This design comes from an exercise in tuning for a short achievable clock period and few clock cycles on the open sky130 flow, not from production work. RTL that was checked went through simulation tests only; none was proved equivalent to the original. Not every run is shown, and edits may drop behaviour that the tests do not exercise. For runs 3 to 5, only the layout was checked, not whether the RTL still works. No activity file was given, so power comes from the tool's default toggle rates.

--- flow/config.mk ---
export PLATFORM = sky130hd
export DESIGN_NAME = pipelined_cpu
export DESIGN_NICKNAME = pipelined_cpu
export VERILOG_FILES = /design/flow/design.v
export SDC_FILE = /design/flow/constraint.sdc
export NUM_CORES = 4
export LEC_CHECK = 0
export CAP_MARGIN = 20
export CORE_MARGIN = 2
export CORE_UTILIZATION = 40
export SLEW_MARGIN = 20
--- flow/constraint.sdc ---
create_clock -name core_clock -period 8.0 [get_ports {clk}]
set_input_delay 1.6000 -clock core_clock [delete_from_list [all_inputs] [get_ports {clk}]]
set_output_delay 1.6000 -clock core_clock [all_outputs]
set_load 0.01 [all_outputs]
--- flow/design.v ---
`timescale 1ns / 1ps
module main_control(
    input [5:0] opcode,
    output RegDst,
    output ALUSrc,
    output MemtoReg,
    output RegWrite,
    output MemRead,
    output MemWrite,
    output Branch,
    output [2:0] ALUOp,
    output JumpSrc
    );
    assign RegDst = (opcode == 6'b100000) ? 1'b1 :  
                    (opcode == 6'b100010) ? 1'b1 :  
                    (opcode == 6'b100100) ? 1'b1 :  
                    (opcode == 6'b100101) ? 1'b1 :  
                    (opcode == 6'b101010) ? 1'b1 :  
                    (opcode == 6'b100011) ? 1'b0 :  
                    (opcode == 6'b101011) ? 1'b0 :  
                    (opcode == 6'b000100) ? 1'b0 :  
                    (opcode == 6'b000010) ? 1'b0 :  
                    (opcode == 6'b001000) ? 1'b0 :  
                    (opcode == 6'b001100) ? 1'b0 :  
                    (opcode == 6'b000000) ? 1'b0 :  
                    1'b0;  
    assign ALUSrc = (opcode == 6'b100000) ? 1'b0 :  
                    (opcode == 6'b100010) ? 1'b0 :  
                    (opcode == 6'b100100) ? 1'b0 :  
                    (opcode == 6'b100101) ? 1'b0 :  
                    (opcode == 6'b101010) ? 1'b0 :  
                    (opcode == 6'b100011) ? 1'b1 :  
                    (opcode == 6'b101011) ? 1'b1 :  
                    (opcode == 6'b000100) ? 1'b0 :  
                    (opcode == 6'b000010) ? 1'b0 :  
                    (opcode == 6'b001000) ? 1'b1 :  
                    (opcode == 6'b001100) ? 1'b1 :  
                    (opcode == 6'b000000) ? 1'b0 :  
                    1'b1;  
    assign MemtoReg = (opcode == 6'b100000) ? 1'b0 :  
                    (opcode == 6'b100010) ? 1'b0 :  
                    (opcode == 6'b100100) ? 1'b0 :  
                    (opcode == 6'b100101) ? 1'b0 :  
                    (opcode == 6'b101010) ? 1'b0 :  
                    (opcode == 6'b100011) ? 1'b1 :  
                    (opcode == 6'b101011) ? 1'b0 :  
                    (opcode == 6'b000100) ? 1'b0 :  
                    (opcode == 6'b000010) ? 1'b0 :  
                    (opcode == 6'b001000) ? 1'b0 :  
                    (opcode == 6'b001100) ? 1'b0 :  
                    (opcode == 6'b000000) ? 1'b0 :  
                    1'b0;  
    assign RegWrite = (opcode == 6'b100000) ? 1'b1 :  
                    (opcode == 6'b100010) ? 1'b1 :  
                    (opcode == 6'b100100) ? 1'b1 :  
                    (opcode == 6'b100101) ? 1'b1 :  
                    (opcode == 6'b101010) ? 1'b1 :  
                    (opcode == 6'b100011) ? 1'b1 :  
                    (opcode == 6'b101011) ? 1'b0 :  
                    (opcode == 6'b000100) ? 1'b0 :  
                    (opcode == 6'b000010) ? 1'b0 :  
                    (opcode == 6'b001000) ? 1'b1 :  
                    (opcode == 6'b001100) ? 1'b1 :  
                    (opcode == 6'b000000) ? 1'b1 :  
                    1'b1;  
    assign MemRead = (opcode == 6'b100000) ? 1'b0 :  
                    (opcode == 6'b100010) ? 1'b0 :  
                    (opcode == 6'b100100) ? 1'b0 :  
                    (opcode == 6'b100101) ? 1'b0:  
                    (opcode == 6'b101010) ? 1'b0 :  
                    (opcode == 6'b100011) ? 1'b1 :  
                    (opcode == 6'b101011) ? 1'b0 :  
                    (opcode == 6'b000100) ? 1'b0 :  
                    (opcode == 6'b000010) ? 1'b0 :  
                    (opcode == 6'b001000) ? 1'b0 :  
                    (opcode == 6'b001100) ? 1'b0 :  
                    (opcode == 6'b000000) ? 1'b0 :  
                    1'b0;  
    assign MemWrite = (opcode == 6'b100000) ? 1'b0 :  
                    (opcode == 6'b100010) ? 1'b0 :  
                    (opcode == 6'b100100) ? 1'b0 :  
                    (opcode == 6'b100101) ? 1'b0 :  
                    (opcode == 6'b101010) ? 1'b0 :  
                    (opcode == 6'b100011) ? 1'b0 :  
                    (opcode == 6'b101011) ? 1'b1 :  
                    (opcode == 6'b000100) ? 1'b0 :  
                    (opcode == 6'b000010) ? 1'b0 :  
                    (opcode == 6'b001000) ? 1'b0 :  
                    (opcode == 6'b001100) ? 1'b0 :  
                    (opcode == 6'b000000) ? 1'b0 :  
                    1'b0;  
    assign Branch = (opcode == 6'b100000) ? 1'b0 :  
                    (opcode == 6'b100010) ? 1'b0 :  
                    (opcode == 6'b100100) ? 1'b0 :  
                    (opcode == 6'b100101) ? 1'b0 :  
                    (opcode == 6'b101010) ? 1'b0 :  
                    (opcode == 6'b100011) ? 1'b0 :  
                    (opcode == 6'b101011) ? 1'b0 :  
                    (opcode == 6'b000100) ? 1'b1 :  
                    (opcode == 6'b000010) ? 1'b0 :  
                    (opcode == 6'b001000) ? 1'b0 :  
                    (opcode == 6'b001100) ? 1'b0 :  
                    (opcode == 6'b000000) ? 1'b0 :  
                    1'b0;  
    assign ALUOp = (opcode == 6'b100000) ? 3'b010 :  
                    (opcode == 6'b100010) ? 3'b010 :  
                    (opcode == 6'b100100) ? 3'b010 :  
                    (opcode == 6'b100101) ? 3'b010 :  
                    (opcode == 6'b101010) ? 3'b010 :  
                    (opcode == 6'b100011) ? 3'b000 :  
                    (opcode == 6'b101011) ? 3'b000 :  
                    (opcode == 6'b000100) ? 3'b001 :  
                    (opcode == 6'b000010) ? 3'b000 :  
                    (opcode == 6'b001000) ? 3'b100 :  
                    (opcode == 6'b001100) ? 3'b101 :  
                    (opcode == 6'b000000) ? 3'b110 :  
                    3'b111;  
    assign JumpSrc = (opcode == 6'b100000) ? 1'b0 :  
                    (opcode == 6'b100010) ? 1'b0 :  
                    (opcode == 6'b100100) ? 1'b0 :  
                    (opcode == 6'b100101) ? 1'b0 :  
                    (opcode == 6'b101010) ? 1'b0 :  
                    (opcode == 6'b100011) ? 1'b0 :  
                    (opcode == 6'b101011) ? 1'b0 :  
                    (opcode == 6'b000100) ? 1'b0 :  
                    (opcode == 6'b000010) ? 1'b1 :  
                    (opcode == 6'b001000) ? 1'b0 :  
                    (opcode == 6'b001100) ? 1'b0 :  
                    (opcode == 6'b000000) ? 1'b0 :  
                    1'b0;  
endmodule
module alu_control(
    input [2:0] ALUOp,
    input [5:0] f,
    output [2:0] op
    );
    assign op = (ALUOp == 3'b000) ? 3'b010 :
                (ALUOp == 3'b001) ? 3'b110 :
                ((ALUOp == 3'b010) | (ALUOp == 3'b011)) ? (
                    (f[3:0] == 4'b0000) ? 3'b010 :
                    (f[3:0] == 4'b0010) ? 3'b110 :
                    (f[3:0] == 4'b0100) ? 3'b000 :
                    (f[3:0] == 4'b0101) ? 3'b001 :
                    3'b111) :
                (ALUOp == 3'b100) ? 3'b010 :
                (ALUOp == 3'b101) ? 3'b000 : 
                (ALUOp == 3'b110) ? 3'b101 :
                3'b001; 
endmodule
module forwarding(
    input ex_mem_regwrite,
    input [4:0] ex_mem_rd,
    input [4:0] id_ex_rs,
    input [4:0] id_ex_rt,
    input mem_wb_regwrite,
    input [4:0] mem_wb_rd,
    output [1:0] fw_a,
    output [1:0] fw_b
);
    assign fw_a =   (ex_mem_regwrite & ~(ex_mem_rd == 5'd0) & (ex_mem_rd == id_ex_rs)) ? 2'b10 :
                    (mem_wb_regwrite & ~(mem_wb_rd == 5'd0) & (mem_wb_rd == id_ex_rs)) ? 2'b01 :
                    2'b00;
    assign fw_b =   (ex_mem_regwrite & ~(ex_mem_rd == 5'd0) & (ex_mem_rd == id_ex_rt)) ? 2'b10 :
                    (mem_wb_regwrite & ~(mem_wb_rd == 5'd0) & (mem_wb_rd == id_ex_rt)) ? 2'b01 :
                    2'b00;
endmodule
module hazard_detection(
    input id_ex_memread,
    input [4:0] id_ex_rt,
    input [4:0] if_id_rs,
    input [4:0] if_id_rt,
    output [2:0] stall
);
    assign stall = (id_ex_memread & ((id_ex_rt == if_id_rs) | (id_ex_rt == if_id_rt))) ? 3'b001 : 3'b110;
endmodule
`timescale 1ns / 1ps
module alu(
    input [31:0] a,
    input [31:0] b,
    input [2:0] c,
    output [31:0] o,
    output z
    );
    wire [31:0]w1;
    wire [31:0]w2;
    wire [31:0]w3;                
    wire [31:0]w4;
    wire [31:0]w5;
    wire [31:0]w6;
    wire z1,z2;
    wire of1,of2;
    and32 and1(a,b,w1);
    add32 add1(a,b,w2,of1);
    or32 or1(a,b,w3);
    sub32 sub1(a,b,w4,of2);
    sll32 sll1(a,b,w5);
    assign w6 = {31'd0, (a[31] != b[31]) ? a[31] : w4[31]};
    assign z1 = (o==32'd0)?1'b1:1'b0;
    assign z2 = (o>32'd0)?1'b0:1'b1;
    mux32_8 mux_32_8_alu(w1,w3,w2,32'h00000000, 32'h00000000, w5, w4,w6, {c[2],c[1],c[0]},o);
    mux1_8 mux1_8_alu(z1,z1,z1,1'b0,1'b0,1'b0,z1,z2,c[2:0],z);
endmodule
module sll32(
    input [31:0] a,
    input [31:0] shamt,
    output [31:0] o
);
    assign o = a << shamt;
endmodule
module add32(
    input signed [31:0] a,
    input signed [31:0] b,
    output signed [31:0] o,
   output of
    );
    assign o = a+b;
    assign of = (a[31] == b[31]) & (a[31] != o[31]);
endmodule
module sub32(
    input signed [31:0] a,
    input signed [31:0] b,
    output signed [31:0] o,
   output of
    );
    assign o = a-b;
   assign of = (a[31] != b[31]) & (a[31] != o[31]);
endmodule
module and32(
    input [31:0] a,
    input [31:0] b,
    output [31:0] o
    );
    assign o = a&b;
endmodule
module or32(
    input [31:0] a,
    input [31:0] b,
    output [31:0] o
    );
    assign o = a|b;
endmodule
module sign_extend(
    input [15:0] data,
    output [31:0] exdata
    );
    wire signed [31:0] w1;
    assign w1[31:16] = data;
    assign w1[15:0] = 16'd0;
    assign exdata = w1>>>16;
endmodule 
module mux5_2(input [4:0]in0,input [4:0]in1,input sel,output [4:0]out);
    assign out = sel ? in1 : in0;
endmodule
module mux32_2(input [31:0]in0,input [31:0]in1, input sel, output [31:0] out);
    assign out = sel ? in1 : in0;
endmodule
module mux32_4(input [31:0]in0, input [31:0]in1, input [31:0]in2, input [31:0]in3, input [1:0]sel, output [31:0] out);
    assign out = sel[1] ? (sel[0] ? in3 : in2) : (sel[0]? in1 : in0);
endmodule
module mux32_8(input [31:0]in0, input [31:0]in1, input [31:0]in2, input [31:0]in3, input [31:0]in4, input [31:0]in5, input [31:0]in6, input [31:0]in7,  input [2:0]sel, output [31:0] out);
    assign out = sel[2] ? (sel[1] ? (sel[0] ? in7 : in6) : (sel[0]? in5 : in4)) : (sel[1] ? (sel[0] ? in3 : in2) : (sel[0]? in1 : in0));
endmodule
module mux1_8(input in0, input in1, input in2, input in3, input in4, input in5, input in6, input in7,  input [2:0]sel, output out);
    assign out = sel[2] ? (sel[1] ? (sel[0] ? in7 : in6) : (sel[0]? in5 : in4)) : (sel[1] ? (sel[0] ? in3 : in2) : (sel[0]? in1 : in0));
endmodule
`timescale 1ns / 1ps
module reg_mem(
    input clk,
    input RegWrite,
    input [4:0] ReadReg1,
    input [4:0] ReadReg2,
    input [4:0] WriteReg,
    input [31:0] WriteData,
    output [31:0] ReadData1,
    output [31:0] ReadData2
    );
    reg [31:0] mem[31:0];
    wire bypass1, bypass2;
    assign bypass1 = RegWrite & (WriteReg == ReadReg1);
    assign bypass2 = RegWrite & (WriteReg == ReadReg2);
    assign ReadData1 = (ReadReg1 == 5'd0) ? 32'd0 : bypass1 ? WriteData : mem[ReadReg1];
    assign ReadData2 = (ReadReg2 == 5'd0) ? 32'd0 : bypass2 ? WriteData : mem[ReadReg2];
    always @(posedge clk) begin
        if (RegWrite) begin
            mem[WriteReg] <= WriteData;
        end
    end
endmodule
module reg32_cond(
    input clk,
    input rst,
    input cond,
    input [31:0] datain,
    output [31:0] dataout
);
    reg [31:0] reg32_data;
    always @(posedge clk) begin
        if (rst) begin
            reg32_data <= 32'd0;
        end
        else if (cond) begin
            reg32_data <= datain;
        end
    end
    assign dataout = reg32_data;
endmodule
`timescale 1ns / 1ps
module pipelined_cpu(
    input clk,
    input rst,
    output [31:0] imem_addr,
    input [31:0] imem_rdata,
    output [31:0] dmem_addr,
    output [31:0] dmem_wdata,
    output dmem_we,
    input [31:0] dmem_rdata
    );
    localparam [31:0] NOP = 32'h08000000;
    wire RegDst;
    wire ALUSrc;
    wire Branch;
    wire JumpSrc;
    wire MemtoReg;
    wire RegWrite;
    wire MemRead;
    wire MemWrite;
    wire [2:0] ALUOp;
    wire [31:0] New_PC;
    wire [31:0] PC_out;
    wire [31:0] inst;
    wire [31:0] PC_plus4;
    wire PC_of;
    wire [31:0] ReadData1;
    wire [31:0] ReadData2;
    wire [31:0] sign_extend_out;
    wire [31:0] Branch_target;
    wire [31:0] sign_extend_ls2;
    wire Branch_target_of;
    wire [31:0] ALU_result;
    wire ALU_zero;
    wire [2:0] op;
    wire [4:0] write_register_addr;
    wire PCSrc;
    wire [31:0] mem_read_data;
    wire [31:0] write_reg_data;
    reg [63:0] IF_ID;
    reg [153:0] ID_EX;
    reg [106:0] EX_MEM;
    reg [70:0] MEM_WB;
    wire PC_write, IF_ID_write, clear_control;
    hazard_detection hzd(ID_EX[144], ID_EX[9:5], IF_ID[25:21], IF_ID[20:16], {PC_write, IF_ID_write, clear_control});
    wire [1:0] fw_a, fw_b;
    wire [31:0] ALU_in_1;
    wire [31:0] ALU_in_2;
    wire [31:0] fw_rt_data;
    wire kill;
    forwarding fw_logic(EX_MEM[105], EX_MEM[4:0], ID_EX[153:149], ID_EX[9:5], MEM_WB[70], MEM_WB[4:0], fw_a, fw_b);
    mux32_2 PC_mux(PC_plus4, EX_MEM[101:70],PCSrc, New_PC);
    reg32_cond PC(clk, rst, PC_write | PCSrc, New_PC, PC_out);
    assign imem_addr = PC_out;
    assign inst = imem_rdata;
    add32 PC_increment(PC_out, 32'd4, PC_plus4, PC_of);
    reg_mem reg_mem_1(clk, MEM_WB[70], IF_ID[25:21], IF_ID[20:16], MEM_WB[4:0], write_reg_data, ReadData1, ReadData2);
    sign_extend sign_extend_1(IF_ID[15:0], sign_extend_out);
    main_control mc1(IF_ID[31:26],RegDst, ALUSrc, MemtoReg, RegWrite, MemRead, MemWrite, Branch, ALUOp, JumpSrc);
    assign sign_extend_ls2 = ID_EX[41:10] << 2;
    add32 branch_target_calculator(ID_EX[137:106], sign_extend_ls2, Branch_target, Branch_target_of);
    mux32_4 FW_1_sel(ID_EX[105:74], write_reg_data, EX_MEM[68:37], 32'h00000000, fw_a, ALU_in_1);
    mux32_4 FW_2_sel(ID_EX[73:42], write_reg_data, EX_MEM[68:37], 32'h00000000, fw_b, fw_rt_data);
    mux32_2 ALUSrc_sel(fw_rt_data, ID_EX[41:10], ID_EX[147], ALU_in_2);
    alu_control alu_control_1(ID_EX[141:139], ID_EX[15:10], op);
    alu alu_1(ALU_in_1, ALU_in_2, op, ALU_result, ALU_zero);
    mux5_2 RegDst_sel(ID_EX[9:5], ID_EX[4:0], ID_EX[148], write_register_addr);
    assign PCSrc = EX_MEM[69] & EX_MEM[102];
    assign kill = rst | PCSrc;
    assign dmem_addr = EX_MEM[68:37];
    assign dmem_wdata = EX_MEM[36:5];
    assign dmem_we = EX_MEM[103];
    assign mem_read_data = dmem_rdata;
    mux32_2 MemtoReg_sel(MEM_WB[36:5], MEM_WB[68:37], MEM_WB[69], write_reg_data);
    always @(posedge clk) begin
        if (kill) begin
            IF_ID <= {PC_plus4, NOP};
        end
        else if (IF_ID_write) begin
            IF_ID <= {PC_plus4, inst};
        end
        if (kill | clear_control) begin
            ID_EX <= {IF_ID[25:21], 11'd0, IF_ID[63:32], ReadData1, ReadData2, sign_extend_out, IF_ID[20:11]};
        end
        else begin
            ID_EX <= {IF_ID[25:21], RegDst, ALUSrc, MemtoReg, RegWrite, MemRead, MemWrite, Branch, ALUOp, JumpSrc, IF_ID[63:32], ReadData1, ReadData2, sign_extend_out, IF_ID[20:11]};
        end
        if (kill) begin
            EX_MEM <= {5'd0, Branch_target, ALU_zero, ALU_result, fw_rt_data, write_register_addr};
        end
        else begin
            EX_MEM <= {ID_EX[146], ID_EX[145], ID_EX[144], ID_EX[143], ID_EX[142], Branch_target, ALU_zero, ALU_result, fw_rt_data, write_register_addr};
        end
        if (rst) begin
            MEM_WB <= {2'b00, mem_read_data, EX_MEM[68:37], EX_MEM[4:0]};
        end
        else begin
            MEM_WB <= {EX_MEM[105], EX_MEM[106], mem_read_data, EX_MEM[68:37], EX_MEM[4:0]};
        end
    end
endmodule
--- flow/run.sh ---
#!/bin/bash
# synth_recipe.tcl (not shown) runs the flow's synth.tcl, then flattens the netlist and writes it again
# the make line also repeats each setting of config.mk as NAME=value (left out here)
make -C /OpenROAD-flow-scripts/flow DESIGN_CONFIG=/design/flow/config.mk WORK_HOME=/design/flow/orfs CLKGATE_MAP_FILE= SYNTH_SCRIPT=/design/flow/synth_recipe.tcl finish
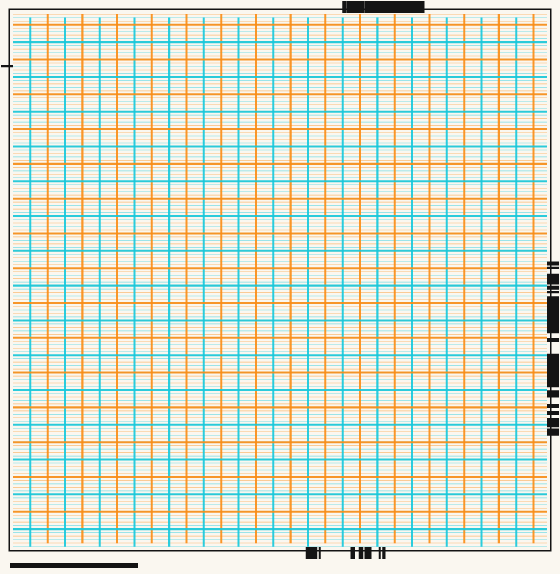
Figure 1: run 1, PDN straps and rails.
Bar = 100 um. Pins as bars on the die edge.
VDD -> orange
VSS -> cyan
rows = 153
met5 straps = 30
met4 straps = 30
signal pins = 163
met1 rails = 154
die width: 422 um
chip height: 422 um
CORE AREA: 174000 um2
VDD IR max: 0.177 mV

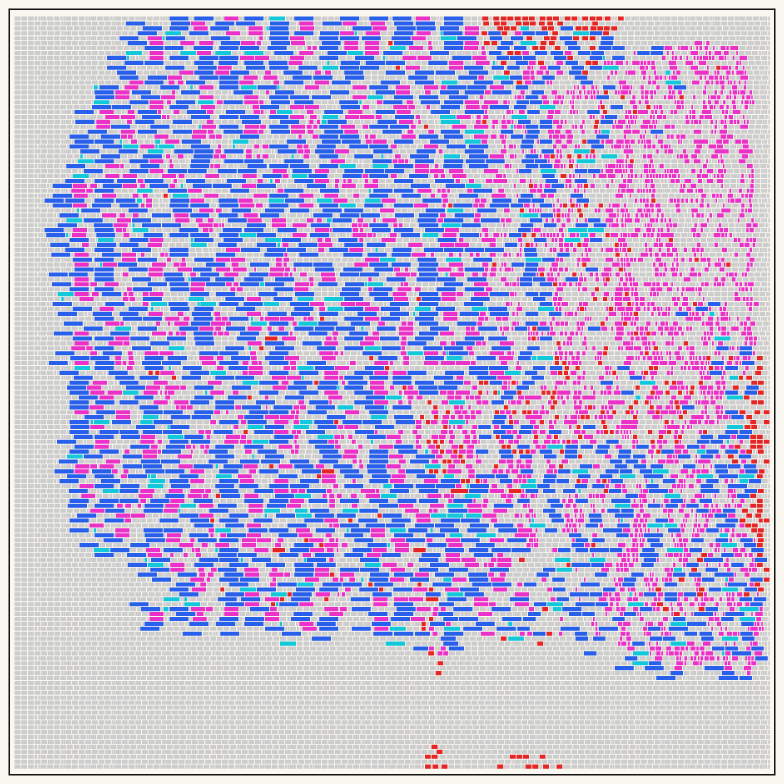
Figure 2: run 1, cells colored by class.
Fill, decap, tap and diode cells in gray.
remaining buffers and delay cells -> red  # cells 398
sequential cells -> blue  # cells 1428
remaining logic cells -> magenta  # cells 3091
clock drivers and dummy loads -> cyan  # cells 276

==> results_dict.tcl, run 1 <==
set metrics [dict create \
    status "finished clean" \
    dieArea_um2 178000 \
    fin_tns_setup_ns 0 \
    hpwlAfterDp_um 146000 \
    fin_hold_ws_ns 0.326 \
    ys_warn_count 3 \
    cp-endpoint "EX_MEM[69]" \
    clockPowerShare 0.334 \
    path_max_fanout 5 \
    synth_ff_type "edfxtp_1" \
    synth_simple_gate_area_frac 0.0631 \
    pg_seq_mw 9.41 \
    drc_errors 0 \
    cts_tree "done" \
    synth_compound_area_frac 0.0940 \
    rrSetupSlack_ns 0.33 \
    setup_viol 0 \
    endpoint_kind "flop" \
    post-route-min-period_ns 7.67 \
    clockRootBuffer "clkbuf_16" \
    routed_via_density 6.30 \
    pwr-share-comb 0.217 \
    clk_path_buf_depth 3 \
    dr.first_iter.drc_count 6352 \
    clk_latency_ns 0.79 \
    r2r-end "EX_MEM[69]" \
    cp_common_cell "buf_4" \
    p_leak_nw 26.7 \
    startpoint "MEM_WB[2]" \
    min_from "ID_EX[107]" \
    crit_path_top_delay_cell "or4_4" \
    grt_usage 0.257 \
    synth_area_leaders "edfxtp_1, mux4_2, dfxtp_1" \
    netlist_instances 4933 \
    placementRows 153 \
    initial_core_util 0.403 \
    clock-sinks 1428 \
    clk_pin_slew_ns 0.06 \
    drt-wirelength-per-cell_um 31.1 \
    clock.fmax_mhz 130 \
    utilization 0.460 \
    stdcell_count 7520 \
    async_reset_ff_frac 0 \
    ant_nets 0 \
    seqPwrFrac 0.448 \
    finalCritPeriodShare 0.959 \
    synthToLayoutAreaGrowth_pct 14.3 \
    dp_cells 7241 \
    grt_pass1_wl_um 333000 \
    cp-start-kind "flop" \
    p_switching_mw 6.48 \
    synth_top_family_by_area "multiplexers" \
    grt_pass1_vias 46000 \
    yosysSeqAreaShare 0.560 \
    p_sw_frac 0.308 \
]
Testbench counts for the RTL of run 1, summed over its fixed seeds: cycles 50,440.
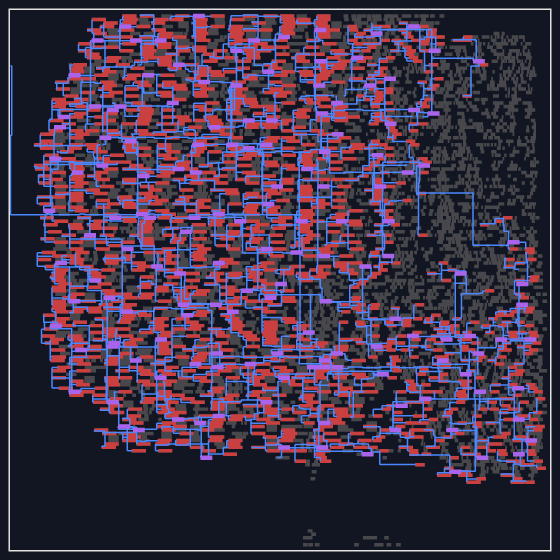
Figure 3: run 1, clock network drawn from the DEF.
clock wires -> blue  # length 17500 um
flip-flops -> red  # count 1428
clock-net drivers -> purple  # count 152
routed clock nets = 153

run 1: cells in the final DEF (no fill, tap or decap), types with 48 or more instances in the layout:
master / netlist / final
edfxtp_1: 1056 / 1056
mux4_2: 485 / 485
dfxtp_1: 372 / 361
nor2_1: 307 / 272
mux2i_1: 266 / 265
buf_4: 66 / 229
a21oi_1: 199 / 199
nand2_1: 174 / 171
clkdlybuf4s50_1: 0 / 162
clkbuf_16: 0 / 156
o21ai_0: 144 / 144
ha_1: 125 / 125
a211oi_1: 117 / 117
inv_1: 114 / 113
nor3_1: 114 / 109
mux2_2: 95 / 95
xnor2_1: 87 / 87
o22ai_1: 67 / 66
xor2_1: 51 / 51
a221oi_1: 48 / 48
run 1: synth_stat cells (all sizes together) (87+ instances only):
cell,number
mux2i,266
o21ai,151
nor2,308
clkbuf,249
dfxtp,372
a21oi,199
ha,125
nand2,175
edfxtp,1056
mux2,97
buf,165
mux4,485
xnor2,87
inv,118
a211oi,122
nor3,116
run 1: per-stage QoR:
step | setup WS [ns] | instance area, um2 | power, mW
after floorplan | 0.194 | 70000 | 12.1
after global placement | -0.246 | 74900 | 14.0
after detailed placement | -0.379 | 74900 | 14.0
after CTS | 0.0458 | 79900 | 21.0
after global routing | -0.0217 | 80000 | 21.7
final | 0.332 | 80000 | 21.0
run 1: critical path, delay by kind of cell, from the launching register on:
kind | cells | cell delay (ns)
flip-flops | 1 | 0.31
adder cells (fa/ha/maj) | 2 | 0.82
AND/OR/NAND/NOR | 12 | 3.14
AO/OA/AOI/OAI | 14 | 2.70
multiplexers | 1 | 0.07
buffers and inverters | 3 | 0.56
run 1: routing by layer:
| layer | wire [um] | track usage | vias up |
|---|---|---|---|
| met1 | 94700 | 0.357 | 24400 |
| met2 | 108000 | 0.404 | 2622 |
| met5 | 13 | 0 | - |
| li1 | - | - | 19900 |
| met4 | 8520 | 0.0864 | 2 |
| met3 | 22900 | 0.0500 | 449 |
run 1: sequential cells by signal, indices dropped and copies added, names as in the netlist:
register and flops:
PC.reg32_data 32, ID_EX 131, reg_mem_1.mem 1024, IF_ID 64, MEM_WB 71, EX_MEM 106
run 1: cell type report:
type                            instances  area (um2)
Antenna cell                            2        5.00
Clock buffer                          199        4190
Clock inverter                         77         768
Fill cell                           15300       93900
Inverter                              118         445
Multi-Input combinational cell       2973       29000
Sequential cell                      1428       39200
Tap cell                             2325        2910
Timing Repair Buffer                  398        3490
Figure 4. Wiring by layer (run 1).
Only two layers are drawn.
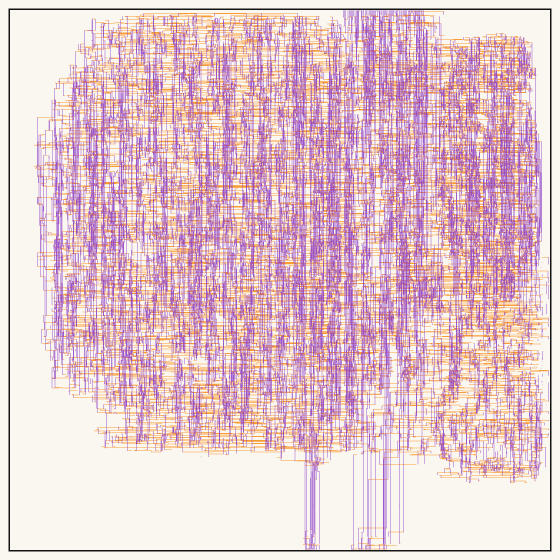

--- run 2 (changed files replaced; the others as in run 1) ---
==> flow/design.v <==
`timescale 1ns / 1ps
module decode(
    input  [31:0] inst,
    output        uses_rs,
    output        uses_rt,
    output        alusrc,       
    output        is_load,
    output        is_store,
    output        is_branch,
    output        wr,           
    output [4:0]  dest,
    output [4:0]  fn            
    ,output       sub           
    );
    wire [5:0] op = inst[31:26];
    wire [3:0] f  = inst[3:0];
    wire is_r    = (op == 6'b100000) | (op == 6'b100010) | (op == 6'b100100) |
                   (op == 6'b100101) | (op == 6'b101010);
    wire is_lw   = (op == 6'b100011);
    wire is_sw   = (op == 6'b101011);
    wire is_beq  = (op == 6'b000100);
    wire is_j    = (op == 6'b000010);
    wire is_addi = (op == 6'b001000);
    wire is_andi = (op == 6'b001100);
    wire is_sll  = (op == 6'b000000);
    wire is_ori  = ~(is_r | is_lw | is_sw | is_beq | is_j | is_addi | is_andi | is_sll);
    wire r_add = is_r & (f == 4'b0000);
    wire r_sub = is_r & (f == 4'b0010);
    wire r_and = is_r & (f == 4'b0100);
    wire r_or  = is_r & (f == 4'b0101);
    wire r_slt = is_r & ~(f == 4'b0000) & ~(f == 4'b0010) & ~(f == 4'b0100) & ~(f == 4'b0101);
    assign uses_rs   = ~is_j;
    assign uses_rt   = is_r | is_sw | is_beq | is_sll;
    assign alusrc    = is_lw | is_sw | is_addi | is_andi | is_ori;
    assign is_load   = is_lw;
    assign is_store  = is_sw;
    assign is_branch = is_beq;
    assign dest      = is_r ? inst[15:11] : inst[20:16];
    assign wr        = (is_r | is_lw | is_addi | is_andi | is_ori | is_sll) & (dest != 5'd0);
    assign sub       = r_sub | r_slt;
    assign fn        = {is_sll, r_slt, r_or | is_ori, r_and | is_andi,
                        r_add | r_sub | is_lw | is_sw | is_addi};
endmodule
`timescale 1ns / 1ps
module alu(
    input  [31:0] a,
    input  [31:0] b,
    input  [4:0]  fn,
    input         sub,
    output [31:0] o
    );
    wire [31:0] bx  = sub ? ~b : b;
    wire [31:0] sum = a + bx + {31'd0, sub};
    wire        lt  = (a[31] != b[31]) ? a[31] : sum[31];
    wire [31:0] sh  = (b[31:5] != 27'd0) ? 32'd0 : (a << b[4:0]);
    assign o = ({32{fn[0]}} & sum) |
               ({32{fn[1]}} & (a & b)) |
               ({32{fn[2]}} & (a | b)) |
               ({32{fn[3]}} & {31'd0, lt}) |
               ({32{fn[4]}} & sh);
endmodule
`timescale 1ns / 1ps
module reg_mem(
    input         clk,
    input         we,
    input  [4:0]  wa,
    input  [31:0] wd,
    input  [4:0]  ra1,
    input  [4:0]  ra2,
    output [31:0] rd1,
    output [31:0] rd2
    );
    reg [31:0] mem [31:1];
    always @(posedge clk) begin
        if (we & (wa != 5'd0)) mem[wa] <= wd;
    end
    assign rd1 = (ra1 == 5'd0) ? 32'd0 : (we & (wa == ra1)) ? wd : mem[ra1];
    assign rd2 = (ra2 == 5'd0) ? 32'd0 : (we & (wa == ra2)) ? wd : mem[ra2];
endmodule
module btb(
    input         clk,
    input         rst,
    input  [31:0] pc,
    output        pred_taken,
    output [31:0] pred_target,
    input         upd,          
    input  [31:0] upd_pc,
    input         upd_taken,
    input  [31:0] upd_target
    );
    reg        valid [0:15];
    reg [1:0]  ctr   [0:15];
    reg [7:0]  tag   [0:15];
    reg [29:0] tgt   [0:15];
    wire [3:0] ri = pc[5:2];
    wire [3:0] wi = upd_pc[5:2];
    assign pred_taken  = valid[ri] & ctr[ri][1] & (tag[ri] == pc[13:6]);
    assign pred_target = {tgt[ri], 2'b00};
    wire       hit = valid[wi] & (tag[wi] == upd_pc[13:6]);
    wire [1:0] c   = ctr[wi];
    integer k;
    always @(posedge clk) begin
        if (rst) begin
            for (k = 0; k < 16; k = k + 1) valid[k] <= 1'b0;
        end
        else if (upd) begin
            if (hit) begin
                if (upd_taken) ctr[wi] <= (c == 2'b11) ? 2'b11 : c + 2'b01;
                else           ctr[wi] <= (c == 2'b00) ? 2'b00 : c - 2'b01;
            end
            else if (upd_taken) begin
                valid[wi] <= 1'b1;
                ctr[wi]   <= 2'b10;
                tag[wi]   <= upd_pc[13:6];
            end
            if (upd_taken) tgt[wi] <= upd_target[31:2];
        end
    end
endmodule
`timescale 1ns / 1ps
module pipelined_cpu(
    input clk,
    input rst,
    output [31:0] imem_addr,
    input [31:0] imem_rdata,
    output [31:0] dmem_addr,
    output [31:0] dmem_wdata,
    output dmem_we,
    input [31:0] dmem_rdata
    );
    reg [31:0] pc;
    reg        d_valid;
    reg [31:0] d_inst;
    reg [31:0] d_pc;
    reg        d_pred;
    reg [31:0] d_ptgt;
    reg        e_valid;
    reg        e_load, e_store, e_branch, e_wr, e_sub;
    reg [4:0]  e_fn;
    reg [4:0]  e_dest;
    reg [31:0] e_a, e_b, e_sd;
    reg        e_fa, e_fb, e_fs;
    reg        e_pred, e_tgt_ok;
    reg [31:0] e_pc, e_pc4, e_target;
    reg        m_wr, m_load, m_store;
    reg [4:0]  m_dest;
    reg [31:0] m_res, m_sd;
    reg        m_branch, m_taken;
    reg [31:0] m_pc, m_target;
    wire [31:0] m_wd = m_load ? dmem_rdata : m_res;
    assign dmem_addr  = m_res;
    assign dmem_wdata = m_sd;
    assign dmem_we    = m_store;
    wire [31:0] a  = e_fa ? m_res : e_a;
    wire [31:0] b  = e_fb ? m_res : e_b;
    wire [31:0] sd = e_fs ? m_res : e_sd;
    wire [31:0] res;
    alu alu_1(a, b, e_fn, e_sub, res);
    wire eq       = (a == b);
    wire taken    = e_branch & eq;
    wire mispred  = e_valid & (e_pred ? ~(taken & e_tgt_ok) : taken);
    wire [31:0] redirect = taken ? e_target : e_pc4;
    wire d_uses_rs, d_uses_rt, d_alusrc, d_load, d_store, d_branch, d_wr, d_sub;
    wire [4:0] d_dest, d_fn;
    decode dec(d_inst, d_uses_rs, d_uses_rt, d_alusrc, d_load, d_store, d_branch, d_wr,
               d_dest, d_fn, d_sub);
    wire [4:0] rs = d_inst[25:21];
    wire [4:0] rt = d_inst[20:16];
    wire [31:0] rd1, rd2;
    reg_mem rf(clk, m_wr, m_dest, m_wd, rs, rt, rd1, rd2);
    wire [31:0] imm    = {{16{d_inst[15]}}, d_inst[15:0]};
    wire [31:0] d_pc4  = d_pc + 32'd4;
    wire [31:0] d_tgt  = d_pc4 + {imm[29:0], 2'b00};
    wire e_fwd_ok = e_valid & e_wr & ~e_load;
    wire hit_rs   = e_fwd_ok & (e_dest == rs);
    wire hit_rt   = e_fwd_ok & (e_dest == rt);
    wire stall = e_valid & e_load & e_wr &
                 ((d_uses_rs & (e_dest == rs)) | (d_uses_rt & (e_dest == rt)));
    wire        f_pred;
    wire [31:0] f_ptgt;
    btb bp(clk, rst, pc, f_pred, f_ptgt, m_branch, m_pc, m_taken, m_target);
    assign imem_addr = pc;
    wire [31:0] pc4 = pc + 32'd4;
    always @(posedge clk) begin
        if (rst)          pc <= 32'd0;
        else if (mispred) pc <= redirect;
        else if (stall)   pc <= pc;
        else if (f_pred)  pc <= f_ptgt;
        else              pc <= pc4;
        if (rst | mispred) d_valid <= 1'b0;
        else if (~stall)   d_valid <= 1'b1;
        if (~stall) begin
            d_inst <= imem_rdata;
            d_pc   <= pc;
            d_pred <= f_pred;
            d_ptgt <= f_ptgt;
        end
        e_valid  <= ~rst & ~mispred & ~stall & d_valid;
        e_load   <= d_load;
        e_store  <= d_store;
        e_branch <= d_branch;
        e_wr     <= d_wr;
        e_sub    <= d_sub;
        e_fn     <= d_fn;
        e_dest   <= d_dest;
        e_a      <= rd1;
        e_b      <= d_alusrc ? imm : rd2;
        e_sd     <= rd2;
        e_fa     <= hit_rs;
        e_fb     <= hit_rt & ~d_alusrc;
        e_fs     <= hit_rt;
        e_pred   <= d_pred;
        e_tgt_ok <= (d_ptgt == d_tgt);
        e_pc     <= d_pc;
        e_pc4    <= d_pc4;
        e_target <= d_tgt;
        m_wr     <= ~rst & e_valid & e_wr;
        m_load   <= e_load;
        m_store  <= ~rst & e_valid & e_store;
        m_branch <= ~rst & e_valid & e_branch;
        m_taken  <= taken;
        m_dest   <= e_dest;
        m_res    <= res;
        m_sd     <= sd;
        m_pc     <= e_pc;
        m_target <= e_target;
    end
endmodule
==> flow/config.mk <==
export PLATFORM = sky130hd
export DESIGN_NAME = pipelined_cpu
export DESIGN_NICKNAME = pipelined_cpu
export VERILOG_FILES = /design/flow/design.v
export SDC_FILE = /design/flow/constraint.sdc
export NUM_CORES = 4
export LEC_CHECK = 0
export ABC_CLOCK_PERIOD_IN_PS = 2500
export CAP_MARGIN = 20
export CORE_MARGIN = 2
export CORE_UTILIZATION = 40
export SETUP_SLACK_MARGIN = 5
export SLEW_MARGIN = 20
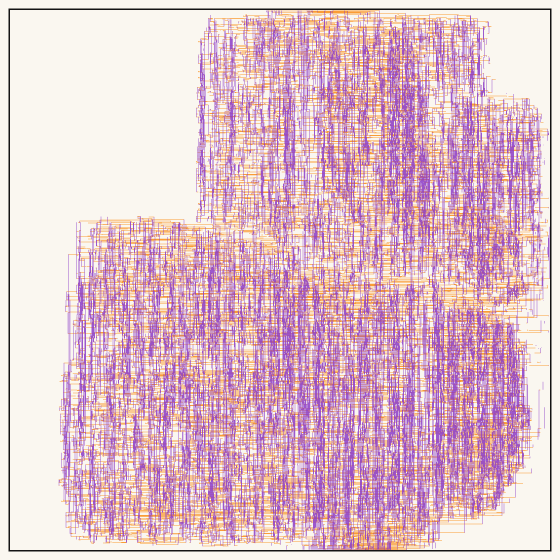
Figure 5: run 2, wiring by layer.
Only two layers are drawn.
M1 -> orange  # wire length 129 mm
M2 -> purple  # wire length 148 mm

==> results_dict.tcl, run 2 <==
set metrics [dict create \
    status "finished clean" \
    cts_made_buffers 215 \
    place_congestion 0.924 \
    synth_cell_types 83 \
    pre_cts_slack_ns 2.67 \
    synth_top_area_frac 0.548 \
    yosysSeqAreaShare 0.625 \
    nFillCells 19000 \
    hpwlAfterDp_um 187000 \
    largest_reg_flops 992 \
    reg_top3 "rf.mem (992), bp.tgt (480), bp.tag (128)" \
    arrival_ns 4.86 \
    total_power_mw 26.9 \
    synthToLayoutAreaGrowth_pct 25.1 \
    p_sw_frac 0.257 \
    final_cell_mix "edfxtp_1, mux4_2, buf_4" \
    placementRows 178 \
    coreArea_um2 235000 \
    r2r-end "e_tgt_ok" \
    cts_tree "done" \
    slew_headroom 0.197 \
    r2r_start "d_pc[2]" \
    grt_pass1_vias 57600 \
    ys_warn_count 3 \
    io_buffers 162 \
    ant_nets 0 \
    crit_type "flop to flop" \
    async_reset_ff_frac 0 \
    drt-wirelength-per-cell_um 33.7 \
    final_common_cell "edfxtp_1" \
    dr.first_iter.drc_count 7719 \
    placed_cell_area_um2 101000 \
    pwr-share-comb 0.137 \
    p_switching_mw 6.91 \
    rrSetupSlack_ns 3.96 \
    drc_errors 0 \
    synth_area_leaders "edfxtp_1, mux4_2, dfxtp_1" \
    cp_common_cell "nand4_1" \
    mappedNetlistArea_um2 94600 \
    nets 6452 \
    clock.fmax_mhz 247 \
    yosysMostFrequentCell "edfxtp_1" \
    cp_slowest_stage_delay_ns 0.56 \
    hp-class "flop to flop" \
    die_y_um 490 \
    p_leak_nw 39.3 \
    seqPwrFrac 0.466 \
    grt_usage 0.259 \
    clock-sinks 2092 \
    p_int_mw 19.9 \
    hold_depth 0 \
    io_pins 163 \
    rsz0062_at_grt "yes" \
    grt_max_degree 93 \
    skew_ns 0.0746 \
    synth_ff_type "edfxtp_1" \
    setup_viol 0 \
    cp.required_ns 8.82 \
    hold_viol 0 \
    initial_core_util 0.402 \
    synth.largest_area_cell "edfxtp_1" \
    clk_path_buf_depth 3 \
    crit_path_top_delay_cell "or4_1" \
    netlist_instances 5641 \
    fin_tns_setup_ns 0 \
    antenna_found_initial 6 \
    dr.pass1.iters 7 \
    clockRootBuffer "clkbuf_16" \
    finalCritPeriodShare 0.506 \
    cp_num_buf_inv 1 \
    routed_via_density 6.22 \
    synth-edff-count 1727 \
    synth.avg_cell_area_um2 16.8 \
    endpoint_kind "flop" \
    clk_latency_ns 0.91 \
    routed-via-count 59700 \
    die_x_um 490 \
    crit_family "simple AND/OR/NAND/NOR gates" \
    dieArea_um2 240000 \
    worst_pin_slew_ns 1.20 \
    synth_commonest_cells "edfxtp_1, mux4_2, dfxtp_1, nor2_1, clkbuf_1" \
    ys_seq_elements 2092 \
    cp-start-kind "flop" \
    vdd_drop_max_mv 0.212 \
    stdcell_area_um2 118000 \
    regMostFlops "rf.mem" \
    fin_ws_ns 3.96 \
    grt_pass1_wl_um 443000 \
    totalWireLength_um 323000 \
    cap_violations 0 \
    clk_pin_slew_ns 0.07 \
    min_from "e_pc[11]" \
    post-route-min-period_ns 4.04 \
    path_max_fanout 6 \
    worstPathCellList "nand3_4 > nor3_4 > and2_4 > nand4_1 > xnor2_2 > ha_4 > nand2_1 > o211ai_1 > inv_1 > and3_1 > or4_1 > a311oi_2 > nand4_1 > nor4_2 > and4b_1" \
    drv_slew 0 \
]
Testbench counts for the RTL of run 2, summed over its fixed seeds: cycles 37,505.
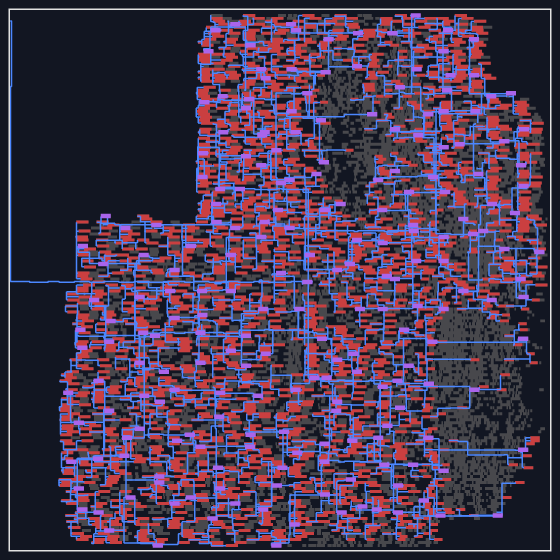
Figure 6: run 2, clock network drawn from the DEF.
clock-net drivers -> purple  # count 215
clock wires -> blue  # length 25.4 mm
flip-flops -> red  # count 2092
flops lie = widely spread
routed clock nets = 216
Clk pwr share: 0.398
P_clk: 10.7 mW

==> run 2: timing repair <==
action,in CTS,in global routing
hold buffers,0,0
cloned,39,19
pin swaps,125,131
buffers inserted,294,144
endpoints found under the setup margin,1375,821
gates resized for setup,1169,372
==> run 2: routing by layer <==
layer / global-route usage / wire length, um
met4: 0.104 / 15200
met5: 0 / 0
met1: 0.368 / 129000
met3: 0.0442 / 31100
met2: 0.397 / 148000
==> run 2: cell families after synthesis <==
| family | synth area share |
|---|---|
| AOI/OAI and AO/OA | 0.0486 |
| xor gates and xnor gates | 0.0199 |
| adders and majority gates | 0.0176 |
| buffers and inverters | 0.0207 |
| DFF | 0.625 |
| muxes | 0.228 |
| and+or+nand+nor | 0.0404 |
==> run 2: area by class of cell <==
type,count,area (um2),share of cell area
antenna,5,12.5,0.000106
clock buffer,287,5920,0.0500
clock inverter,122,1690,0.0143
inverter,129,503,0.00425
multi-input combinational,3056,38200,0.322
sequential,2092,59500,0.502
tap,3150,3940,0.0333
timing repair buffer,757,8680,0.0733
timing repair inverter,3,20.0,0.000169
==> run 2: worst max path at each step <==
stage | slack (ns) | endpoint | cells after the start | startpoint
after floorplan | 4.45 | e_tgt_ok | 18 | d_pc[2]
after global placement | 2.81 | pc[12] | 14 | e_fb
after detailed placement | 2.67 | pc[12] | 14 | e_fb
after CTS | 4.11 | e_tgt_ok | 19 | d_pc[2]
after global routing | 3.75 | e_tgt_ok | 19 | d_pc[2]
final | 3.96 | e_tgt_ok | 15 | d_pc[2]
==> run 2: per-stage QoR <==
step           instances  hold slack (ns)   util
6_report            9601            0.326  0.504
5_1_grt             9598            0.338  0.504
4_1_cts             9433            0.326  0.489
3_5_place_dp        8691            0.312  0.429
2_1_floorplan       5641            0.310      -
3_3_place_gp        8689            0.311  0.429
==> run 2: worst reg2reg max path, delay by kind of cell (launching register included) <==
family	cells	cell delay, ns
AO/OA/AOI/OAI	2	0.66
AND/OR/NAND/NOR	10	2.18
flip-flops	1	0.47
adder cells (fa/ha/maj)	1	0.34
buffers and inverters	1	0.11
XOR/XNOR	1	0.21
==> run 2: power groups by stage <==
stage	logic, mW	registers, mW	clock network (mW)
after detailed placement	2.80	12.8	0
after global placement	2.79	12.8	0
after global routing	3.82	12.5	11.2
after floorplan	1.83	12.6	0
final	3.67	12.5	10.7
after CTS	3.31	12.5	10.8
Figure 7. Signal routing as the flow saved it (run 2).
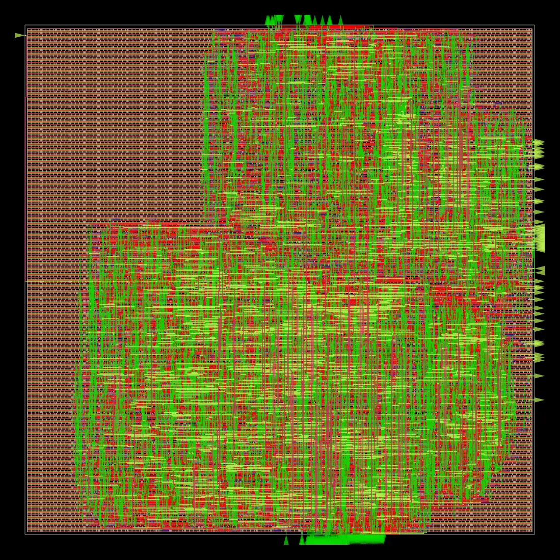

## Run 3: files that changed since run 2, shown whole
==> flow/design.v <==
`timescale 1ns / 1ps
module decode(
    input  [31:0] inst,
    output        uses_rs,
    output        uses_rt,
    output        alusrc,       
    output        is_load,
    output        is_store,
    output        is_branch,
    output        wr,           
    output [4:0]  dest,
    output [5:0]  fn            
    );
    wire [5:0] op = inst[31:26];
    wire [3:0] f  = inst[3:0];
    wire is_r    = (op == 6'b100000) | (op == 6'b100010) | (op == 6'b100100) |
                   (op == 6'b100101) | (op == 6'b101010);
    wire is_lw   = (op == 6'b100011);
    wire is_sw   = (op == 6'b101011);
    wire is_beq  = (op == 6'b000100);
    wire is_j    = (op == 6'b000010);
    wire is_addi = (op == 6'b001000);
    wire is_andi = (op == 6'b001100);
    wire is_sll  = (op == 6'b000000);
    wire is_ori  = ~(is_r | is_lw | is_sw | is_beq | is_j | is_addi | is_andi | is_sll);
    wire r_add = is_r & (f == 4'b0000);
    wire r_sub = is_r & (f == 4'b0010);
    wire r_and = is_r & (f == 4'b0100);
    wire r_or  = is_r & (f == 4'b0101);
    wire r_slt = is_r & ~(f == 4'b0000) & ~(f == 4'b0010) & ~(f == 4'b0100) & ~(f == 4'b0101);
    assign uses_rs   = ~is_j;
    assign uses_rt   = is_r | is_sw | is_beq | is_sll;
    assign alusrc    = is_lw | is_sw | is_addi | is_andi | is_ori;
    assign is_load   = is_lw;
    assign is_store  = is_sw;
    assign is_branch = is_beq;
    assign dest      = is_r ? inst[15:11] : inst[20:16];
    assign wr        = (is_r | is_lw | is_addi | is_andi | is_ori | is_sll) & (dest != 5'd0);
    assign fn        = {is_sll, r_slt, r_or | is_ori, r_and | is_andi, r_sub,
                        r_add | is_lw | is_sw | is_addi};
endmodule
`timescale 1ns / 1ps
module alu(
    input  [31:0] a,
    input  [31:0] b,
    input  [31:0] c,
    input  [5:0]  fn,
    output [31:0] o
    );
    wire [31:0] add, diff;
    add32k add_1(a, b, 1'b0, add);
    add32k sub_1(a, ~b, 1'b1, diff);
    wire        lt   = (a[31] != b[31]) ? a[31] : diff[31];
    wire [31:0] sh  = (c[31:5] != 27'd0) ? 32'd0 : (a << c[4:0]);
    assign o = ({32{fn[0]}} & add) |
               ({32{fn[1]}} & diff) |
               ({32{fn[2]}} & (a & b)) |
               ({32{fn[3]}} & (a | b)) |
               ({32{fn[4]}} & {31'd0, lt}) |
               ({32{fn[5]}} & sh);
endmodule
module add32k(
    input  [31:0] a,
    input  [31:0] b,
    input         cin,
    output [31:0] s
    );
    wire [31:0] p = a ^ b;
    wire [31:0] g0 = a & b;
    wire [31:0] g = {g0[31:1], g0[0] | (p[0] & cin)};
    wire [31:0] g1, p1, g2, p2, g3, p3, g4, p4, g5;
    genvar i;
    generate
        for (i = 0; i < 32; i = i + 1) begin : l1
            if (i >= 1) begin : x
                assign g1[i] = g[i] | (p[i] & g[i-1]);
                assign p1[i] = p[i] & p[i-1];
            end else begin : y
                assign g1[i] = g[i];
                assign p1[i] = p[i];
            end
        end
        for (i = 0; i < 32; i = i + 1) begin : l2
            if (i >= 2) begin : x
                assign g2[i] = g1[i] | (p1[i] & g1[i-2]);
                assign p2[i] = p1[i] & p1[i-2];
            end else begin : y
                assign g2[i] = g1[i];
                assign p2[i] = p1[i];
            end
        end
        for (i = 0; i < 32; i = i + 1) begin : l3
            if (i >= 4) begin : x
                assign g3[i] = g2[i] | (p2[i] & g2[i-4]);
                assign p3[i] = p2[i] & p2[i-4];
            end else begin : y
                assign g3[i] = g2[i];
                assign p3[i] = p2[i];
            end
        end
        for (i = 0; i < 32; i = i + 1) begin : l4
            if (i >= 8) begin : x
                assign g4[i] = g3[i] | (p3[i] & g3[i-8]);
                assign p4[i] = p3[i] & p3[i-8];
            end else begin : y
                assign g4[i] = g3[i];
                assign p4[i] = p3[i];
            end
        end
        for (i = 0; i < 32; i = i + 1) begin : l5
            if (i >= 16) begin : x
                assign g5[i] = g4[i] | (p4[i] & g4[i-16]);
            end else begin : y
                assign g5[i] = g4[i];
            end
        end
    endgenerate
    wire [31:0] c = {g5[30:0], cin};
    assign s = p ^ c;
endmodule
`timescale 1ns / 1ps
module reg_mem(
    input         clk,
    input         we,
    input  [4:0]  wa,
    input  [31:0] wd,
    input  [4:0]  ra1,
    input  [4:0]  ra2,
    output [31:0] rd1,
    output [31:0] rd2
    );
    reg [31:0] mem [31:1];
    always @(posedge clk) begin
        if (we & (wa != 5'd0)) mem[wa] <= wd;
    end
    assign rd1 = (ra1 == 5'd0) ? 32'd0 : (we & (wa == ra1)) ? wd : mem[ra1];
    assign rd2 = (ra2 == 5'd0) ? 32'd0 : (we & (wa == ra2)) ? wd : mem[ra2];
endmodule
module btb(
    input         clk,
    input         rst,
    input  [31:0] pc,
    output        pred_taken,
    output        hit,
    output [1:0]  ctr_out,
    output [31:0] pred_target,
    input         upd,          
    input  [31:0] upd_pc,
    input         upd_taken,
    input         upd_hit,      
    input  [1:0]  upd_ctr,      
    input  [31:0] upd_target
    );
    reg        valid [0:15];
    reg [1:0]  ctr   [0:15];
    reg [3:0]  tag   [0:15];
    reg [11:0] tgt   [0:15];    
    wire [3:0] ri = pc[5:2];
    wire [3:0] wi = upd_pc[5:2];
    assign hit         = valid[ri] & (tag[ri] == pc[9:6]);
    assign ctr_out     = ctr[ri];
    assign pred_taken  = hit & ctr[ri][1];
    assign pred_target = {pc[31:14], tgt[ri], 2'b00};
    wire [1:0] c     = upd_ctr;
    wire       alloc = upd & ~upd_hit & upd_taken;
    integer k;
    always @(posedge clk) begin
        if (upd & upd_taken) tgt[wi] <= upd_target[13:2];
        if (alloc) tag[wi] <= upd_pc[9:6];
        if (alloc) ctr[wi] <= 2'b10;
        else if (upd & upd_hit) begin
            if (upd_taken) ctr[wi] <= (c == 2'b11) ? 2'b11 : c + 2'b01;
            else           ctr[wi] <= (c == 2'b00) ? 2'b00 : c - 2'b01;
        end
        if (rst) begin
            for (k = 0; k < 16; k = k + 1) valid[k] <= 1'b0;
        end
        else if (alloc) valid[wi] <= 1'b1;
    end
endmodule
`timescale 1ns / 1ps
module pipelined_cpu(
    input clk,
    input rst,
    output [31:0] imem_addr,
    input [31:0] imem_rdata,
    output [31:0] dmem_addr,
    output [31:0] dmem_wdata,
    output dmem_we,
    input [31:0] dmem_rdata
    );
    reg [31:0] pc;
    reg        d_valid;
    reg [31:0] d_inst;
    reg [31:0] d_pc;
    reg        d_pred, d_hit;
    reg [1:0]  d_ctr;
    reg [31:0] d_ptgt;
    reg        e_valid;
    reg        e_load, e_store, e_branch, e_wr;
    reg [5:0]  e_fn;
    reg [4:0]  e_dest;
    reg [31:0] e_a, e_b, e_sd;
    reg        e_fa, e_fb, e_fs;
    reg        e_pred, e_hit;
    reg [1:0]  e_ctr;
    reg [31:0] e_ptgt;
    reg [31:0] e_pc, e_pc4, e_target;
    reg        m_wr, m_load, m_store;
    reg [4:0]  m_dest;
    reg [31:0] m_res, m_sd;
    reg        m_branch, m_taken, m_hit;
    reg [1:0]  m_ctr;
    reg [31:0] m_pc, m_target;
    wire [31:0] m_wd = m_load ? dmem_rdata : m_res;
    assign dmem_addr  = m_res;
    assign dmem_wdata = m_sd;
    assign dmem_we    = m_store;
    wire [31:0] a  = e_fa ? m_res : e_a;
    wire [31:0] b  = e_fb ? m_res : e_b;
    wire [31:0] sd = e_fs ? m_res : e_sd;
    wire [31:0] res;
    alu alu_1(a, b, sd, e_fn, res);
    wire eq       = (a == sd);    
    wire taken    = e_branch & eq;
    wire e_tgt_ok = (e_ptgt == e_target);
    wire mp_eq  = e_valid & (e_pred ? ~(e_branch & e_tgt_ok) : e_branch);
    wire mp_ne  = e_valid & e_pred;
    wire mispred = eq ? mp_eq : mp_ne;
    wire d_uses_rs, d_uses_rt, d_alusrc, d_load, d_store, d_branch, d_wr;
    wire [4:0] d_dest;
    wire [5:0] d_fn;
    decode dec(d_inst, d_uses_rs, d_uses_rt, d_alusrc, d_load, d_store, d_branch, d_wr,
               d_dest, d_fn);
    wire [4:0] rs = d_inst[25:21];
    wire [4:0] rt = d_inst[20:16];
    wire [31:0] rd1, rd2;
    reg_mem rf(clk, m_wr, m_dest, m_wd, rs, rt, rd1, rd2);
    wire [31:0] imm    = {{16{d_inst[15]}}, d_inst[15:0]};
    wire [31:0] d_pc4  = d_pc + 32'd4;
    wire [31:0] d_tgt  = d_pc4 + {imm[29:0], 2'b00};
    wire e_fwd_ok = e_valid & e_wr & ~e_load;
    wire hit_rs   = e_fwd_ok & (e_dest == rs);
    wire hit_rt   = e_fwd_ok & (e_dest == rt);
    wire stall = e_valid & e_load & e_wr &
                 ((d_uses_rs & (e_dest == rs)) | (d_uses_rt & (e_dest == rt)));
    wire        f_pred, f_hit;
    wire [1:0]  f_ctr;
    wire [31:0] f_ptgt;
    btb bp(clk, rst, pc, f_pred, f_hit, f_ctr, f_ptgt,
           m_branch, m_pc, m_taken, m_hit, m_ctr, m_target);
    assign imem_addr = pc;
    wire [31:0] pc4   = pc + 32'd4;
    wire [31:0] fpath = stall ? pc : f_pred ? f_ptgt : pc4;
    wire [31:0] npc_eq = mp_eq ? (e_branch ? e_target : e_pc4) : fpath;
    wire [31:0] npc_ne = mp_ne ? e_pc4 : fpath;
    always @(posedge clk) begin
        if (rst) pc <= 32'd0;
        else     pc <= {eq ? npc_eq[31:2] : npc_ne[31:2], 2'b00};
        if (rst | mispred) d_valid <= 1'b0;
        else if (~stall)   d_valid <= 1'b1;
        if (~stall) begin
            d_inst <= imem_rdata;
            d_pc   <= pc;
            d_pred <= f_pred;
            d_hit  <= f_hit;
            d_ctr  <= f_ctr;
            d_ptgt <= f_ptgt;
        end
        e_valid  <= ~rst & ~mispred & ~stall & d_valid;
        e_load   <= d_load;
        e_store  <= d_store;
        e_branch <= d_branch;
        e_wr     <= d_wr;
        e_fn     <= d_fn;
        e_dest   <= d_dest;
        e_a      <= rd1;
        e_b      <= d_alusrc ? imm : rd2;
        e_sd     <= rd2;
        e_fa     <= hit_rs;
        e_fb     <= hit_rt & ~d_alusrc;
        e_fs     <= hit_rt;
        e_pred   <= d_pred;
        e_ptgt   <= d_ptgt;
        e_hit    <= d_hit;
        e_ctr    <= d_ctr;
        e_pc     <= d_pc;
        e_pc4    <= d_pc4;
        e_target <= d_tgt;
        m_wr     <= ~rst & e_valid & e_wr;
        m_load   <= e_load;
        m_store  <= ~rst & e_valid & e_store;
        m_branch <= ~rst & e_valid & e_branch;
        m_taken  <= taken;
        m_hit    <= e_hit;
        m_ctr    <= e_ctr;
        m_dest   <= e_dest;
        m_res    <= res;
        m_sd     <= sd;
        m_pc     <= e_pc;
        m_target <= e_target;
    end
endmodule
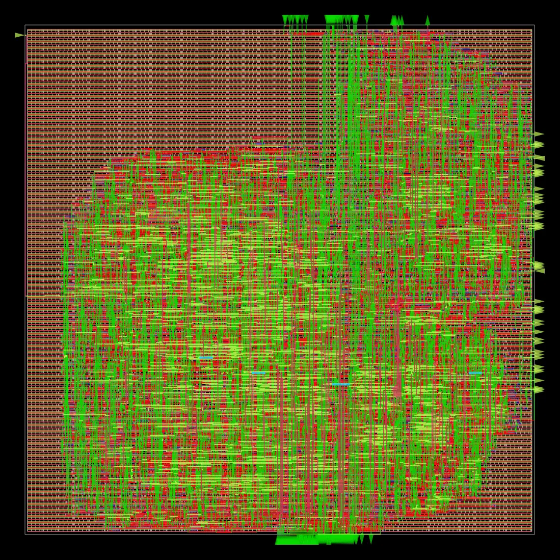
Figure 8: run 3, signal routing as the flow saved it.
met2 wire length: 133000 um
wire length per cell: 32.4 um

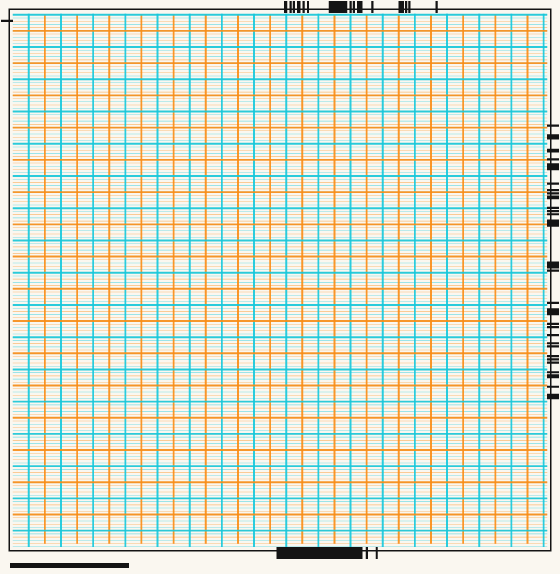
Figure 9: run 3, PDN straps and rails.
Bar = 100 um. Pins as bars on the die edge.
VDD -> orange
VSS -> cyan
met1 rails = 166
signal pins = 163
rows = 165

==> results_dict.tcl, run 3 <==
set metrics [dict create \
    nFillCells 16800 \
    met3_length_um 25400 \
    grtUsageMet2 0.421 \
    vdd_drop_max_mv 0.160 \
    drv_slew 0 \
    coreArea_um2 202000 \
    drc_errors 0 \
    grt_max_degree 72 \
    cp_slowest_stage_delay_ns 0.49 \
    clock.fmax_mhz 244 \
    seq_area_um2 48400 \
    die_y_um 456 \
    stdcell_count 8554 \
    netlist_instances 5284 \
    busiest_layer "met2" \
    initial_core_util 0.403 \
    grt-ovfl-total 0 \
    place_congestion 0.926 \
    crit_family "compound AO/OA/AOI/OAI gates" \
    cp.required_ns 8.71 \
    grt_usage 0.260 \
    clk_path_buf_depth 3 \
    io_pins 163 \
    crit_type "flop to flop" \
    ant_nets 0 \
    mappedNetlistArea_um2 81500 \
    pwr_density_cell_nw_per_um2 229 \
    crit_path_top_delay_cell "fa_1" \
    synth-edff-count 1358 \
    async_reset_ff_frac 0 \
    die_x_um 456 \
    arrival_ns 4.80 \
    synth_area_leaders "edfxtp_1, mux4_2, dfxtp_1" \
    post-route-min-period_ns 4.09 \
    drive_gt1_frac 0.346 \
    slew_headroom 0.181 \
    hpwlAfterDp_um 162000 \
    regMostFlops "rf.mem" \
    worst_pin_slew_ns 1.23 \
    p_leak_nw 33.8 \
    synthToLayoutAreaGrowth_pct 21.7 \
    dp_cells 7859 \
    totalWireLength_um 277000 \
    path_max_fanout 6 \
    cts_tree "done" \
    grt_use_met3 0.0485 \
    multiInputGateArea_um2 34100 \
    largest_reg_flops 992 \
    synth.largest_area_cell "edfxtp_1" \
    met1_length_um 107000 \
    cts_made_buffers 181 \
    synth_top_area_frac 0.500 \
    io_buffers 160 \
    worstPathCellList "buf_4 > buf_12 > mux2i_4 > ha_4 > or3_4 > a211oi_4 > o31ai_4 > a31oi_4 > o31ai_4 > o211ai_1 > a221oi_2 > fa_1 > o22ai_1 > a221oi_1 > o21ai_1 > a21oi_1 > o21ai_1" \
    dieArea_um2 207000 \
    grt_pass1_vias 52100 \
    synth.avg_cell_area_um2 15.4 \
    rsz0062_at_grt "yes" \
    final_cell_mix "edfxtp_1, mux4_2, buf_4" \
    hp-class "flop to flop" \
    antenna_found_initial 12 \
    cp_num_buf_inv 2 \
    fin_hold_ws_ns 0.331 \
    yosysMostFrequentCell "edfxtp_1" \
    ctsHoldBuffers 0 \
    nets 5923 \
    dr.pass1.iters 7 \
    synth_commonest_cells "edfxtp_1, mux4_2, dfxtp_1, nor2_1, mux2i_1" \
    cap_violations 0 \
    fin_tns_setup_ns 0 \
    grt_pass1_wl_um 389000 \
    dr.first_iter.drc_count 6825 \
    hold_viol 0 \
    total_power_mw 22.8 \
    skew_ns 0.0306 \
    ys_seq_elements 1724 \
    grt_util_met1 0.347 \
    status "finished clean" \
    synth_cell_types 99 \
    clk_latency_ns 0.85 \
    yosysSeqAreaShare 0.590 \
    routed_via_density 6.23 \
    synth_ff_type "edfxtp_1" \
    routed-via-count 53300 \
    placementRows 165 \
    finalCritPeriodShare 0.512 \
    clockRootBuffer "clkbuf_16" \
    routed.top_layer "met5" \
    cp-start-kind "flop" \
    endpoint_kind "flop" \
    clk_pin_slew_ns 0.07 \
    clock-sinks 1724 \
    setup_viol 0 \
    reg_top3 "rf.mem (992), bp.tgt (192), bp.tag (64)" \
    ys_warn_count 3 \
    final_common_cell "edfxtp_1" \
]
run 3: changes by cell type after synthesis, sizes merged, moves of 27 or more:
cell | before | now
a211oi | 119 | 173
a21o | 25 | 52
a21oi | 219 | 168
a221oi | 5 | 33
buf | 122 | 167
clkbuf | 250 | 199
edfxtp | 1727 | 1358
inv | 128 | 172
mux2 | 105 | 49
mux2i | 238 | 280
mux4 | 798 | 639
o221ai | 11 | 39
run 3: area by class of cell:
cell class / count / share of cell area
Sequential cell: 1724 / 0.487
Clock buffer: 250 / 0.0515
Timing Repair Buffer: 614 / 0.0653
Antenna cell: 3 / 0.0000757
Multi-Input combinational cell: 3027 / 0.344
Tap cell: 2672 / 0.0337
Clock inverter: 86 / 0.0112
Timing Repair inverter: 4 / 0.000252
Inverter: 174 / 0.00682
run 3: report_power, final:
part,internal (mW),total (mW),switching (mW)
Clock,5.14,8.81,3.67
Combinational,1.43,3.51,2.07
Sequential,10.1,10.4,0.335
Total,16.7,22.8,6.08
run 3: what timing repair did:
| action | 4_1_cts | 5_1_grt |
|---|---|---|
| setup buffers | 254 | 65 |
| setup endpoints to repair | 658 | 399 |
| pin swaps | 150 | 110 |
| resized for setup | 1076 | 138 |
| gates cloned | 27 | 9 |
run 3: stage by stage:
| stage | instance area, um2 | setup slack (ns) | util |
|---|---|---|---|
| after global routing | 99200 | 3.71 | 0.490 |
| after floorplan | 81800 | 4.01 | - |
| after global placement | 86300 | 2.70 | 0.426 |
| after CTS | 97900 | 3.96 | 0.484 |
| after detailed placement | 86300 | 2.76 | 0.427 |
| final | 99200 | 3.91 | 0.490 |
run 3: path summary, 6_finish.rpt:
| path | start | to | slack, ns | cells after the start |
|---|---|---|---|---|
| max | e_fa | m_res[31] | 3.91 | 17 |
| min | e_pc[8] | m_pc[8] | 0.33 | 0 |
| max reg2reg | e_fa | m_res[31] | 3.91 | 17 |
| min reg2reg | e_pc[8] | m_pc[8] | 0.33 | 0 |
run 3: cells by family after synthesis:
kind of cell | count (synthesis) | synth area share
buffers and inverters | 540 | 0.0287
DFF | 1724 | 0.590
adders and majority gates | 132 | 0.0206
other | 1 | 0.0000460
AOI/OAI and AO/OA | 844 | 0.0723
xor gates and xnor gates | 177 | 0.0191
muxes | 968 | 0.218
and+or+nand+nor | 898 | 0.0510
Figure 10. Wiring by layer (run 3).
Only two layers are drawn.
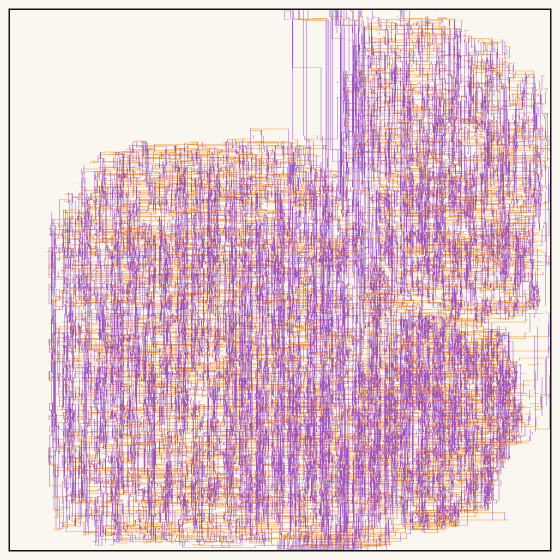

==> run 4: changes to the inputs <==
--- a/flow/design.v
+++ b/flow/design.v
@@ -54,8 +54,7 @@
     wire [31:0] sh  = (c[31:5] != 27'd0) ? 32'd0 : (a << c[4:0]);
-    assign o = ({32{fn[0]}} & add) |
-               ({32{fn[1]}} & diff) |
-               ({32{fn[2]}} & (a & b)) |
-               ({32{fn[3]}} & (a | b)) |
-               ({32{fn[4]}} & {31'd0, lt}) |
-               ({32{fn[5]}} & sh);
+    wire [31:0] early = ({32{fn[2]}} & (a & b)) |
+                        ({32{fn[3]}} & (a | b)) |
+                        ({32{fn[4]}} & {31'd0, lt}) |
+                        ({32{fn[5]}} & sh);
+    assign o = fn[0] ? add : fn[1] ? diff : early;
 endmodule
@@ -118,3 +117,7 @@
     wire [31:0] c = {g5[30:0], cin};
-    assign s = p ^ c;
+    generate
+        for (i = 0; i < 32; i = i + 1) begin : sm
+            assign s[i] = c[i] ? ~p[i] : p[i];
+        end
+    endgenerate
 endmodule
@@ -191,6 +194,6 @@
     );
-    reg [31:0] pc;
+    reg [31:2] pc;      
     reg        d_valid;
     reg [31:0] d_inst;
-    reg [31:0] d_pc;
+    reg [31:0] d_pc, d_pc4;
     reg        d_pred, d_hit;
@@ -239,3 +242,2 @@
     wire [31:0] imm    = {{16{d_inst[15]}}, d_inst[15:0]};
-    wire [31:0] d_pc4  = d_pc + 32'd4;
     wire [31:0] d_tgt  = d_pc4 + {imm[29:0], 2'b00};
@@ -249,7 +251,7 @@
     wire [31:0] f_ptgt;
-    btb bp(clk, rst, pc, f_pred, f_hit, f_ctr, f_ptgt,
+    btb bp(clk, rst, {pc, 2'b00}, f_pred, f_hit, f_ctr, f_ptgt,
            m_branch, m_pc, m_taken, m_hit, m_ctr, m_target);
-    assign imem_addr = pc;
-    wire [31:0] pc4   = pc + 32'd4;
-    wire [31:0] fpath = stall ? pc : f_pred ? f_ptgt : pc4;
+    assign imem_addr = {pc, 2'b00};
+    wire [31:0] pc4   = {pc + 30'd1, 2'b00};
+    wire [31:0] fpath = stall ? {pc, 2'b00} : f_pred ? f_ptgt : pc4;
     wire [31:0] npc_eq = mp_eq ? (e_branch ? e_target : e_pc4) : fpath;
@@ -257,4 +259,4 @@
     always @(posedge clk) begin
-        if (rst) pc <= 32'd0;
-        else     pc <= {eq ? npc_eq[31:2] : npc_ne[31:2], 2'b00};
+        if (rst) pc <= 30'd0;
+        else     pc <= eq ? npc_eq[31:2] : npc_ne[31:2];
         if (rst | mispred) d_valid <= 1'b0;
@@ -263,3 +265,4 @@
             d_inst <= imem_rdata;
-            d_pc   <= pc;
+            d_pc   <= {pc, 2'b00};
+            d_pc4  <= pc4;
             d_pred <= f_pred;
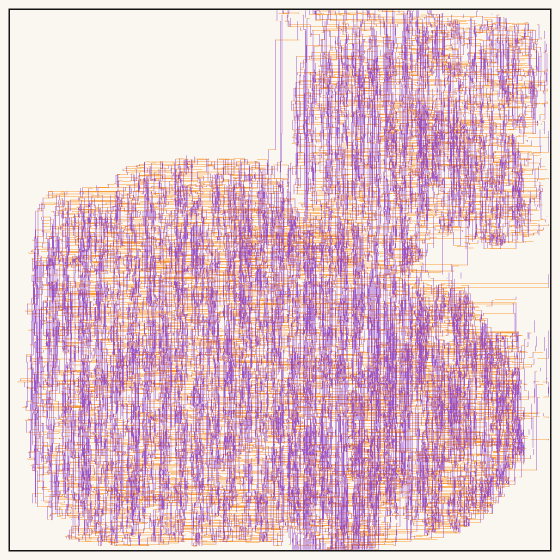
Figure 11: run 4, wiring by layer.
Only two layers are drawn.
M1 -> orange  # wire length 107 mm
M2 -> purple  # wire length 132 mm

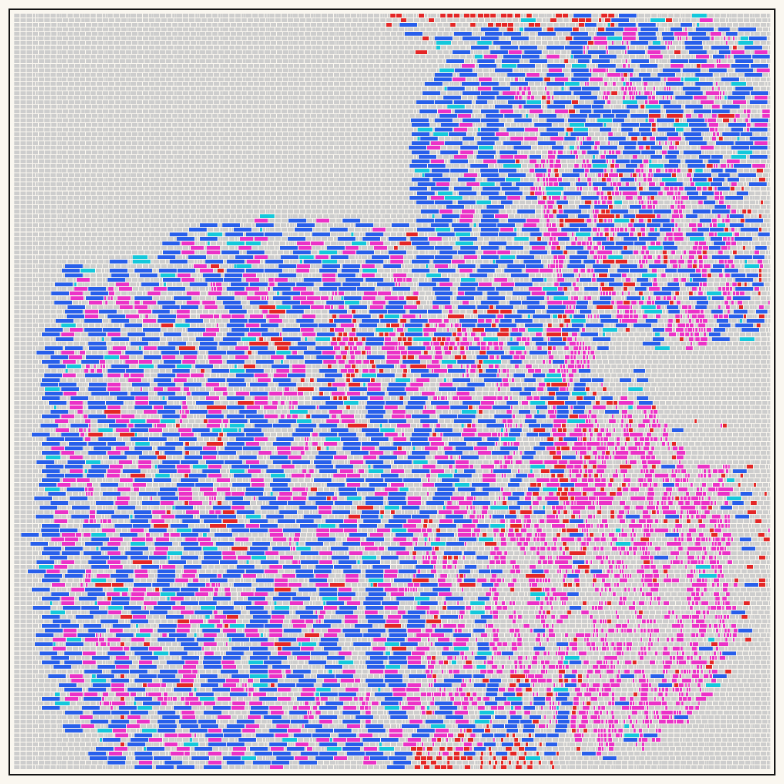
Figure 12: run 4, cells colored by class.
Fill, decap, tap and diode cells in gray.
clock drivers and dummy loads -> cyan  # cells 337
remaining buffers and delay cells -> red  # cells 583
remaining logic cells -> magenta  # cells 3169
sequential cells -> blue  # cells 1750
CORE AREA: 204000 um2
sequential cell area share: 0.500
num rows: 166

==> results_dict.tcl, run 4 <==
set metrics [dict create \
    yosysMostFrequentCell "edfxtp_1" \
    regMostFlops "rf.mem" \
    clockRootBuffer "clkbuf_16" \
    pre_cts_slack_ns 2.65 \
    io_buffers 160 \
    endpoint_kind "flop" \
    utilization 0.482 \
    totalWireLength_um 278000 \
    crit_cells 18 \
    placed_cell_area_um2 86800 \
    netlist_instances 5279 \
    synth_commonest_cells "edfxtp_1, mux4_2, nor2_1, dfxtp_1, a21oi_1" \
    worst_pin_slew_ns 1.27 \
    synthToLayoutAreaGrowth_pct 20.2 \
    final_cell_mix "edfxtp_1, mux4_2, nor2_1" \
    synth.largest_area_cell "edfxtp_1" \
    drive_gt1_frac 0.337 \
    worstPathCellList "buf_12 > buf_6 > mux2i_4 > inv_1 > ha_1 > nor3_2 > o221ai_1 > o311ai_1 > nor2_1 > a311o_1 > a211oi_4 > a21boi_1 > or3b_4 > a21oi_4 > fa_2 > a32oi_1 > nor2_1 > a21oi_1" \
    hold_depth 0 \
    pwr_density_cell_nw_per_um2 233 \
    arrival_ns 5.06 \
    antenna_found_initial 9 \
    p_leak_nw 33.6 \
    cts_made_buffers 183 \
    drv_slew 0 \
    largest_reg_flops 992 \
    slew_headroom 0.148 \
    clk_pin_slew_ns 0.06 \
    cp_num_buf_inv 3 \
    yosysSeqAreaShare 0.598 \
    ys_warn_count 3 \
    ys_seq_elements 1750 \
    drc_errors 0 \
    setup_viol 0 \
    mappedNetlistArea_um2 81800 \
    synth.avg_cell_area_um2 15.5 \
    die_x_um 456 \
    final_common_cell "edfxtp_1" \
    crit_family "compound AO/OA/AOI/OAI gates" \
    post-route-min-period_ns 4.27 \
    routed_via_density 6.22 \
    fin_tns_setup_ns 0 \
    seq_area_um2 49200 \
    crit_path_top_delay_cell "fa_2" \
    vdd_drop_max_mv 0.239 \
    stdcell_count 8528 \
    skew_ns 0.0738 \
    ant_nets 0 \
    stdcell_area_um2 98300 \
    nets 5883 \
    routed-via-count 53000 \
    path_max_fanout 5 \
    synth-edff-count 1384 \
    clk_path_buf_depth 3 \
    ff2ff_path_depth 18 \
    async_reset_ff_frac 0 \
    cap_violations 0 \
    cp_common_cell "nor2_1" \
    clock.fmax_mhz 234 \
    total_power_mw 22.9 \
    hp-class "flop to flop" \
    status "finished clean" \
    synth_top_area_frac 0.508 \
    synth_cell_types 88 \
    multiInputGateArea_um2 33100 \
    grt_max_degree 153 \
    grt-ovfl-total 0 \
    finalCritPeriodShare 0.534 \
    grt_pass1_vias 51800 \
    synth_area_leaders "edfxtp_1, mux4_2, dfxtp_1" \
    cp-start-kind "flop" \
    nFillCells 17200 \
    dr.first_iter.drc_count 6528 \
    reg_top3 "rf.mem (992), bp.tgt (192), bp.tag (64)" \
    initial_core_util 0.401 \
    synth_ff_type "edfxtp_1" \
    ctsHoldBuffers 0 \
    dieArea_um2 208000 \
    clk_latency_ns 0.86 \
]
## run 4: changes by cell type in the layout (fill, tap and decap cells not counted), sizes merged, moves of 21 or more
cell	delta
mux2i	-29
mux2	+21
a21oi	+73
a22o	-23
a211oi	-55
a21o	-29
o21ai	+49
clkinv	+36
a22oi	+34
nand2	-46
buf	-28
edfxtp	+26
nor2	+52
## run 4: where the power goes
group,switching [mW],total (mW),internal (mW)
combinational,2.21,3.69,1.47
sequential,0.336,10.7,10.3
clock,3.75,8.51,4.75
## run 4: path summary, 6_finish.rpt
check | startpoint | to | slack, ns
worst min register to register | d_ptgt[7] | e_ptgt[7] | 0.30
worst min-delay path | d_ptgt[7] | e_ptgt[7] | 0.30
worst max register to register | e_fa | m_res[31] | 3.73
worst max-delay path | e_fa | m_res[31] | 3.73
## run 4: kinds of logic (layout without fill, tap and decap cells)
family          after synthesis  after routing  synth area share
flops                      1750           1750             0.598
fa+ha+maj                   131            131            0.0204
buf+inv                     531           1084            0.0272
compound gates              864            864            0.0692
simple gates                868            873            0.0477
mux                         971            972             0.220
other cells                   1              3         0.0000458
xor+xnor                    163            163            0.0174
## run 4: worst register-to-register path, stage by stage (launching register included)
cell	delay (ns)
dfxtp_4	0.39
buf_12	0.14
buf_6	0.17
mux2i_4	0.34
inv_1	0.14
ha_1	0.27
nor3_2	0.22
o221ai_1	0.17
o311ai_1	0.14
nor2_1	0.07
a311o_1	0.41
a211oi_4	0.33
a21boi_1	0.11
or3b_4	0.40
a21oi_4	0.14
fa_2	0.44
a32oi_1	0.17
nor2_1	0.06
a21oi_1	0.12
## run 4: cell type report
type | instances | area share
clock buffer | 225 | 0.0496
sequential | 1750 | 0.500
timing repair buffer | 583 | 0.0625
multi-input combinational | 3005 | 0.336
antenna | 1 | 0.0000254
clock inverter | 112 | 0.0109
tap | 2688 | 0.0342
timing repair inverter | 1 | 0.0000763
inverter | 163 | 0.00643
## run 4: routing by layer
layer / vias to the layer above / part of all wire / global-route usage
met5: - / 0.00014 / 0
met1: 27800 / 0.39 / 0.346
li1: 21900 / - / -
met4: 6 / 0.049 / 0.111
met2: 2773 / 0.47 / 0.413
met3: 585 / 0.091 / 0.0528
## run 4: repair_timing
item	4_1_cts	5_1_grt
endpoints found under the setup margin	707	319
endpoints found under the hold margin	0	0
gates cloned	24	11
resized for setup	901	168
pin swaps	72	68
setup buffers	199	81
Figure 13. PDN straps and rails (run 4).
Bar = 100 um. Pins as bars on the die edge.
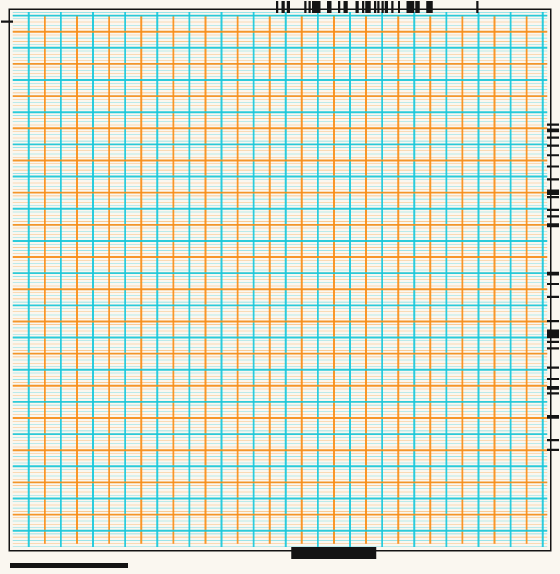

==> run 5: changes to the inputs <==
--- a/flow/design.v
+++ b/flow/design.v
@@ -45,11 +45,10 @@
     input  [31:0] b,
-    input  [31:0] c,
     input  [5:0]  fn,
-    output [31:0] o
-    );
-    wire [31:0] add, diff;
-    add32k add_1(a, b, 1'b0, add);
-    add32k sub_1(a, ~b, 1'b1, diff);
-    wire        lt   = (a[31] != b[31]) ? a[31] : diff[31];
-    wire [31:0] sh  = (c[31:5] != 27'd0) ? 32'd0 : (a << c[4:0]);
+    output [31:0] o,
+    output        eq
+    );
+    wire        sub  = fn[1] | fn[4];
+    wire [31:0] sum  = a + (sub ? ~b : b) + {31'd0, sub};
+    wire        lt   = (a[31] != b[31]) ? a[31] : sum[31];
+    wire [31:0] sh   = (b[31:5] != 27'd0) ? 32'd0 : (a << b[4:0]);
     wire [31:0] early = ({32{fn[2]}} & (a & b)) |
@@ -58,66 +57,4 @@
                         ({32{fn[5]}} & sh);
-    assign o = fn[0] ? add : fn[1] ? diff : early;
-endmodule
-module add32k(
-    input  [31:0] a,
-    input  [31:0] b,
-    input         cin,
-    output [31:0] s
-    );
-    wire [31:0] p = a ^ b;
-    wire [31:0] g0 = a & b;
-    wire [31:0] g = {g0[31:1], g0[0] | (p[0] & cin)};
-    wire [31:0] g1, p1, g2, p2, g3, p3, g4, p4, g5;
-    genvar i;
-    generate
-        for (i = 0; i < 32; i = i + 1) begin : l1
-            if (i >= 1) begin : x
-                assign g1[i] = g[i] | (p[i] & g[i-1]);
-                assign p1[i] = p[i] & p[i-1];
-            end else begin : y
-                assign g1[i] = g[i];
-                assign p1[i] = p[i];
-            end
-        end
-        for (i = 0; i < 32; i = i + 1) begin : l2
-            if (i >= 2) begin : x
-                assign g2[i] = g1[i] | (p1[i] & g1[i-2]);
-                assign p2[i] = p1[i] & p1[i-2];
-            end else begin : y
-                assign g2[i] = g1[i];
-                assign p2[i] = p1[i];
-            end
-        end
-        for (i = 0; i < 32; i = i + 1) begin : l3
-            if (i >= 4) begin : x
-                assign g3[i] = g2[i] | (p2[i] & g2[i-4]);
-                assign p3[i] = p2[i] & p2[i-4];
-            end else begin : y
-                assign g3[i] = g2[i];
-                assign p3[i] = p2[i];
-            end
-        end
-        for (i = 0; i < 32; i = i + 1) begin : l4
-            if (i >= 8) begin : x
-                assign g4[i] = g3[i] | (p3[i] & g3[i-8]);
-                assign p4[i] = p3[i] & p3[i-8];
-            end else begin : y
-                assign g4[i] = g3[i];
-                assign p4[i] = p3[i];
-            end
-        end
-        for (i = 0; i < 32; i = i + 1) begin : l5
-            if (i >= 16) begin : x
-                assign g5[i] = g4[i] | (p4[i] & g4[i-16]);
-            end else begin : y
-                assign g5[i] = g4[i];
-            end
-        end
-    endgenerate
-    wire [31:0] c = {g5[30:0], cin};
-    generate
-        for (i = 0; i < 32; i = i + 1) begin : sm
-            assign s[i] = c[i] ? ~p[i] : p[i];
-        end
-    endgenerate
+    assign o  = (fn[0] | fn[1]) ? sum : early;
+    assign eq = (a == b);
 endmodule
@@ -225,4 +162,4 @@
     wire [31:0] res;
-    alu alu_1(a, b, sd, e_fn, res);
-    wire eq       = (a == sd);    
+    wire        eq;
+    alu alu_1(a, b, e_fn, res, eq);
     wire taken    = e_branch & eq;
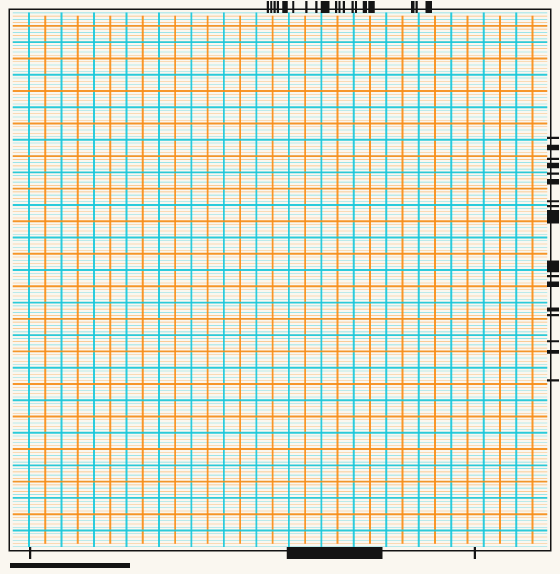
Figure 14: run 5, PDN straps and rails.
Bar = 100 um. Pins as bars on the die edge.
VSS -> cyan
VDD -> orange
met1 rails = 165
met4 straps = 32
rows = 164
CORE AREA: 199000 um2
die width: 451 um

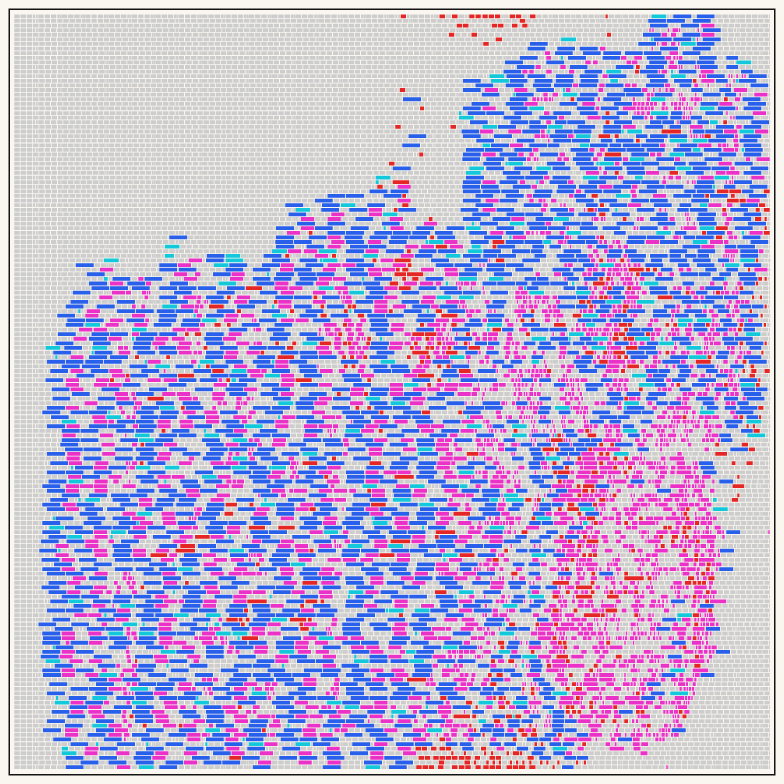
Figure 15: run 5, cells colored by class.
Fill, decap, tap and diode cells in gray.
remaining logic cells -> magenta  # cells 2970
sequential cells -> blue  # cells 1750
clock drivers and dummy loads -> cyan  # cells 338
remaining buffers and delay cells -> red  # cells 581

==> results_dict.tcl, run 5 <==
set metrics [dict create \
    cts_made_buffers 184 \
    ys_seq_elements 1750 \
    path_max_fanout 9 \
    regMostFlops "rf.mem" \
    arrival_ns 4.25 \
    drt-wirelength-per-cell_um 32.3 \
    crit_path_top_delay_cell "dfxtp_4" \
    p_sw_frac 0.263 \
    vdd_drop_max_mv 0.217 \
    status "finished clean" \
    crit_type "flop to flop" \
    clockRootBuffer "clkbuf_16" \
    ys_warn_count 3 \
    stdcell_count 8298 \
    drive_gt1_frac 0.335 \
    clockPowerShare 0.385 \
    drc_errors 0 \
    place_congestion 0.922 \
    setup_viol 0 \
    synth.avg_cell_area_um2 15.8 \
    drv_slew 0 \
    synth_ff_type "edfxtp_1" \
    cap_violations 0 \
    met3_length_um 22500 \
    mappedNetlistArea_um2 80000 \
    placementRows 164 \
    grt_usage 0.254 \
    final_common_cell "edfxtp_1" \
    endpoint_kind "flop" \
    synth-edff-count 1384 \
    dr.pass1.iters 6 \
    slew_headroom 0.266 \
    synth_top_area_frac 0.520 \
    totalWireLength_um 268000 \
    dr.first_iter.drc_count 6321 \
    fin_tns_setup_ns 0 \
    final_cell_mix "edfxtp_1, mux4_2, buf_4" \
    clk_path_buf_depth 3 \
    ant_nets 0 \
    dieArea_um2 204000 \
    skew_ns 0.0731 \
    cp-start-kind "flop" \
    io_buffers 160 \
    yosysSeqAreaShare 0.611 \
    pre_cts_slack_ns 2.89 \
    p_int_mw 16.5 \
    io_pins 163 \
    rsz0062_at_grt "yes" \
    synthToLayoutAreaGrowth_pct 21.1 \
    cp.required_ns 8.66 \
    hold_viol 0 \
    grt-ovfl-total 0 \
    nets 5680 \
    worstPathCellList "buf_12 > buf_16 > buf_4 > mux2i_2 > ha_1 > nor4_4 > nand2_2 > nor4_4 > o32ai_4 > buf_6 > o21bai_4 > buf_12 > nor2_4 > o21ai_1 > o211ai_1" \
    wl_met2_um 130000 \
    pwr-share-comb 0.144 \
    cp_slowest_stage_delay_ns 0.37 \
    post-route-min-period_ns 3.59 \
    seqPwrFrac 0.471 \
    clk_latency_ns 0.83 \
    cts_tree "done" \
    routed.top_layer "met5" \
    grt_pass1_wl_um 370000 \
    largest_reg_flops 992 \
    async_reset_ff_frac 0 \
    antenna_found_initial 13 \
    hp-class "flop to flop" \
    clock.fmax_mhz 279 \
    synth_area_leaders "edfxtp_1, mux4_2, dfxtp_1" \
    routed-via-count 50700 \
    finalCritPeriodShare 0.449 \
    clk_pin_slew_ns 0.06 \
    p_switching_mw 5.87 \
    grt_max_degree 91 \
    reg_top3 "rf.mem (992), bp.tgt (192), bp.tag (64)" \
    synth_commonest_cells "edfxtp_1, mux4_2, dfxtp_1, nor2_1, mux2i_1" \
    utilization 0.486 \
    grt_pass1_vias 49200 \
    total_power_mw 22.3 \
    hpwlAfterDp_um 156000 \
    clock-sinks 1750 \
    p_leak_nw 33.1 \
    worst_pin_slew_ns 1.10 \
    ctsHoldBuffers 0 \
    initial_core_util 0.401 \
    routed_via_density 6.11 \
    yosysMostFrequentCell "edfxtp_1" \
    met1_length_um 105000 \
]
-- run 5: cell types whose count changed after synthesis, moves of 45 or more --
cell	change
mux2i_1	+97
a21oi_1	-78
o21ai_0	-77
a211oi_1	+66
mux4_2	-56
inv_1	-46
nor2_1	-45
-- run 5: final cells by class --
| class | count | area [um2] |
|---|---|---|
| fillers | 16600 | 102000 |
| flip-flops and latches | 1750 | 49200 |
| multi-input cells | 2851 | 31700 |
| repair buffers | 581 | 6080 |
| clock buffers | 246 | 5140 |
| well taps | 2656 | 3320 |
| clock inverters | 92 | 940 |
| inverters | 112 | 477 |
| repair inverters | 7 | 51.3 |
| diodes | 3 | 7.51 |
-- run 5: stage by stage --
stage	hold WS [ns]	cell area [um2]
finish	0.310	96900
global route	0.327	96900
CTS	0.315	94800
detailed placement	0.312	84900
global placement	0.311	84900
floorplan	0.310	80300
-- run 5: power groups by stage --
stage / sequential [mW] / combinational [mW] / clock, mW
after floorplan: 10.6 / 1.60 / 0
after global placement: 10.7 / 2.51 / 0
after detailed placement: 10.7 / 2.52 / 0
after CTS: 10.5 / 2.96 / 8.70
after global routing: 10.5 / 3.38 / 9.05
final: 10.5 / 3.22 / 8.60
-- run 5: kinds of logic after synthesis --
group                    synth area share
AO/OA/AOI/OAI                      0.0590
XOR/XNOR                           0.0197
adder cells (fa/ha/maj)            0.0202
buffers and inverters              0.0247
flip-flops                          0.611
multiplexers                        0.218
other                           0.0000469
AND/OR/NAND/NOR                    0.0472
-- run 5: final timing paths --
path | start | to | slack, ns | depth (start not counted)
max | e_fa | pc[8] | 4.41 | 15
min | e_pc[5] | bp.upd_pc[5] | 0.31 | 0
max reg2reg | e_fa | pc[8] | 4.41 | 15
min reg2reg | e_pc[5] | bp.upd_pc[5] | 0.31 | 0
-- run 5: layer usage --
metal  global-route usage  up-vias
met5              0.00734        -
met4               0.0934        8
li1                     -    21000
met2                0.415     2549
met3               0.0447      483
met1                0.339    26600
-- run 5: repair_timing --
action / CTS / global route
setup buffers: 204 / 81
pin swaps: 61 / 61
gates cloned: 20 / 17
endpoints found under the setup margin: 696 / 417
hold endpoints to repair: 0 / 0
gates resized for setup: 890 / 218
-- run 5: worst max-delay path: cells and delay by family (launching register included) --
family          cells  cell delay, ns
mux                 1            0.28
simple gates        4            0.91
fa+ha+maj           1            0.35
buf+inv             5            0.75
flops               1            0.37
compound gates      4            0.74
Figure 16. Signal routing as the flow saved it (run 5).
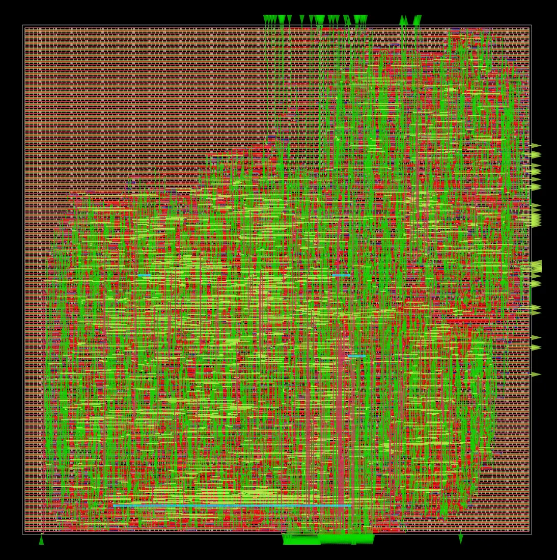

==> run 6: changes to the inputs <==
--- a/flow/design.v
+++ b/flow/design.v
@@ -46,4 +46,3 @@
     input  [5:0]  fn,
-    output [31:0] o,
-    output        eq
+    output [31:0] o
     );
@@ -58,3 +57,2 @@
     assign o  = (fn[0] | fn[1]) ? sum : early;
-    assign eq = (a == b);
 endmodule
@@ -143,3 +141,3 @@
     reg [31:0] e_a, e_b, e_sd;
-    reg        e_fa, e_fb, e_fs;
+    reg        e_fa, e_fb, e_fs, e_eq;
     reg        e_pred, e_hit;
@@ -162,4 +160,4 @@
     wire [31:0] res;
-    wire        eq;
-    alu alu_1(a, b, e_fn, res, eq);
+    alu alu_1(a, b, e_fn, res);
+    wire eq = e_fa ? (e_fs ? 1'b1 : (m_res == e_sd)) : (e_fs ? (e_a == m_res) : e_eq);
     wire taken    = e_branch & eq;
@@ -219,2 +217,3 @@
         e_sd     <= rd2;
+        e_eq     <= (rd1 == rd2);
         e_fa     <= hit_rs;
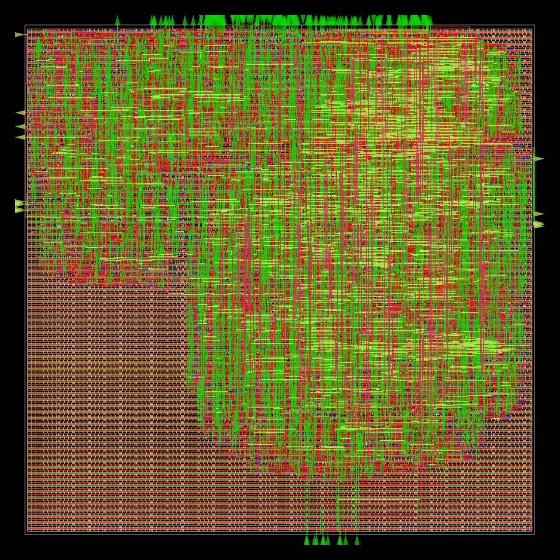
Figure 17: run 6, signal routing as the flow saved it.
WL met3: 26700 um
met2 wire length: 129000 um
WL final: 280000 um
met1 wire length: 106000 um

==> results_dict.tcl, run 6 <==
set metrics [dict create \
    synth_fa_ha_area_frac 0.0107 \
    worstPathCellList "buf_12 > nand2b_1 > buf_6 > o22ai_1 > o31ai_2 > o21a_1 > xor2_1 > nor4_1 > nand4_1 > nor4_2" \
    cp_num_buf_inv 2 \
    nets 5911 \
    yosysMostFrequentCell "edfxtp_1" \
    largest_reg_flops 992 \
    synth.avg_cell_area_um2 15.2 \
    stdcell_area_um2 97900 \
    hpwlAfterDp_um 162000 \
    ant_nets 0 \
    fin_ws_ns 4.49 \
    die_y_um 452 \
    drive_gt1_frac 0.341 \
    routed-via-count 53600 \
    post-route-min-period_ns 3.51 \
    initial_core_util 0.403 \
    cp-start-kind "flop" \
    drc_errors 0 \
    synth_cell_types 88 \
    ys_seq_elements 1756 \
    dr.first_iter.drc_count 6634 \
    status "finished clean" \
    clk_latency_ns 0.82 \
    crit_type "flop to flop" \
    synth_area_leaders "edfxtp_1, mux4_2, dfxtp_1" \
    grt_pass1_vias 52700 \
    path_max_fanout 45 \
    reg_top3 "rf.mem (992), bp.tgt (192), bp.tag (64)" \
    synth_compound_area_frac 0.0881 \
    coreArea_um2 200000 \
    ys_warn_count 3 \
    yosysSeqAreaShare 0.610 \
    cts_tree "done" \
    rsz0062_at_grt "yes" \
    io_buffers 160 \
    regMostFlops "rf.mem" \
    nFillCells 16700 \
    clock-sinks 1756 \
    p_leak_nw 33.3 \
    grt_pass1_wl_um 390000 \
    finalCritPeriodShare 0.439 \
    setup_viol 0 \
    synth_xor_area_frac 0.0300 \
    routed.top_layer "met4" \
    grt-ovfl-total 0 \
    worst_pin_slew_ns 1.08 \
    synth_ff_type "edfxtp_1" \
    final_common_cell "edfxtp_1" \
    mappedNetlistArea_um2 80400 \
    cp.required_ns 8.73 \
    synth.largest_area_cell "edfxtp_1" \
    clk_path_buf_depth 3 \
    pwr_density_cell_nw_per_um2 228 \
    clockRootBuffer "clkbuf_16" \
    async_reset_ff_frac 0 \
    hp-class "flop to flop" \
    netlist_instances 5300 \
    die_x_um 452 \
    pre_cts_slack_ns 3.44 \
    multiInputGateArea_um2 31800 \
    skew_ns 0.0611 \
    final_cell_mix "edfxtp_1, mux4_2, buf_4" \
    arrival_ns 4.25 \
    synth-edff-count 1384 \
    cts_made_buffers 180 \
    drt-wirelength-per-cell_um 32.6 \
    synth_top_area_frac 0.517 \
    place_congestion 0.932 \
    hold_viol 0 \
    drv_slew 0 \
    cap_violations 0 \
    fin_tns_setup_ns 0 \
    crit_family "simple AND/OR/NAND/NOR gates" \
    synthToLayoutAreaGrowth_pct 21.8 \
    antenna_found_initial 9 \
    crit_path_top_delay_cell "dfxtp_4" \
    vdd_drop_max_mv 0.230 \
    clock.fmax_mhz 285 \
    io_pins 163 \
    dr.pass1.iters 6 \
    slew_headroom 0.277 \
    cp_slowest_stage_delay_ns 0.46 \
    seq_area_um2 49300 \
    synthMuxAreaShare 0.184 \
    dieArea_um2 205000 \
    routed_via_density 6.24 \
    grt_max_degree 73 \
    synth_simple_gate_area_frac 0.0487 \
    synth_top_family_by_area "multiplexers" \
    grt_usage 0.267 \
    placed_cell_area_um2 84900 \
    synth_commonest_cells "edfxtp_1, mux4_2, dfxtp_1, nor2_1, mux2i_1" \
    clk_pin_slew_ns 0.06 \
    endpoint_kind "flop" \
    htreeDepth 4 \
    placementRows 164 \
]
Testbench counts for the RTL of run 6, summed over its fixed seeds: cycles 37,505.
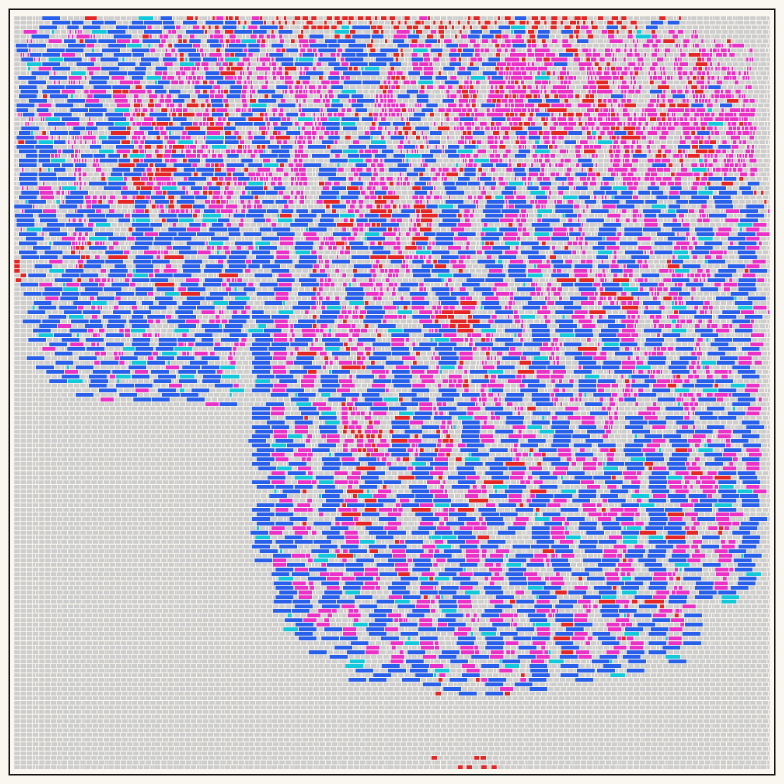
Figure 18: run 6, cells colored by class.
Fill, decap, tap and diode cells in gray.
remaining logic cells -> magenta  # cells 3173
clock drivers and dummy loads -> cyan  # cells 334
remaining buffers and delay cells -> red  # cells 667
sequential cells -> blue  # cells 1756

## run 6: where the power goes
| part | switching [mW] | internal (mW) |
|---|---|---|
| clock | 3.64 | 4.57 |
| sequential | 0.263 | 10.3 |
| combinational | 2.13 | 1.41 |
## run 6: metrics by stage
stage | std cells | util | hold WS [ns] | total power [mW]
after floorplan | 5301 | - | 0.310 | 12.3
after global placement | 7853 | 0.425 | 0.311 | 13.4
after detailed placement | 7853 | 0.425 | 0.315 | 13.4
after CTS | 8505 | 0.482 | 0.329 | 22.1
after global routing | 8589 | 0.490 | 0.333 | 22.8
final | 8594 | 0.490 | 0.328 | 22.3
## run 6: logic make-up (layout without fill, tap and decap cells)
group                      after synthesis  after routing
DFF                                   1756           1756
and+or+nand+nor                        853            856
buffers and inverters                  463           1084
AOI/OAI and AO/OA                     1028           1028
muxes                                  857            862
other                                    1             10
adders and majority gates               68             68
xor gates and xnor gates               274            274
## run 6: layout make-up
class	instances	share of cell area
clock inverters	93	0.00850
diodes	8	0.000204
flip-flops and latches	1756	0.503
multi-input cells	3090	0.325
clock buffers	241	0.0495
repair inverters	7	0.000524
well taps	2656	0.0339
inverters	76	0.00351
repair buffers	667	0.0761
## run 6: final timing paths
check,from,endpoint,slack (ns),cells past startpoint
worst max register to register,flop,e_eq,4.49,10
worst min-delay path,e_pc[2],bp.upd_pc[2],0.33,0
worst max-delay path,flop,e_eq,4.49,10
worst min register to register,e_pc[2],bp.upd_pc[2],0.33,0
## run 6: per-layer routing
| layer | track usage | up-vias |
|---|---|---|
| met3 | 0.0546 | 727 |
| met1 | 0.344 | 27600 |
| met5 | 0 | - |
| met4 | 0.157 | 0 |
| met2 | 0.418 | 3153 |
| li1 | - | 22100 |
## run 6: what timing repair did
item	CTS	global route
pin swaps	89	142
hold buffers	0	0
endpoints found under the setup margin	507	285
buffers inserted	268	73
gates resized for setup	994	207
cloned	50	7
Figure 19. Wiring by layer (run 6).
Only two layers are drawn.
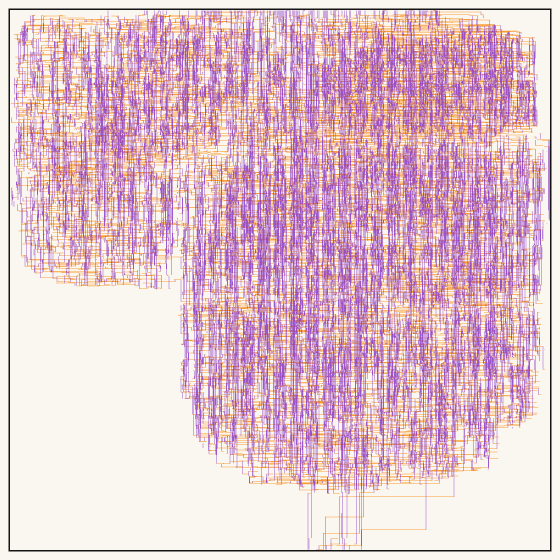

==> run 7: changes to the inputs <==
--- a/flow/design.v
+++ b/flow/design.v
@@ -142,2 +142,3 @@
     reg        e_fa, e_fb, e_fs, e_eq;
+    reg        e_la, e_lb, e_ls;
     reg        e_pred, e_hit;
@@ -156,8 +157,11 @@
     assign dmem_we    = m_store;
-    wire [31:0] a  = e_fa ? m_res : e_a;
-    wire [31:0] b  = e_fb ? m_res : e_b;
-    wire [31:0] sd = e_fs ? m_res : e_sd;
+    wire [31:0] a  = e_la ? dmem_rdata : e_fa ? m_res : e_a;
+    wire [31:0] b  = e_lb ? dmem_rdata : e_fb ? m_res : e_b;
+    wire [31:0] sd = e_ls ? dmem_rdata : e_fs ? m_res : e_sd;
     wire [31:0] res;
     alu alu_1(a, b, e_fn, res);
-    wire eq = e_fa ? (e_fs ? 1'b1 : (m_res == e_sd)) : (e_fs ? (e_a == m_res) : e_eq);
+    wire eq = e_fa ? (e_fs ? 1'b1 : (m_res == e_sd)) :
+              e_la ? (e_ls ? 1'b1 : (dmem_rdata == e_sd)) :
+              e_fs ? (e_a == m_res) :
+              e_ls ? (e_a == dmem_rdata) : e_eq;
     wire taken    = e_branch & eq;
@@ -178,7 +182,5 @@
     wire [31:0] d_tgt  = d_pc4 + {imm[29:0], 2'b00};
-    wire e_fwd_ok = e_valid & e_wr & ~e_load;
+    wire e_fwd_ok = e_valid & e_wr;
     wire hit_rs   = e_fwd_ok & (e_dest == rs);
     wire hit_rt   = e_fwd_ok & (e_dest == rt);
-    wire stall = e_valid & e_load & e_wr &
-                 ((d_uses_rs & (e_dest == rs)) | (d_uses_rt & (e_dest == rt)));
     wire        f_pred, f_hit;
@@ -190,3 +192,3 @@
     wire [31:0] pc4   = {pc + 30'd1, 2'b00};
-    wire [31:0] fpath = stall ? {pc, 2'b00} : f_pred ? f_ptgt : pc4;
+    wire [31:0] fpath = f_pred ? f_ptgt : pc4;
     wire [31:0] npc_eq = mp_eq ? (e_branch ? e_target : e_pc4) : fpath;
@@ -197,4 +199,4 @@
         if (rst | mispred) d_valid <= 1'b0;
-        else if (~stall)   d_valid <= 1'b1;
-        if (~stall) begin
+        else               d_valid <= 1'b1;
+        begin
             d_inst <= imem_rdata;
@@ -207,3 +209,3 @@
         end
-        e_valid  <= ~rst & ~mispred & ~stall & d_valid;
+        e_valid  <= ~rst & ~mispred & d_valid;
         e_load   <= d_load;
@@ -218,5 +220,8 @@
         e_eq     <= (rd1 == rd2);
-        e_fa     <= hit_rs;
-        e_fb     <= hit_rt & ~d_alusrc;
-        e_fs     <= hit_rt;
+        e_fa     <= hit_rs & ~e_load;
+        e_fb     <= hit_rt & ~e_load & ~d_alusrc;
+        e_fs     <= hit_rt & ~e_load;
+        e_la     <= hit_rs & e_load;
+        e_lb     <= hit_rt & e_load & ~d_alusrc;
+        e_ls     <= hit_rt & e_load;
         e_pred   <= d_pred;
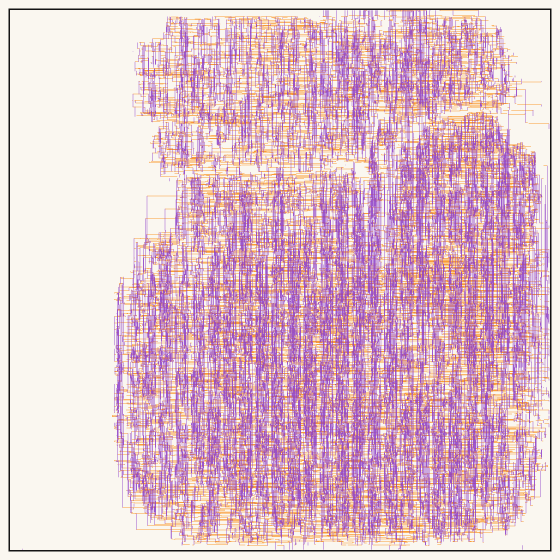
Figure 20: run 7, wiring by layer.
Only two layers are drawn.
M1 -> orange  # wire length 117 mm
M2 -> purple  # wire length 139 mm
vias: 58600
GR Util All Layers: 0.294

==> results_dict.tcl, run 7 <==
set metrics [dict create \
    status "finished clean" \
    worst_pin_slew_ns 1.12 \
    vdd_drop_max_mv 0.198 \
    regMostFlops "rf.mem" \
    fin_tns_setup_ns 0 \
    multiInputGateArea_um2 33600 \
    cp_common_cell "nor3_1" \
    synth_cell_types 107 \
    totalWireLength_um 315000 \
    clock-sinks 1749 \
    io_buffers 160 \
    placementRows 165 \
    drt-wirelength-per-cell_um 34.7 \
    cp_num_buf_inv 2 \
    post-route-min-period_ns 3.55 \
    place_congestion 0.958 \
    hpwlAfterDp_um 185000 \
    die_x_um 456 \
    htreeDepth 4 \
    seq_area_um2 48100 \
    cts_made_buffers 174 \
    netlist_instances 5791 \
    grt_max_degree 68 \
    synth_area_leaders "edfxtp_1, dfxtp_1, mux4_2" \
    cp-start-kind "flop" \
    crit_path_top_delay_cell "a211oi_2" \
    setup_viol 0 \
    finalCritPeriodShare 0.444 \
    ant_nets 0 \
    total_power_mw 22.5 \
    initial_core_util 0.403 \
    clockRootBuffer "clkbuf_16" \
    grt_pass1_wl_um 434000 \
    worstPathCellList "buf_4 > nand2b_4 > buf_8 > o221ai_1 > a21oi_1 > nor3_1 > nor3_1 > a211oi_2 > xnor2_1 > nand4_1 > nor4_2" \
    synthToLayoutAreaGrowth_pct 21.3 \
    cap_violations 0 \
    die_y_um 456 \
    dr.first_iter.drc_count 8331 \
    crit_type "flop to flop" \
    final_cell_mix "edfxtp_1, mux4_2, buf_4" \
    pwr_density_cell_nw_per_um2 227 \
    grt_pass1_vias 56700 \
    skew_ns 0.0412 \
    arrival_ns 4.30 \
    endpoint_kind "flop" \
    routed_via_density 6.46 \
    yosysMostFrequentCell "edfxtp_1" \
    synth.largest_area_cell "edfxtp_1" \
    ctsHoldBuffers 0 \
    antenna_found_initial 6 \
    synth_ff_type "edfxtp_1" \
    clk_latency_ns 0.86 \
    clk_path_buf_depth 3 \
    nets 6386 \
    mappedNetlistArea_um2 81600 \
    dieArea_um2 208000 \
    final_common_cell "edfxtp_1" \
    slew_headroom 0.234 \
    dr.pass1.iters 8 \
    hp-class "flop to flop" \
    ys_warn_count 3 \
    async_reset_ff_frac 0 \
    drv_slew 0 \
    synth-edff-count 1280 \
    synth_commonest_cells "edfxtp_1, dfxtp_1, mux2i_1, mux4_2, nand2_1" \
    cts_tree "done" \
    postCtsSetupBuffers 271 \
    drc_errors 0 \
    cp_slowest_stage_delay_ns 0.59 \
    synth_top_area_frac 0.471 \
    reg_top3 "rf.mem (992), bp.tgt (192), bp.tag (64)" \
    utilization 0.488 \
    grt-ovfl-total 0 \
    clk_pin_slew_ns 0.06 \
    hold_viol 0 \
    rsz0062_at_grt "yes" \
    largest_reg_flops 992 \
    yosysSeqAreaShare 0.586 \
    nFillCells 17100 \
    cp.required_ns 8.75 \
]
Testbench counts for the RTL of run 7, summed over its fixed seeds: cycles 34,530.
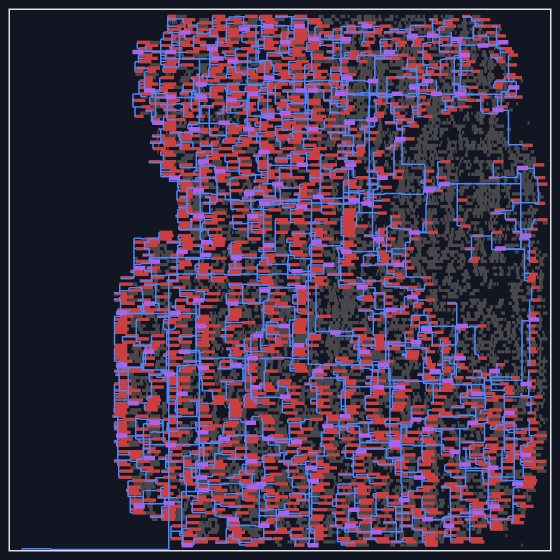
Figure 21: run 7, clock network drawn from the DEF.
clock wires -> blue  # length 20.8 mm
flip-flops -> red  # count 1749
clock-net drivers -> purple  # count 174
routed clock nets = 175

run 7: changes by cell type in the layout (fill, tap and decap cells not counted), moves of 45 or more:
cell	before	now
mux4_2	478	390
o21ai_0	83	172
a211oi_1	121	46
buf_4	324	381
dfxtp_1	290	379
o221ai_1	1	75
xor2_1	89	144
a22o_1	76	11
nand2_1	185	330
mux2i_1	192	380
a21oi_1	132	177
edfxtp_1	1384	1280
run 7: final cells by class:
| cell class | instances | share of cell area |
|---|---|---|
| timing repair inverter | 3 | 0.000164 |
| clock buffer | 225 | 0.0488 |
| inverter | 90 | 0.00366 |
| multi-input combinational | 3534 | 0.339 |
| sequential | 1749 | 0.486 |
| clock inverter | 98 | 0.00983 |
| timing repair buffer | 701 | 0.0779 |
| antenna | 7 | 0.000177 |
| tap | 2672 | 0.0338 |
run 7: cell families after synthesis:
| family | count (synthesis) | share of synthesized area |
|---|---|---|
| AOI/OAI and AO/OA | 1075 | 0.0902 |
| xor gates and xnor gates | 338 | 0.0363 |
| adders and majority gates | 68 | 0.0106 |
| buffers and inverters | 514 | 0.0351 |
| DFF | 1749 | 0.586 |
| muxes | 941 | 0.179 |
| other | 1 | 0.0000460 |
| and+or+nand+nor | 1105 | 0.0622 |
run 7: worst paths after layout:
kind	end	startpoint	cells past startpoint	slack (ns)
setup reg to reg	e_eq	d_inst[22]	11	4.45
hold / removal	bp.upd_pc[6]	e_pc[6]	0	0.32
hold reg to reg	bp.upd_pc[6]	e_pc[6]	0	0.32
setup / recovery	e_eq	d_inst[22]	11	4.45
run 7: through the flow:
stage | setup WS [ns] | instances | hold slack, ns | instance area [um2]
6_report | 4.45 | 9079 | 0.319 | 98900
5_1_grt | 4.42 | 9074 | 0.328 | 98900
3_5_place_dp | 1.95 | 8345 | 0.312 | 85900
2_1_floorplan | 3.93 | 5792 | 0.310 | 82100
3_3_place_gp | 1.83 | 8343 | 0.310 | 85800
4_1_cts | 4.48 | 8986 | 0.315 | 97400
run 7: report_power, final:
group,switching [mW],total [mW],internal (mW)
Clock,3.67,8.36,4.69
Combinational,2.26,3.68,1.42
Sequential,0.301,10.5,10.2
Total,6.22,22.5,16.3
run 7: routing by layer:
layer  vias to the layer above  track usage  wire (um)
met5                         -            0          0
met4                         0        0.170      21500
met3                       992       0.0800      38000
met2                      4165        0.446     139000
met1                     29900        0.379     117000
li1                      23600            -          -
Figure 22. Signal routing as the flow saved it (run 7).
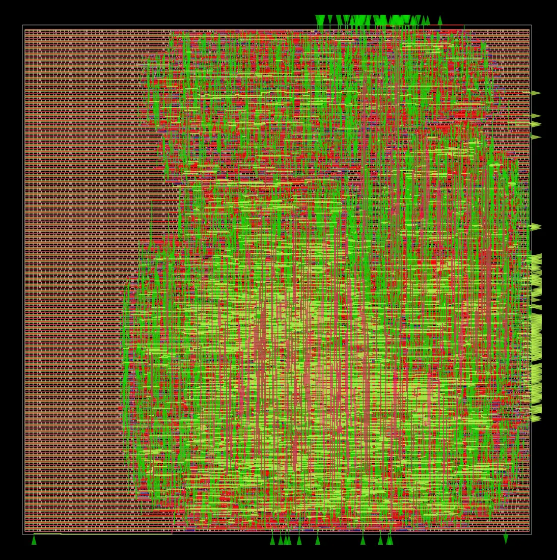

==> run 8: changes to the inputs <==
--- a/flow/design.v
+++ b/flow/design.v
@@ -141,3 +141,3 @@
     reg [31:0] e_a, e_b, e_sd;
-    reg        e_fa, e_fb, e_fs, e_eq;
+    reg        e_fa, e_fb, e_fs;
     reg        e_la, e_lb, e_ls;
@@ -165,3 +165,3 @@
               e_fs ? (e_a == m_res) :
-              e_ls ? (e_a == dmem_rdata) : e_eq;
+              e_ls ? (e_a == dmem_rdata) : (e_a == e_sd);
     wire taken    = e_branch & eq;
@@ -219,3 +219,2 @@
         e_sd     <= rd2;
-        e_eq     <= (rd1 == rd2);
         e_fa     <= hit_rs & ~e_load;
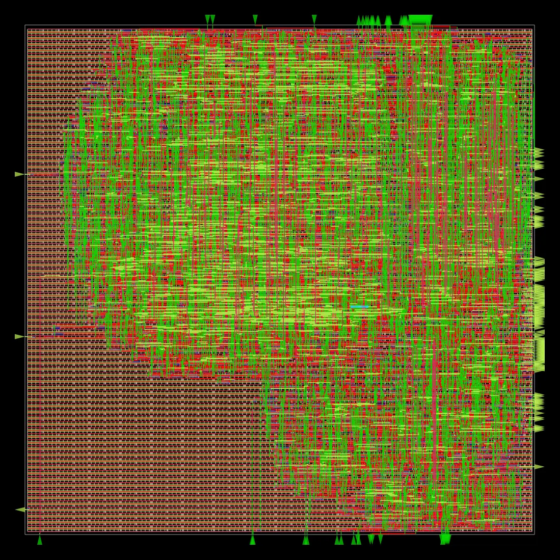
Figure 23: run 8, signal routing as the flow saved it.
wire length per cell: 32.0 um
WL final: 281000 um
GR Util All Layers: 0.263

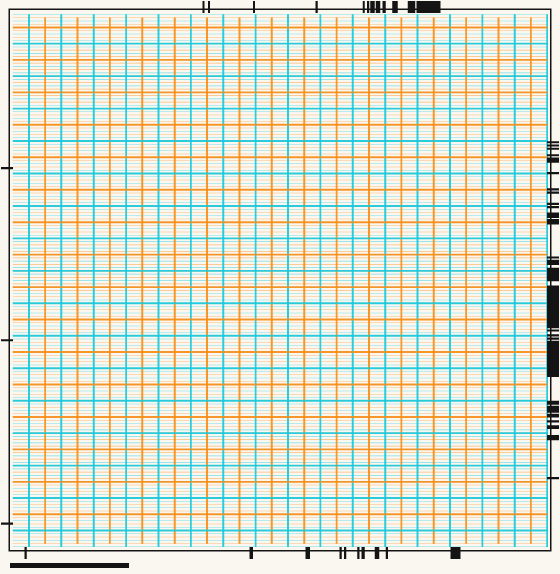
Figure 24: run 8, PDN straps and rails.
Bar = 100 um. Pins as bars on the die edge.
VDD -> orange
VSS -> cyan
met1 rails = 165
rows = 164
met5 straps = 32
met4 straps = 33

==> results_dict.tcl, run 8 <==
set metrics [dict create \
    hold_viol 0 \
    placementRows 164 \
    skew_ns 0.0504 \
    arrival_ns 4.21 \
    path_max_fanout 7 \
    grt-ovfl-total 0 \
    cts_made_buffers 185 \
    dieArea_um2 205000 \
    pwr-share-comb 0.151 \
    io_buffers 160 \
    stdcell_count 8777 \
    finalCritPeriodShare 0.437 \
    routed_via_density 6.24 \
    fin_tns_setup_ns 0 \
    seqPwrFrac 0.465 \
    crit_path_top_delay_cell "nor4_4" \
    dr.first_iter.drc_count 6372 \
    dp_cells 8075 \
    grt_pass1_wl_um 387000 \
    drv_slew 0 \
    ys_seq_elements 1748 \
    post-route-min-period_ns 3.49 \
    worstPathCellList "buf_8 > mux2i_1 > o21ai_1 > xor2_2 > nor4_4 > nand4_1 > buf_4 > nor3_4 > o32ai_2 > and2_4 > buf_12 > a221o_1" \
    pwr_density_cell_nw_per_um2 228 \
    async_reset_ff_frac 0 \
    grt_pass1_vias 52600 \
    synth_commonest_cells "edfxtp_1, mux4_2, dfxtp_1, mux2i_1, a211oi_1" \
    mappedNetlistArea_um2 80500 \
    clockPowerShare 0.384 \
    p_leak_nw 33.1 \
    die_x_um 453 \
    clock-sinks 1748 \
    slew_headroom 0.292 \
    synthToLayoutAreaGrowth_pct 21.9 \
    status "finished clean" \
    yosysMostFrequentCell "edfxtp_1" \
    nFillCells 16900 \
    comb-power_mw 3.38 \
    clk_latency_ns 0.85 \
    io_pins 163 \
    die_y_um 453 \
    clk_pin_slew_ns 0.06 \
    synth_top_area_frac 0.478 \
    coreArea_um2 200000 \
    ant_nets 0 \
    final_cell_mix "edfxtp_1, mux4_2, mux2i_1" \
    place_congestion 0.923 \
    drive_gt1_frac 0.311 \
    cap_violations 0 \
    power.group.top "sequential cells" \
    netlist_instances 5531 \
    pg_seq_mw 10.4 \
    regMostFlops "rf.mem" \
    dr.pass1.iters 6 \
    clockRootBuffer "clkbuf_16" \
    htreeDepth 4 \
    cts_tree "done" \
    nets 6092 \
    synth_cell_types 84 \
    cp.required_ns 8.72 \
    rsz0062_at_grt "yes" \
    largest_reg_flops 992 \
    grt_max_degree 70 \
    crit_family "simple AND/OR/NAND/NOR gates" \
    reg_top3 "rf.mem (992), bp.tgt (192), bp.tag (64)" \
    cp_num_buf_inv 3 \
    routed-via-count 54800 \
    ys_warn_count 3 \
    clk_path_buf_depth 3 \
    crit_type "input port to flop" \
    cp_slowest_stage_delay_ns 0.35 \
    p_sw_frac 0.270 \
    synth.avg_cell_area_um2 14.5 \
    clock.fmax_mhz 286 \
    drc_errors 0 \
    cp-start-kind "input port" \
    hp-class "flop to flop" \
    endpoint_kind "flop" \
    synth-edff-count 1280 \
    setup_viol 0 \
    p_int_mw 16.3 \
    antenna_found_initial 9 \
    clock_power_mw 8.58 \
    p_switching_mw 6.03 \
    vdd_drop_max_mv 0.190 \
    initial_core_util 0.403 \
    synth_area_leaders "edfxtp_1, mux4_2, dfxtp_1" \
    hpwlAfterDp_um 158000 \
    synth.largest_area_cell "edfxtp_1" \
    final_common_cell "edfxtp_1" \
    yosysSeqAreaShare 0.594 \
    worst_pin_slew_ns 1.06 \
    synth_ff_type "edfxtp_1" \
]
Testbench counts for the RTL of run 8, summed over its fixed seeds: cycles 34,530.
run 8: cells by family (layout without fill, tap and decap cells):
kind of cell,count (synthesis),count (layout),share of synthesized area
AND/OR/NAND/NOR,861,868,0.0495
multiplexers,983,983,0.196
flip-flops,1748,1748,0.594
XOR/XNOR,271,271,0.0295
buffers and inverters,481,1059,0.0247
AO/OA/AOI/OAI,1118,1120,0.0953
adder cells (fa/ha/maj),68,68,0.0107
other,1,4,0.0000466
run 8: final cells by class:
type                       instances  area [um2]  area share
sequential                      1748       48100       0.491
multi-input combinational       3312       33300       0.340
timing repair buffer             633        6920      0.0705
clock buffer                     246        5080      0.0518
tap                             2656        3320      0.0339
clock inverter                   101         986      0.0101
inverter                          77         332     0.00338
timing repair inverter             2        13.8    0.000140
antenna                            2        5.00   0.0000510
run 8: worst register-to-register path, cell delays in order (launching register included):
cell	delay, ns
dfxtp_4	0.36
buf_6	0.10
buf_12	0.13
buf_6	0.11
buf_12	0.14
buf_12	0.15
buf_4	0.15
mux2i_1	0.24
a221oi_1	0.12
a22oi_1	0.20
nand2_1	0.48
nand2_4	0.34
clkinv_8	0.18
or3_1	0.38
a21oi_1	0.15
a221o_1	0.11
run 8: worst paths after layout:
path	startpoint	endpoint	slack, ns	cells past startpoint
hold reg to reg	e_pc[2]	bp.upd_pc[2]	0.30	0
setup / recovery	dmem_rdata[9]	pc[8]	4.51	12
setup reg to reg	pc[2]	pc[22]	4.60	15
hold / removal	e_pc[2]	bp.upd_pc[2]	0.30	0
run 8: what timing repair did:
action,4_1_cts,5_1_grt
gates resized for setup,1129,240
endpoints found under the setup margin,1013,373
buffers inserted,208,91
pin swaps,127,133
hold buffers,0,0
cloned,35,17
run 8: metal layers:
metal,vias up,share of wire,GRT usage
met5,-,0.000046,0
met4,2,0.047,0.107
met3,561,0.092,0.0533
met2,3004,0.46,0.414
met1,28300,0.40,0.355
li1,22900,-,-
run 8: through the flow:
step,hold WS [ns],setup WS (ns),utilization,area [um2],power (mW)
after floorplan,0.310,3.90,-,80700,12.1
after global placement,0.310,2.21,0.427,85300,13.2
after detailed placement,0.312,2.24,0.427,85400,13.3
after CTS,0.302,4.49,0.479,95800,22.2
after global routing,0.316,4.53,0.491,98100,23.0
final,0.301,4.51,0.491,98100,22.4

## Gallery

Cells colored by class.
Fill, decap, tap and diode cells in gray.
(a)
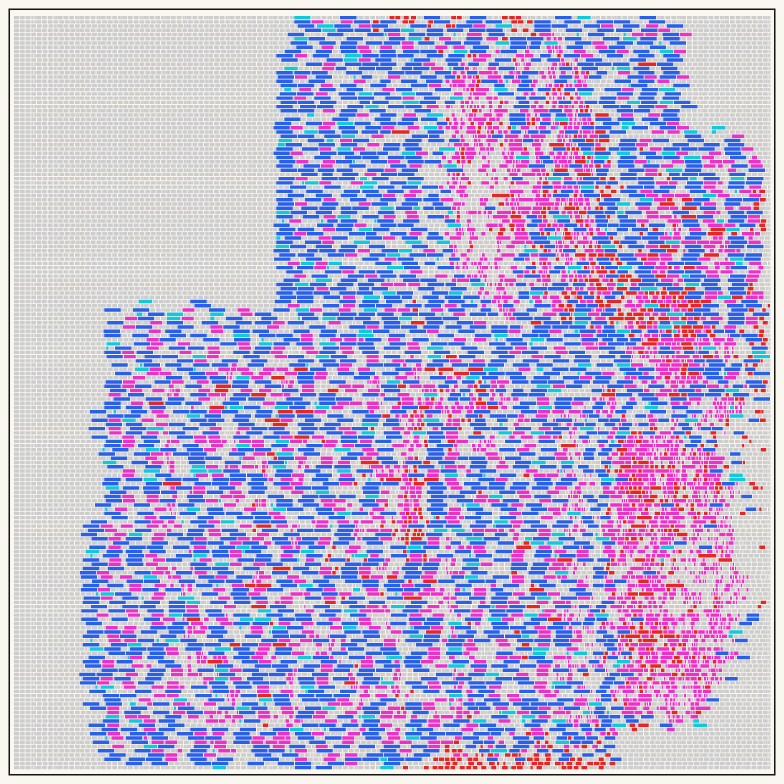
(b)
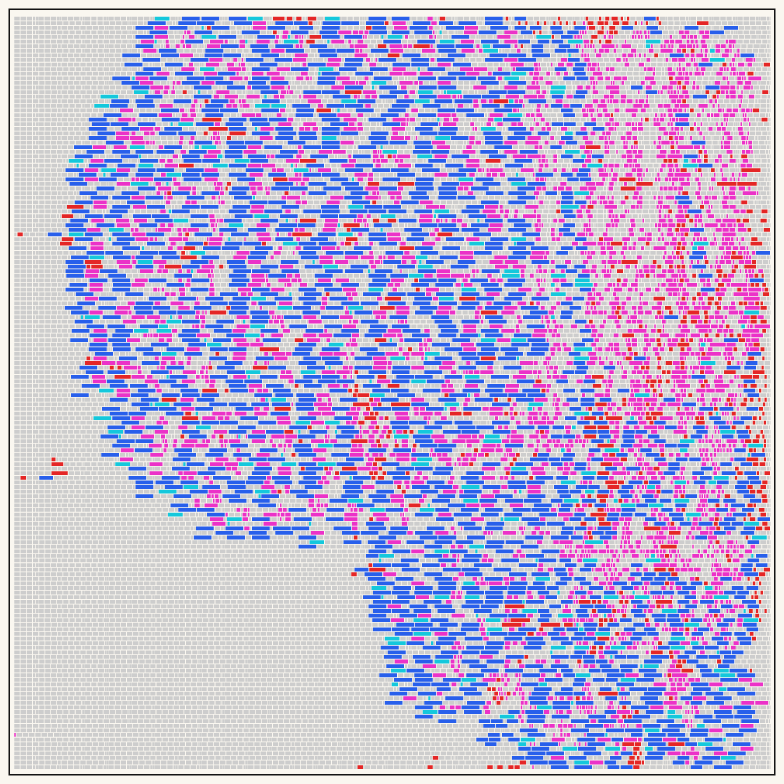
(c)
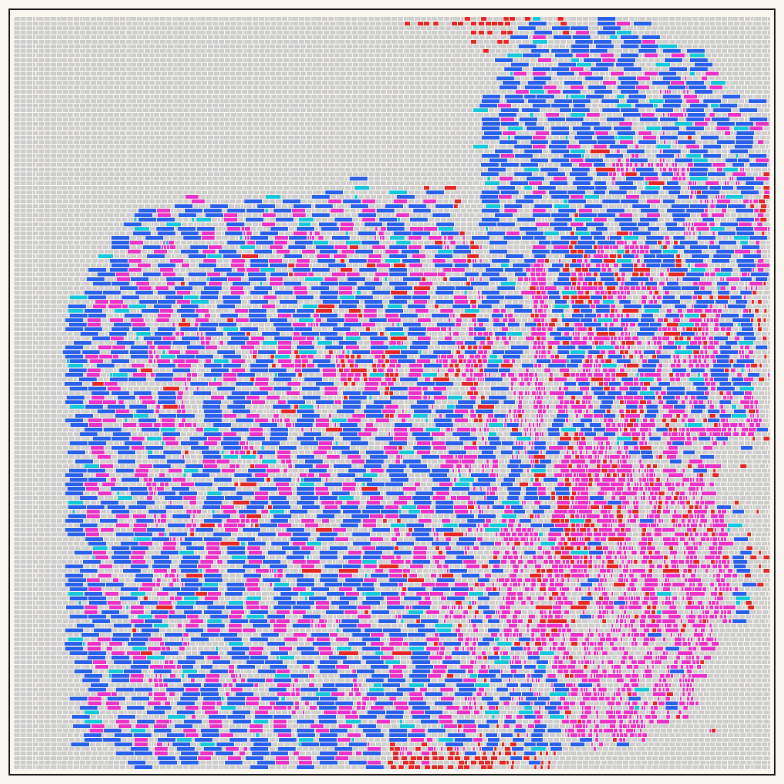
(d)
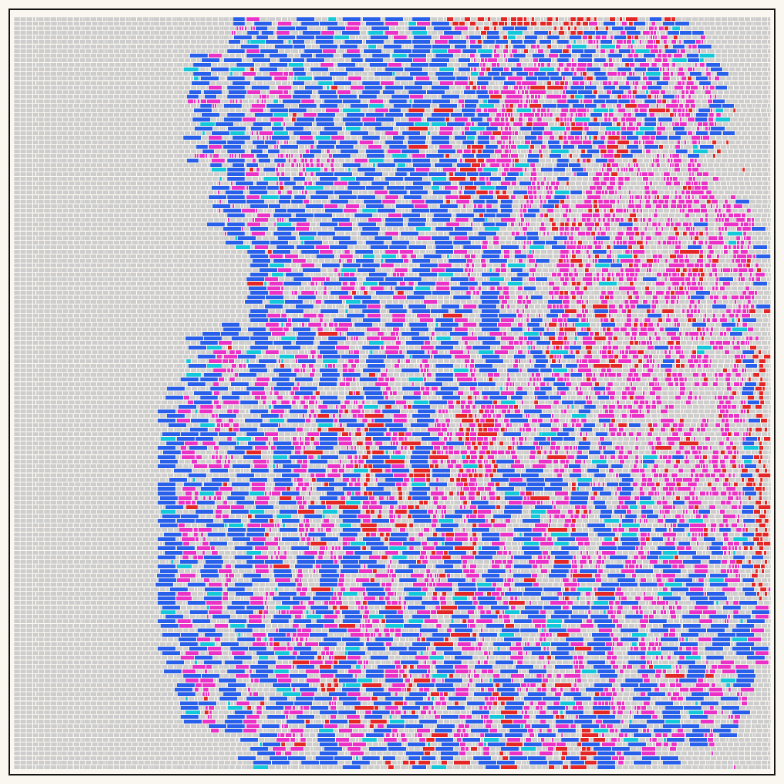
- (a) = run 2
- (c) = run 3
- (d) = run 7
- (b) = run 8
The one with the most sequential cells is (a).

## static timing again, ports no longer ideal
How much do the figures lean on ideal ports? The routed layouts below were timed once more, with nothing changed but the port constraints. Step 1 (the two cells are an assumption about what drives the block):
set clk [get_ports {clk}]
set_driving_cell -lib_cell sky130_fd_sc_hd__clkbuf_16 $clk
set_driving_cell -lib_cell sky130_fd_sc_hd__buf_2 [delete_from_list [all_inputs] $clk]
Step 2 also shifts input and output timing later by t, the mid clock arrival at the registers, as if the neighbouring blocks saw the same clock. a / b / c = no drivers / after step 1 / after step 2; a / b = the first two.
| run | t, ns | slack for setup (ns) | clock arrival spread, ns | worst register clock-pin slew, ns | pins driven straight from the clock port |
|---|---|---|---|---|---|
| run 1 | 0.853 | 0.332 / 0.332 / 0.332 | 0.046 / 0.047 | 0.07 / 0.07 | 1 |
| run 2 | 0.964 | 3.955 / 3.955 / 3.955 | 0.076 / 0.076 | 0.07 / 0.07 | 1 |
| run 3 | 0.918 | 3.906 / 3.906 / 3.906 | 0.040 / 0.041 | 0.07 / 0.07 | 1 |
| run 4 | 0.911 | 3.726 / 3.726 / 3.726 | 0.089 / 0.089 | 0.08 / 0.08 | 1 |
| run 5 | 0.911 | 4.410 / 4.410 / 4.095 | 0.094 / 0.094 | 0.07 / 0.07 | 1 |
| run 6 | 0.879 | 4.487 / 4.487 / 3.738 | 0.070 / 0.071 | 0.07 / 0.07 | 1 |
| run 7 | 0.945 | 4.449 / 4.417 / 3.615 | 0.043 / 0.044 | 0.07 / 0.07 | 1 |
| run 8 | 0.916 | 4.508 / 4.529 / 3.613 | 0.070 / 0.070 | 0.07 / 0.07 | 1 |
After both steps every run listed still meets setup and hold. The setup slack of run 8, which loses most, moves by +0.021 ns with the drivers and by -0.895 ns with both steps.
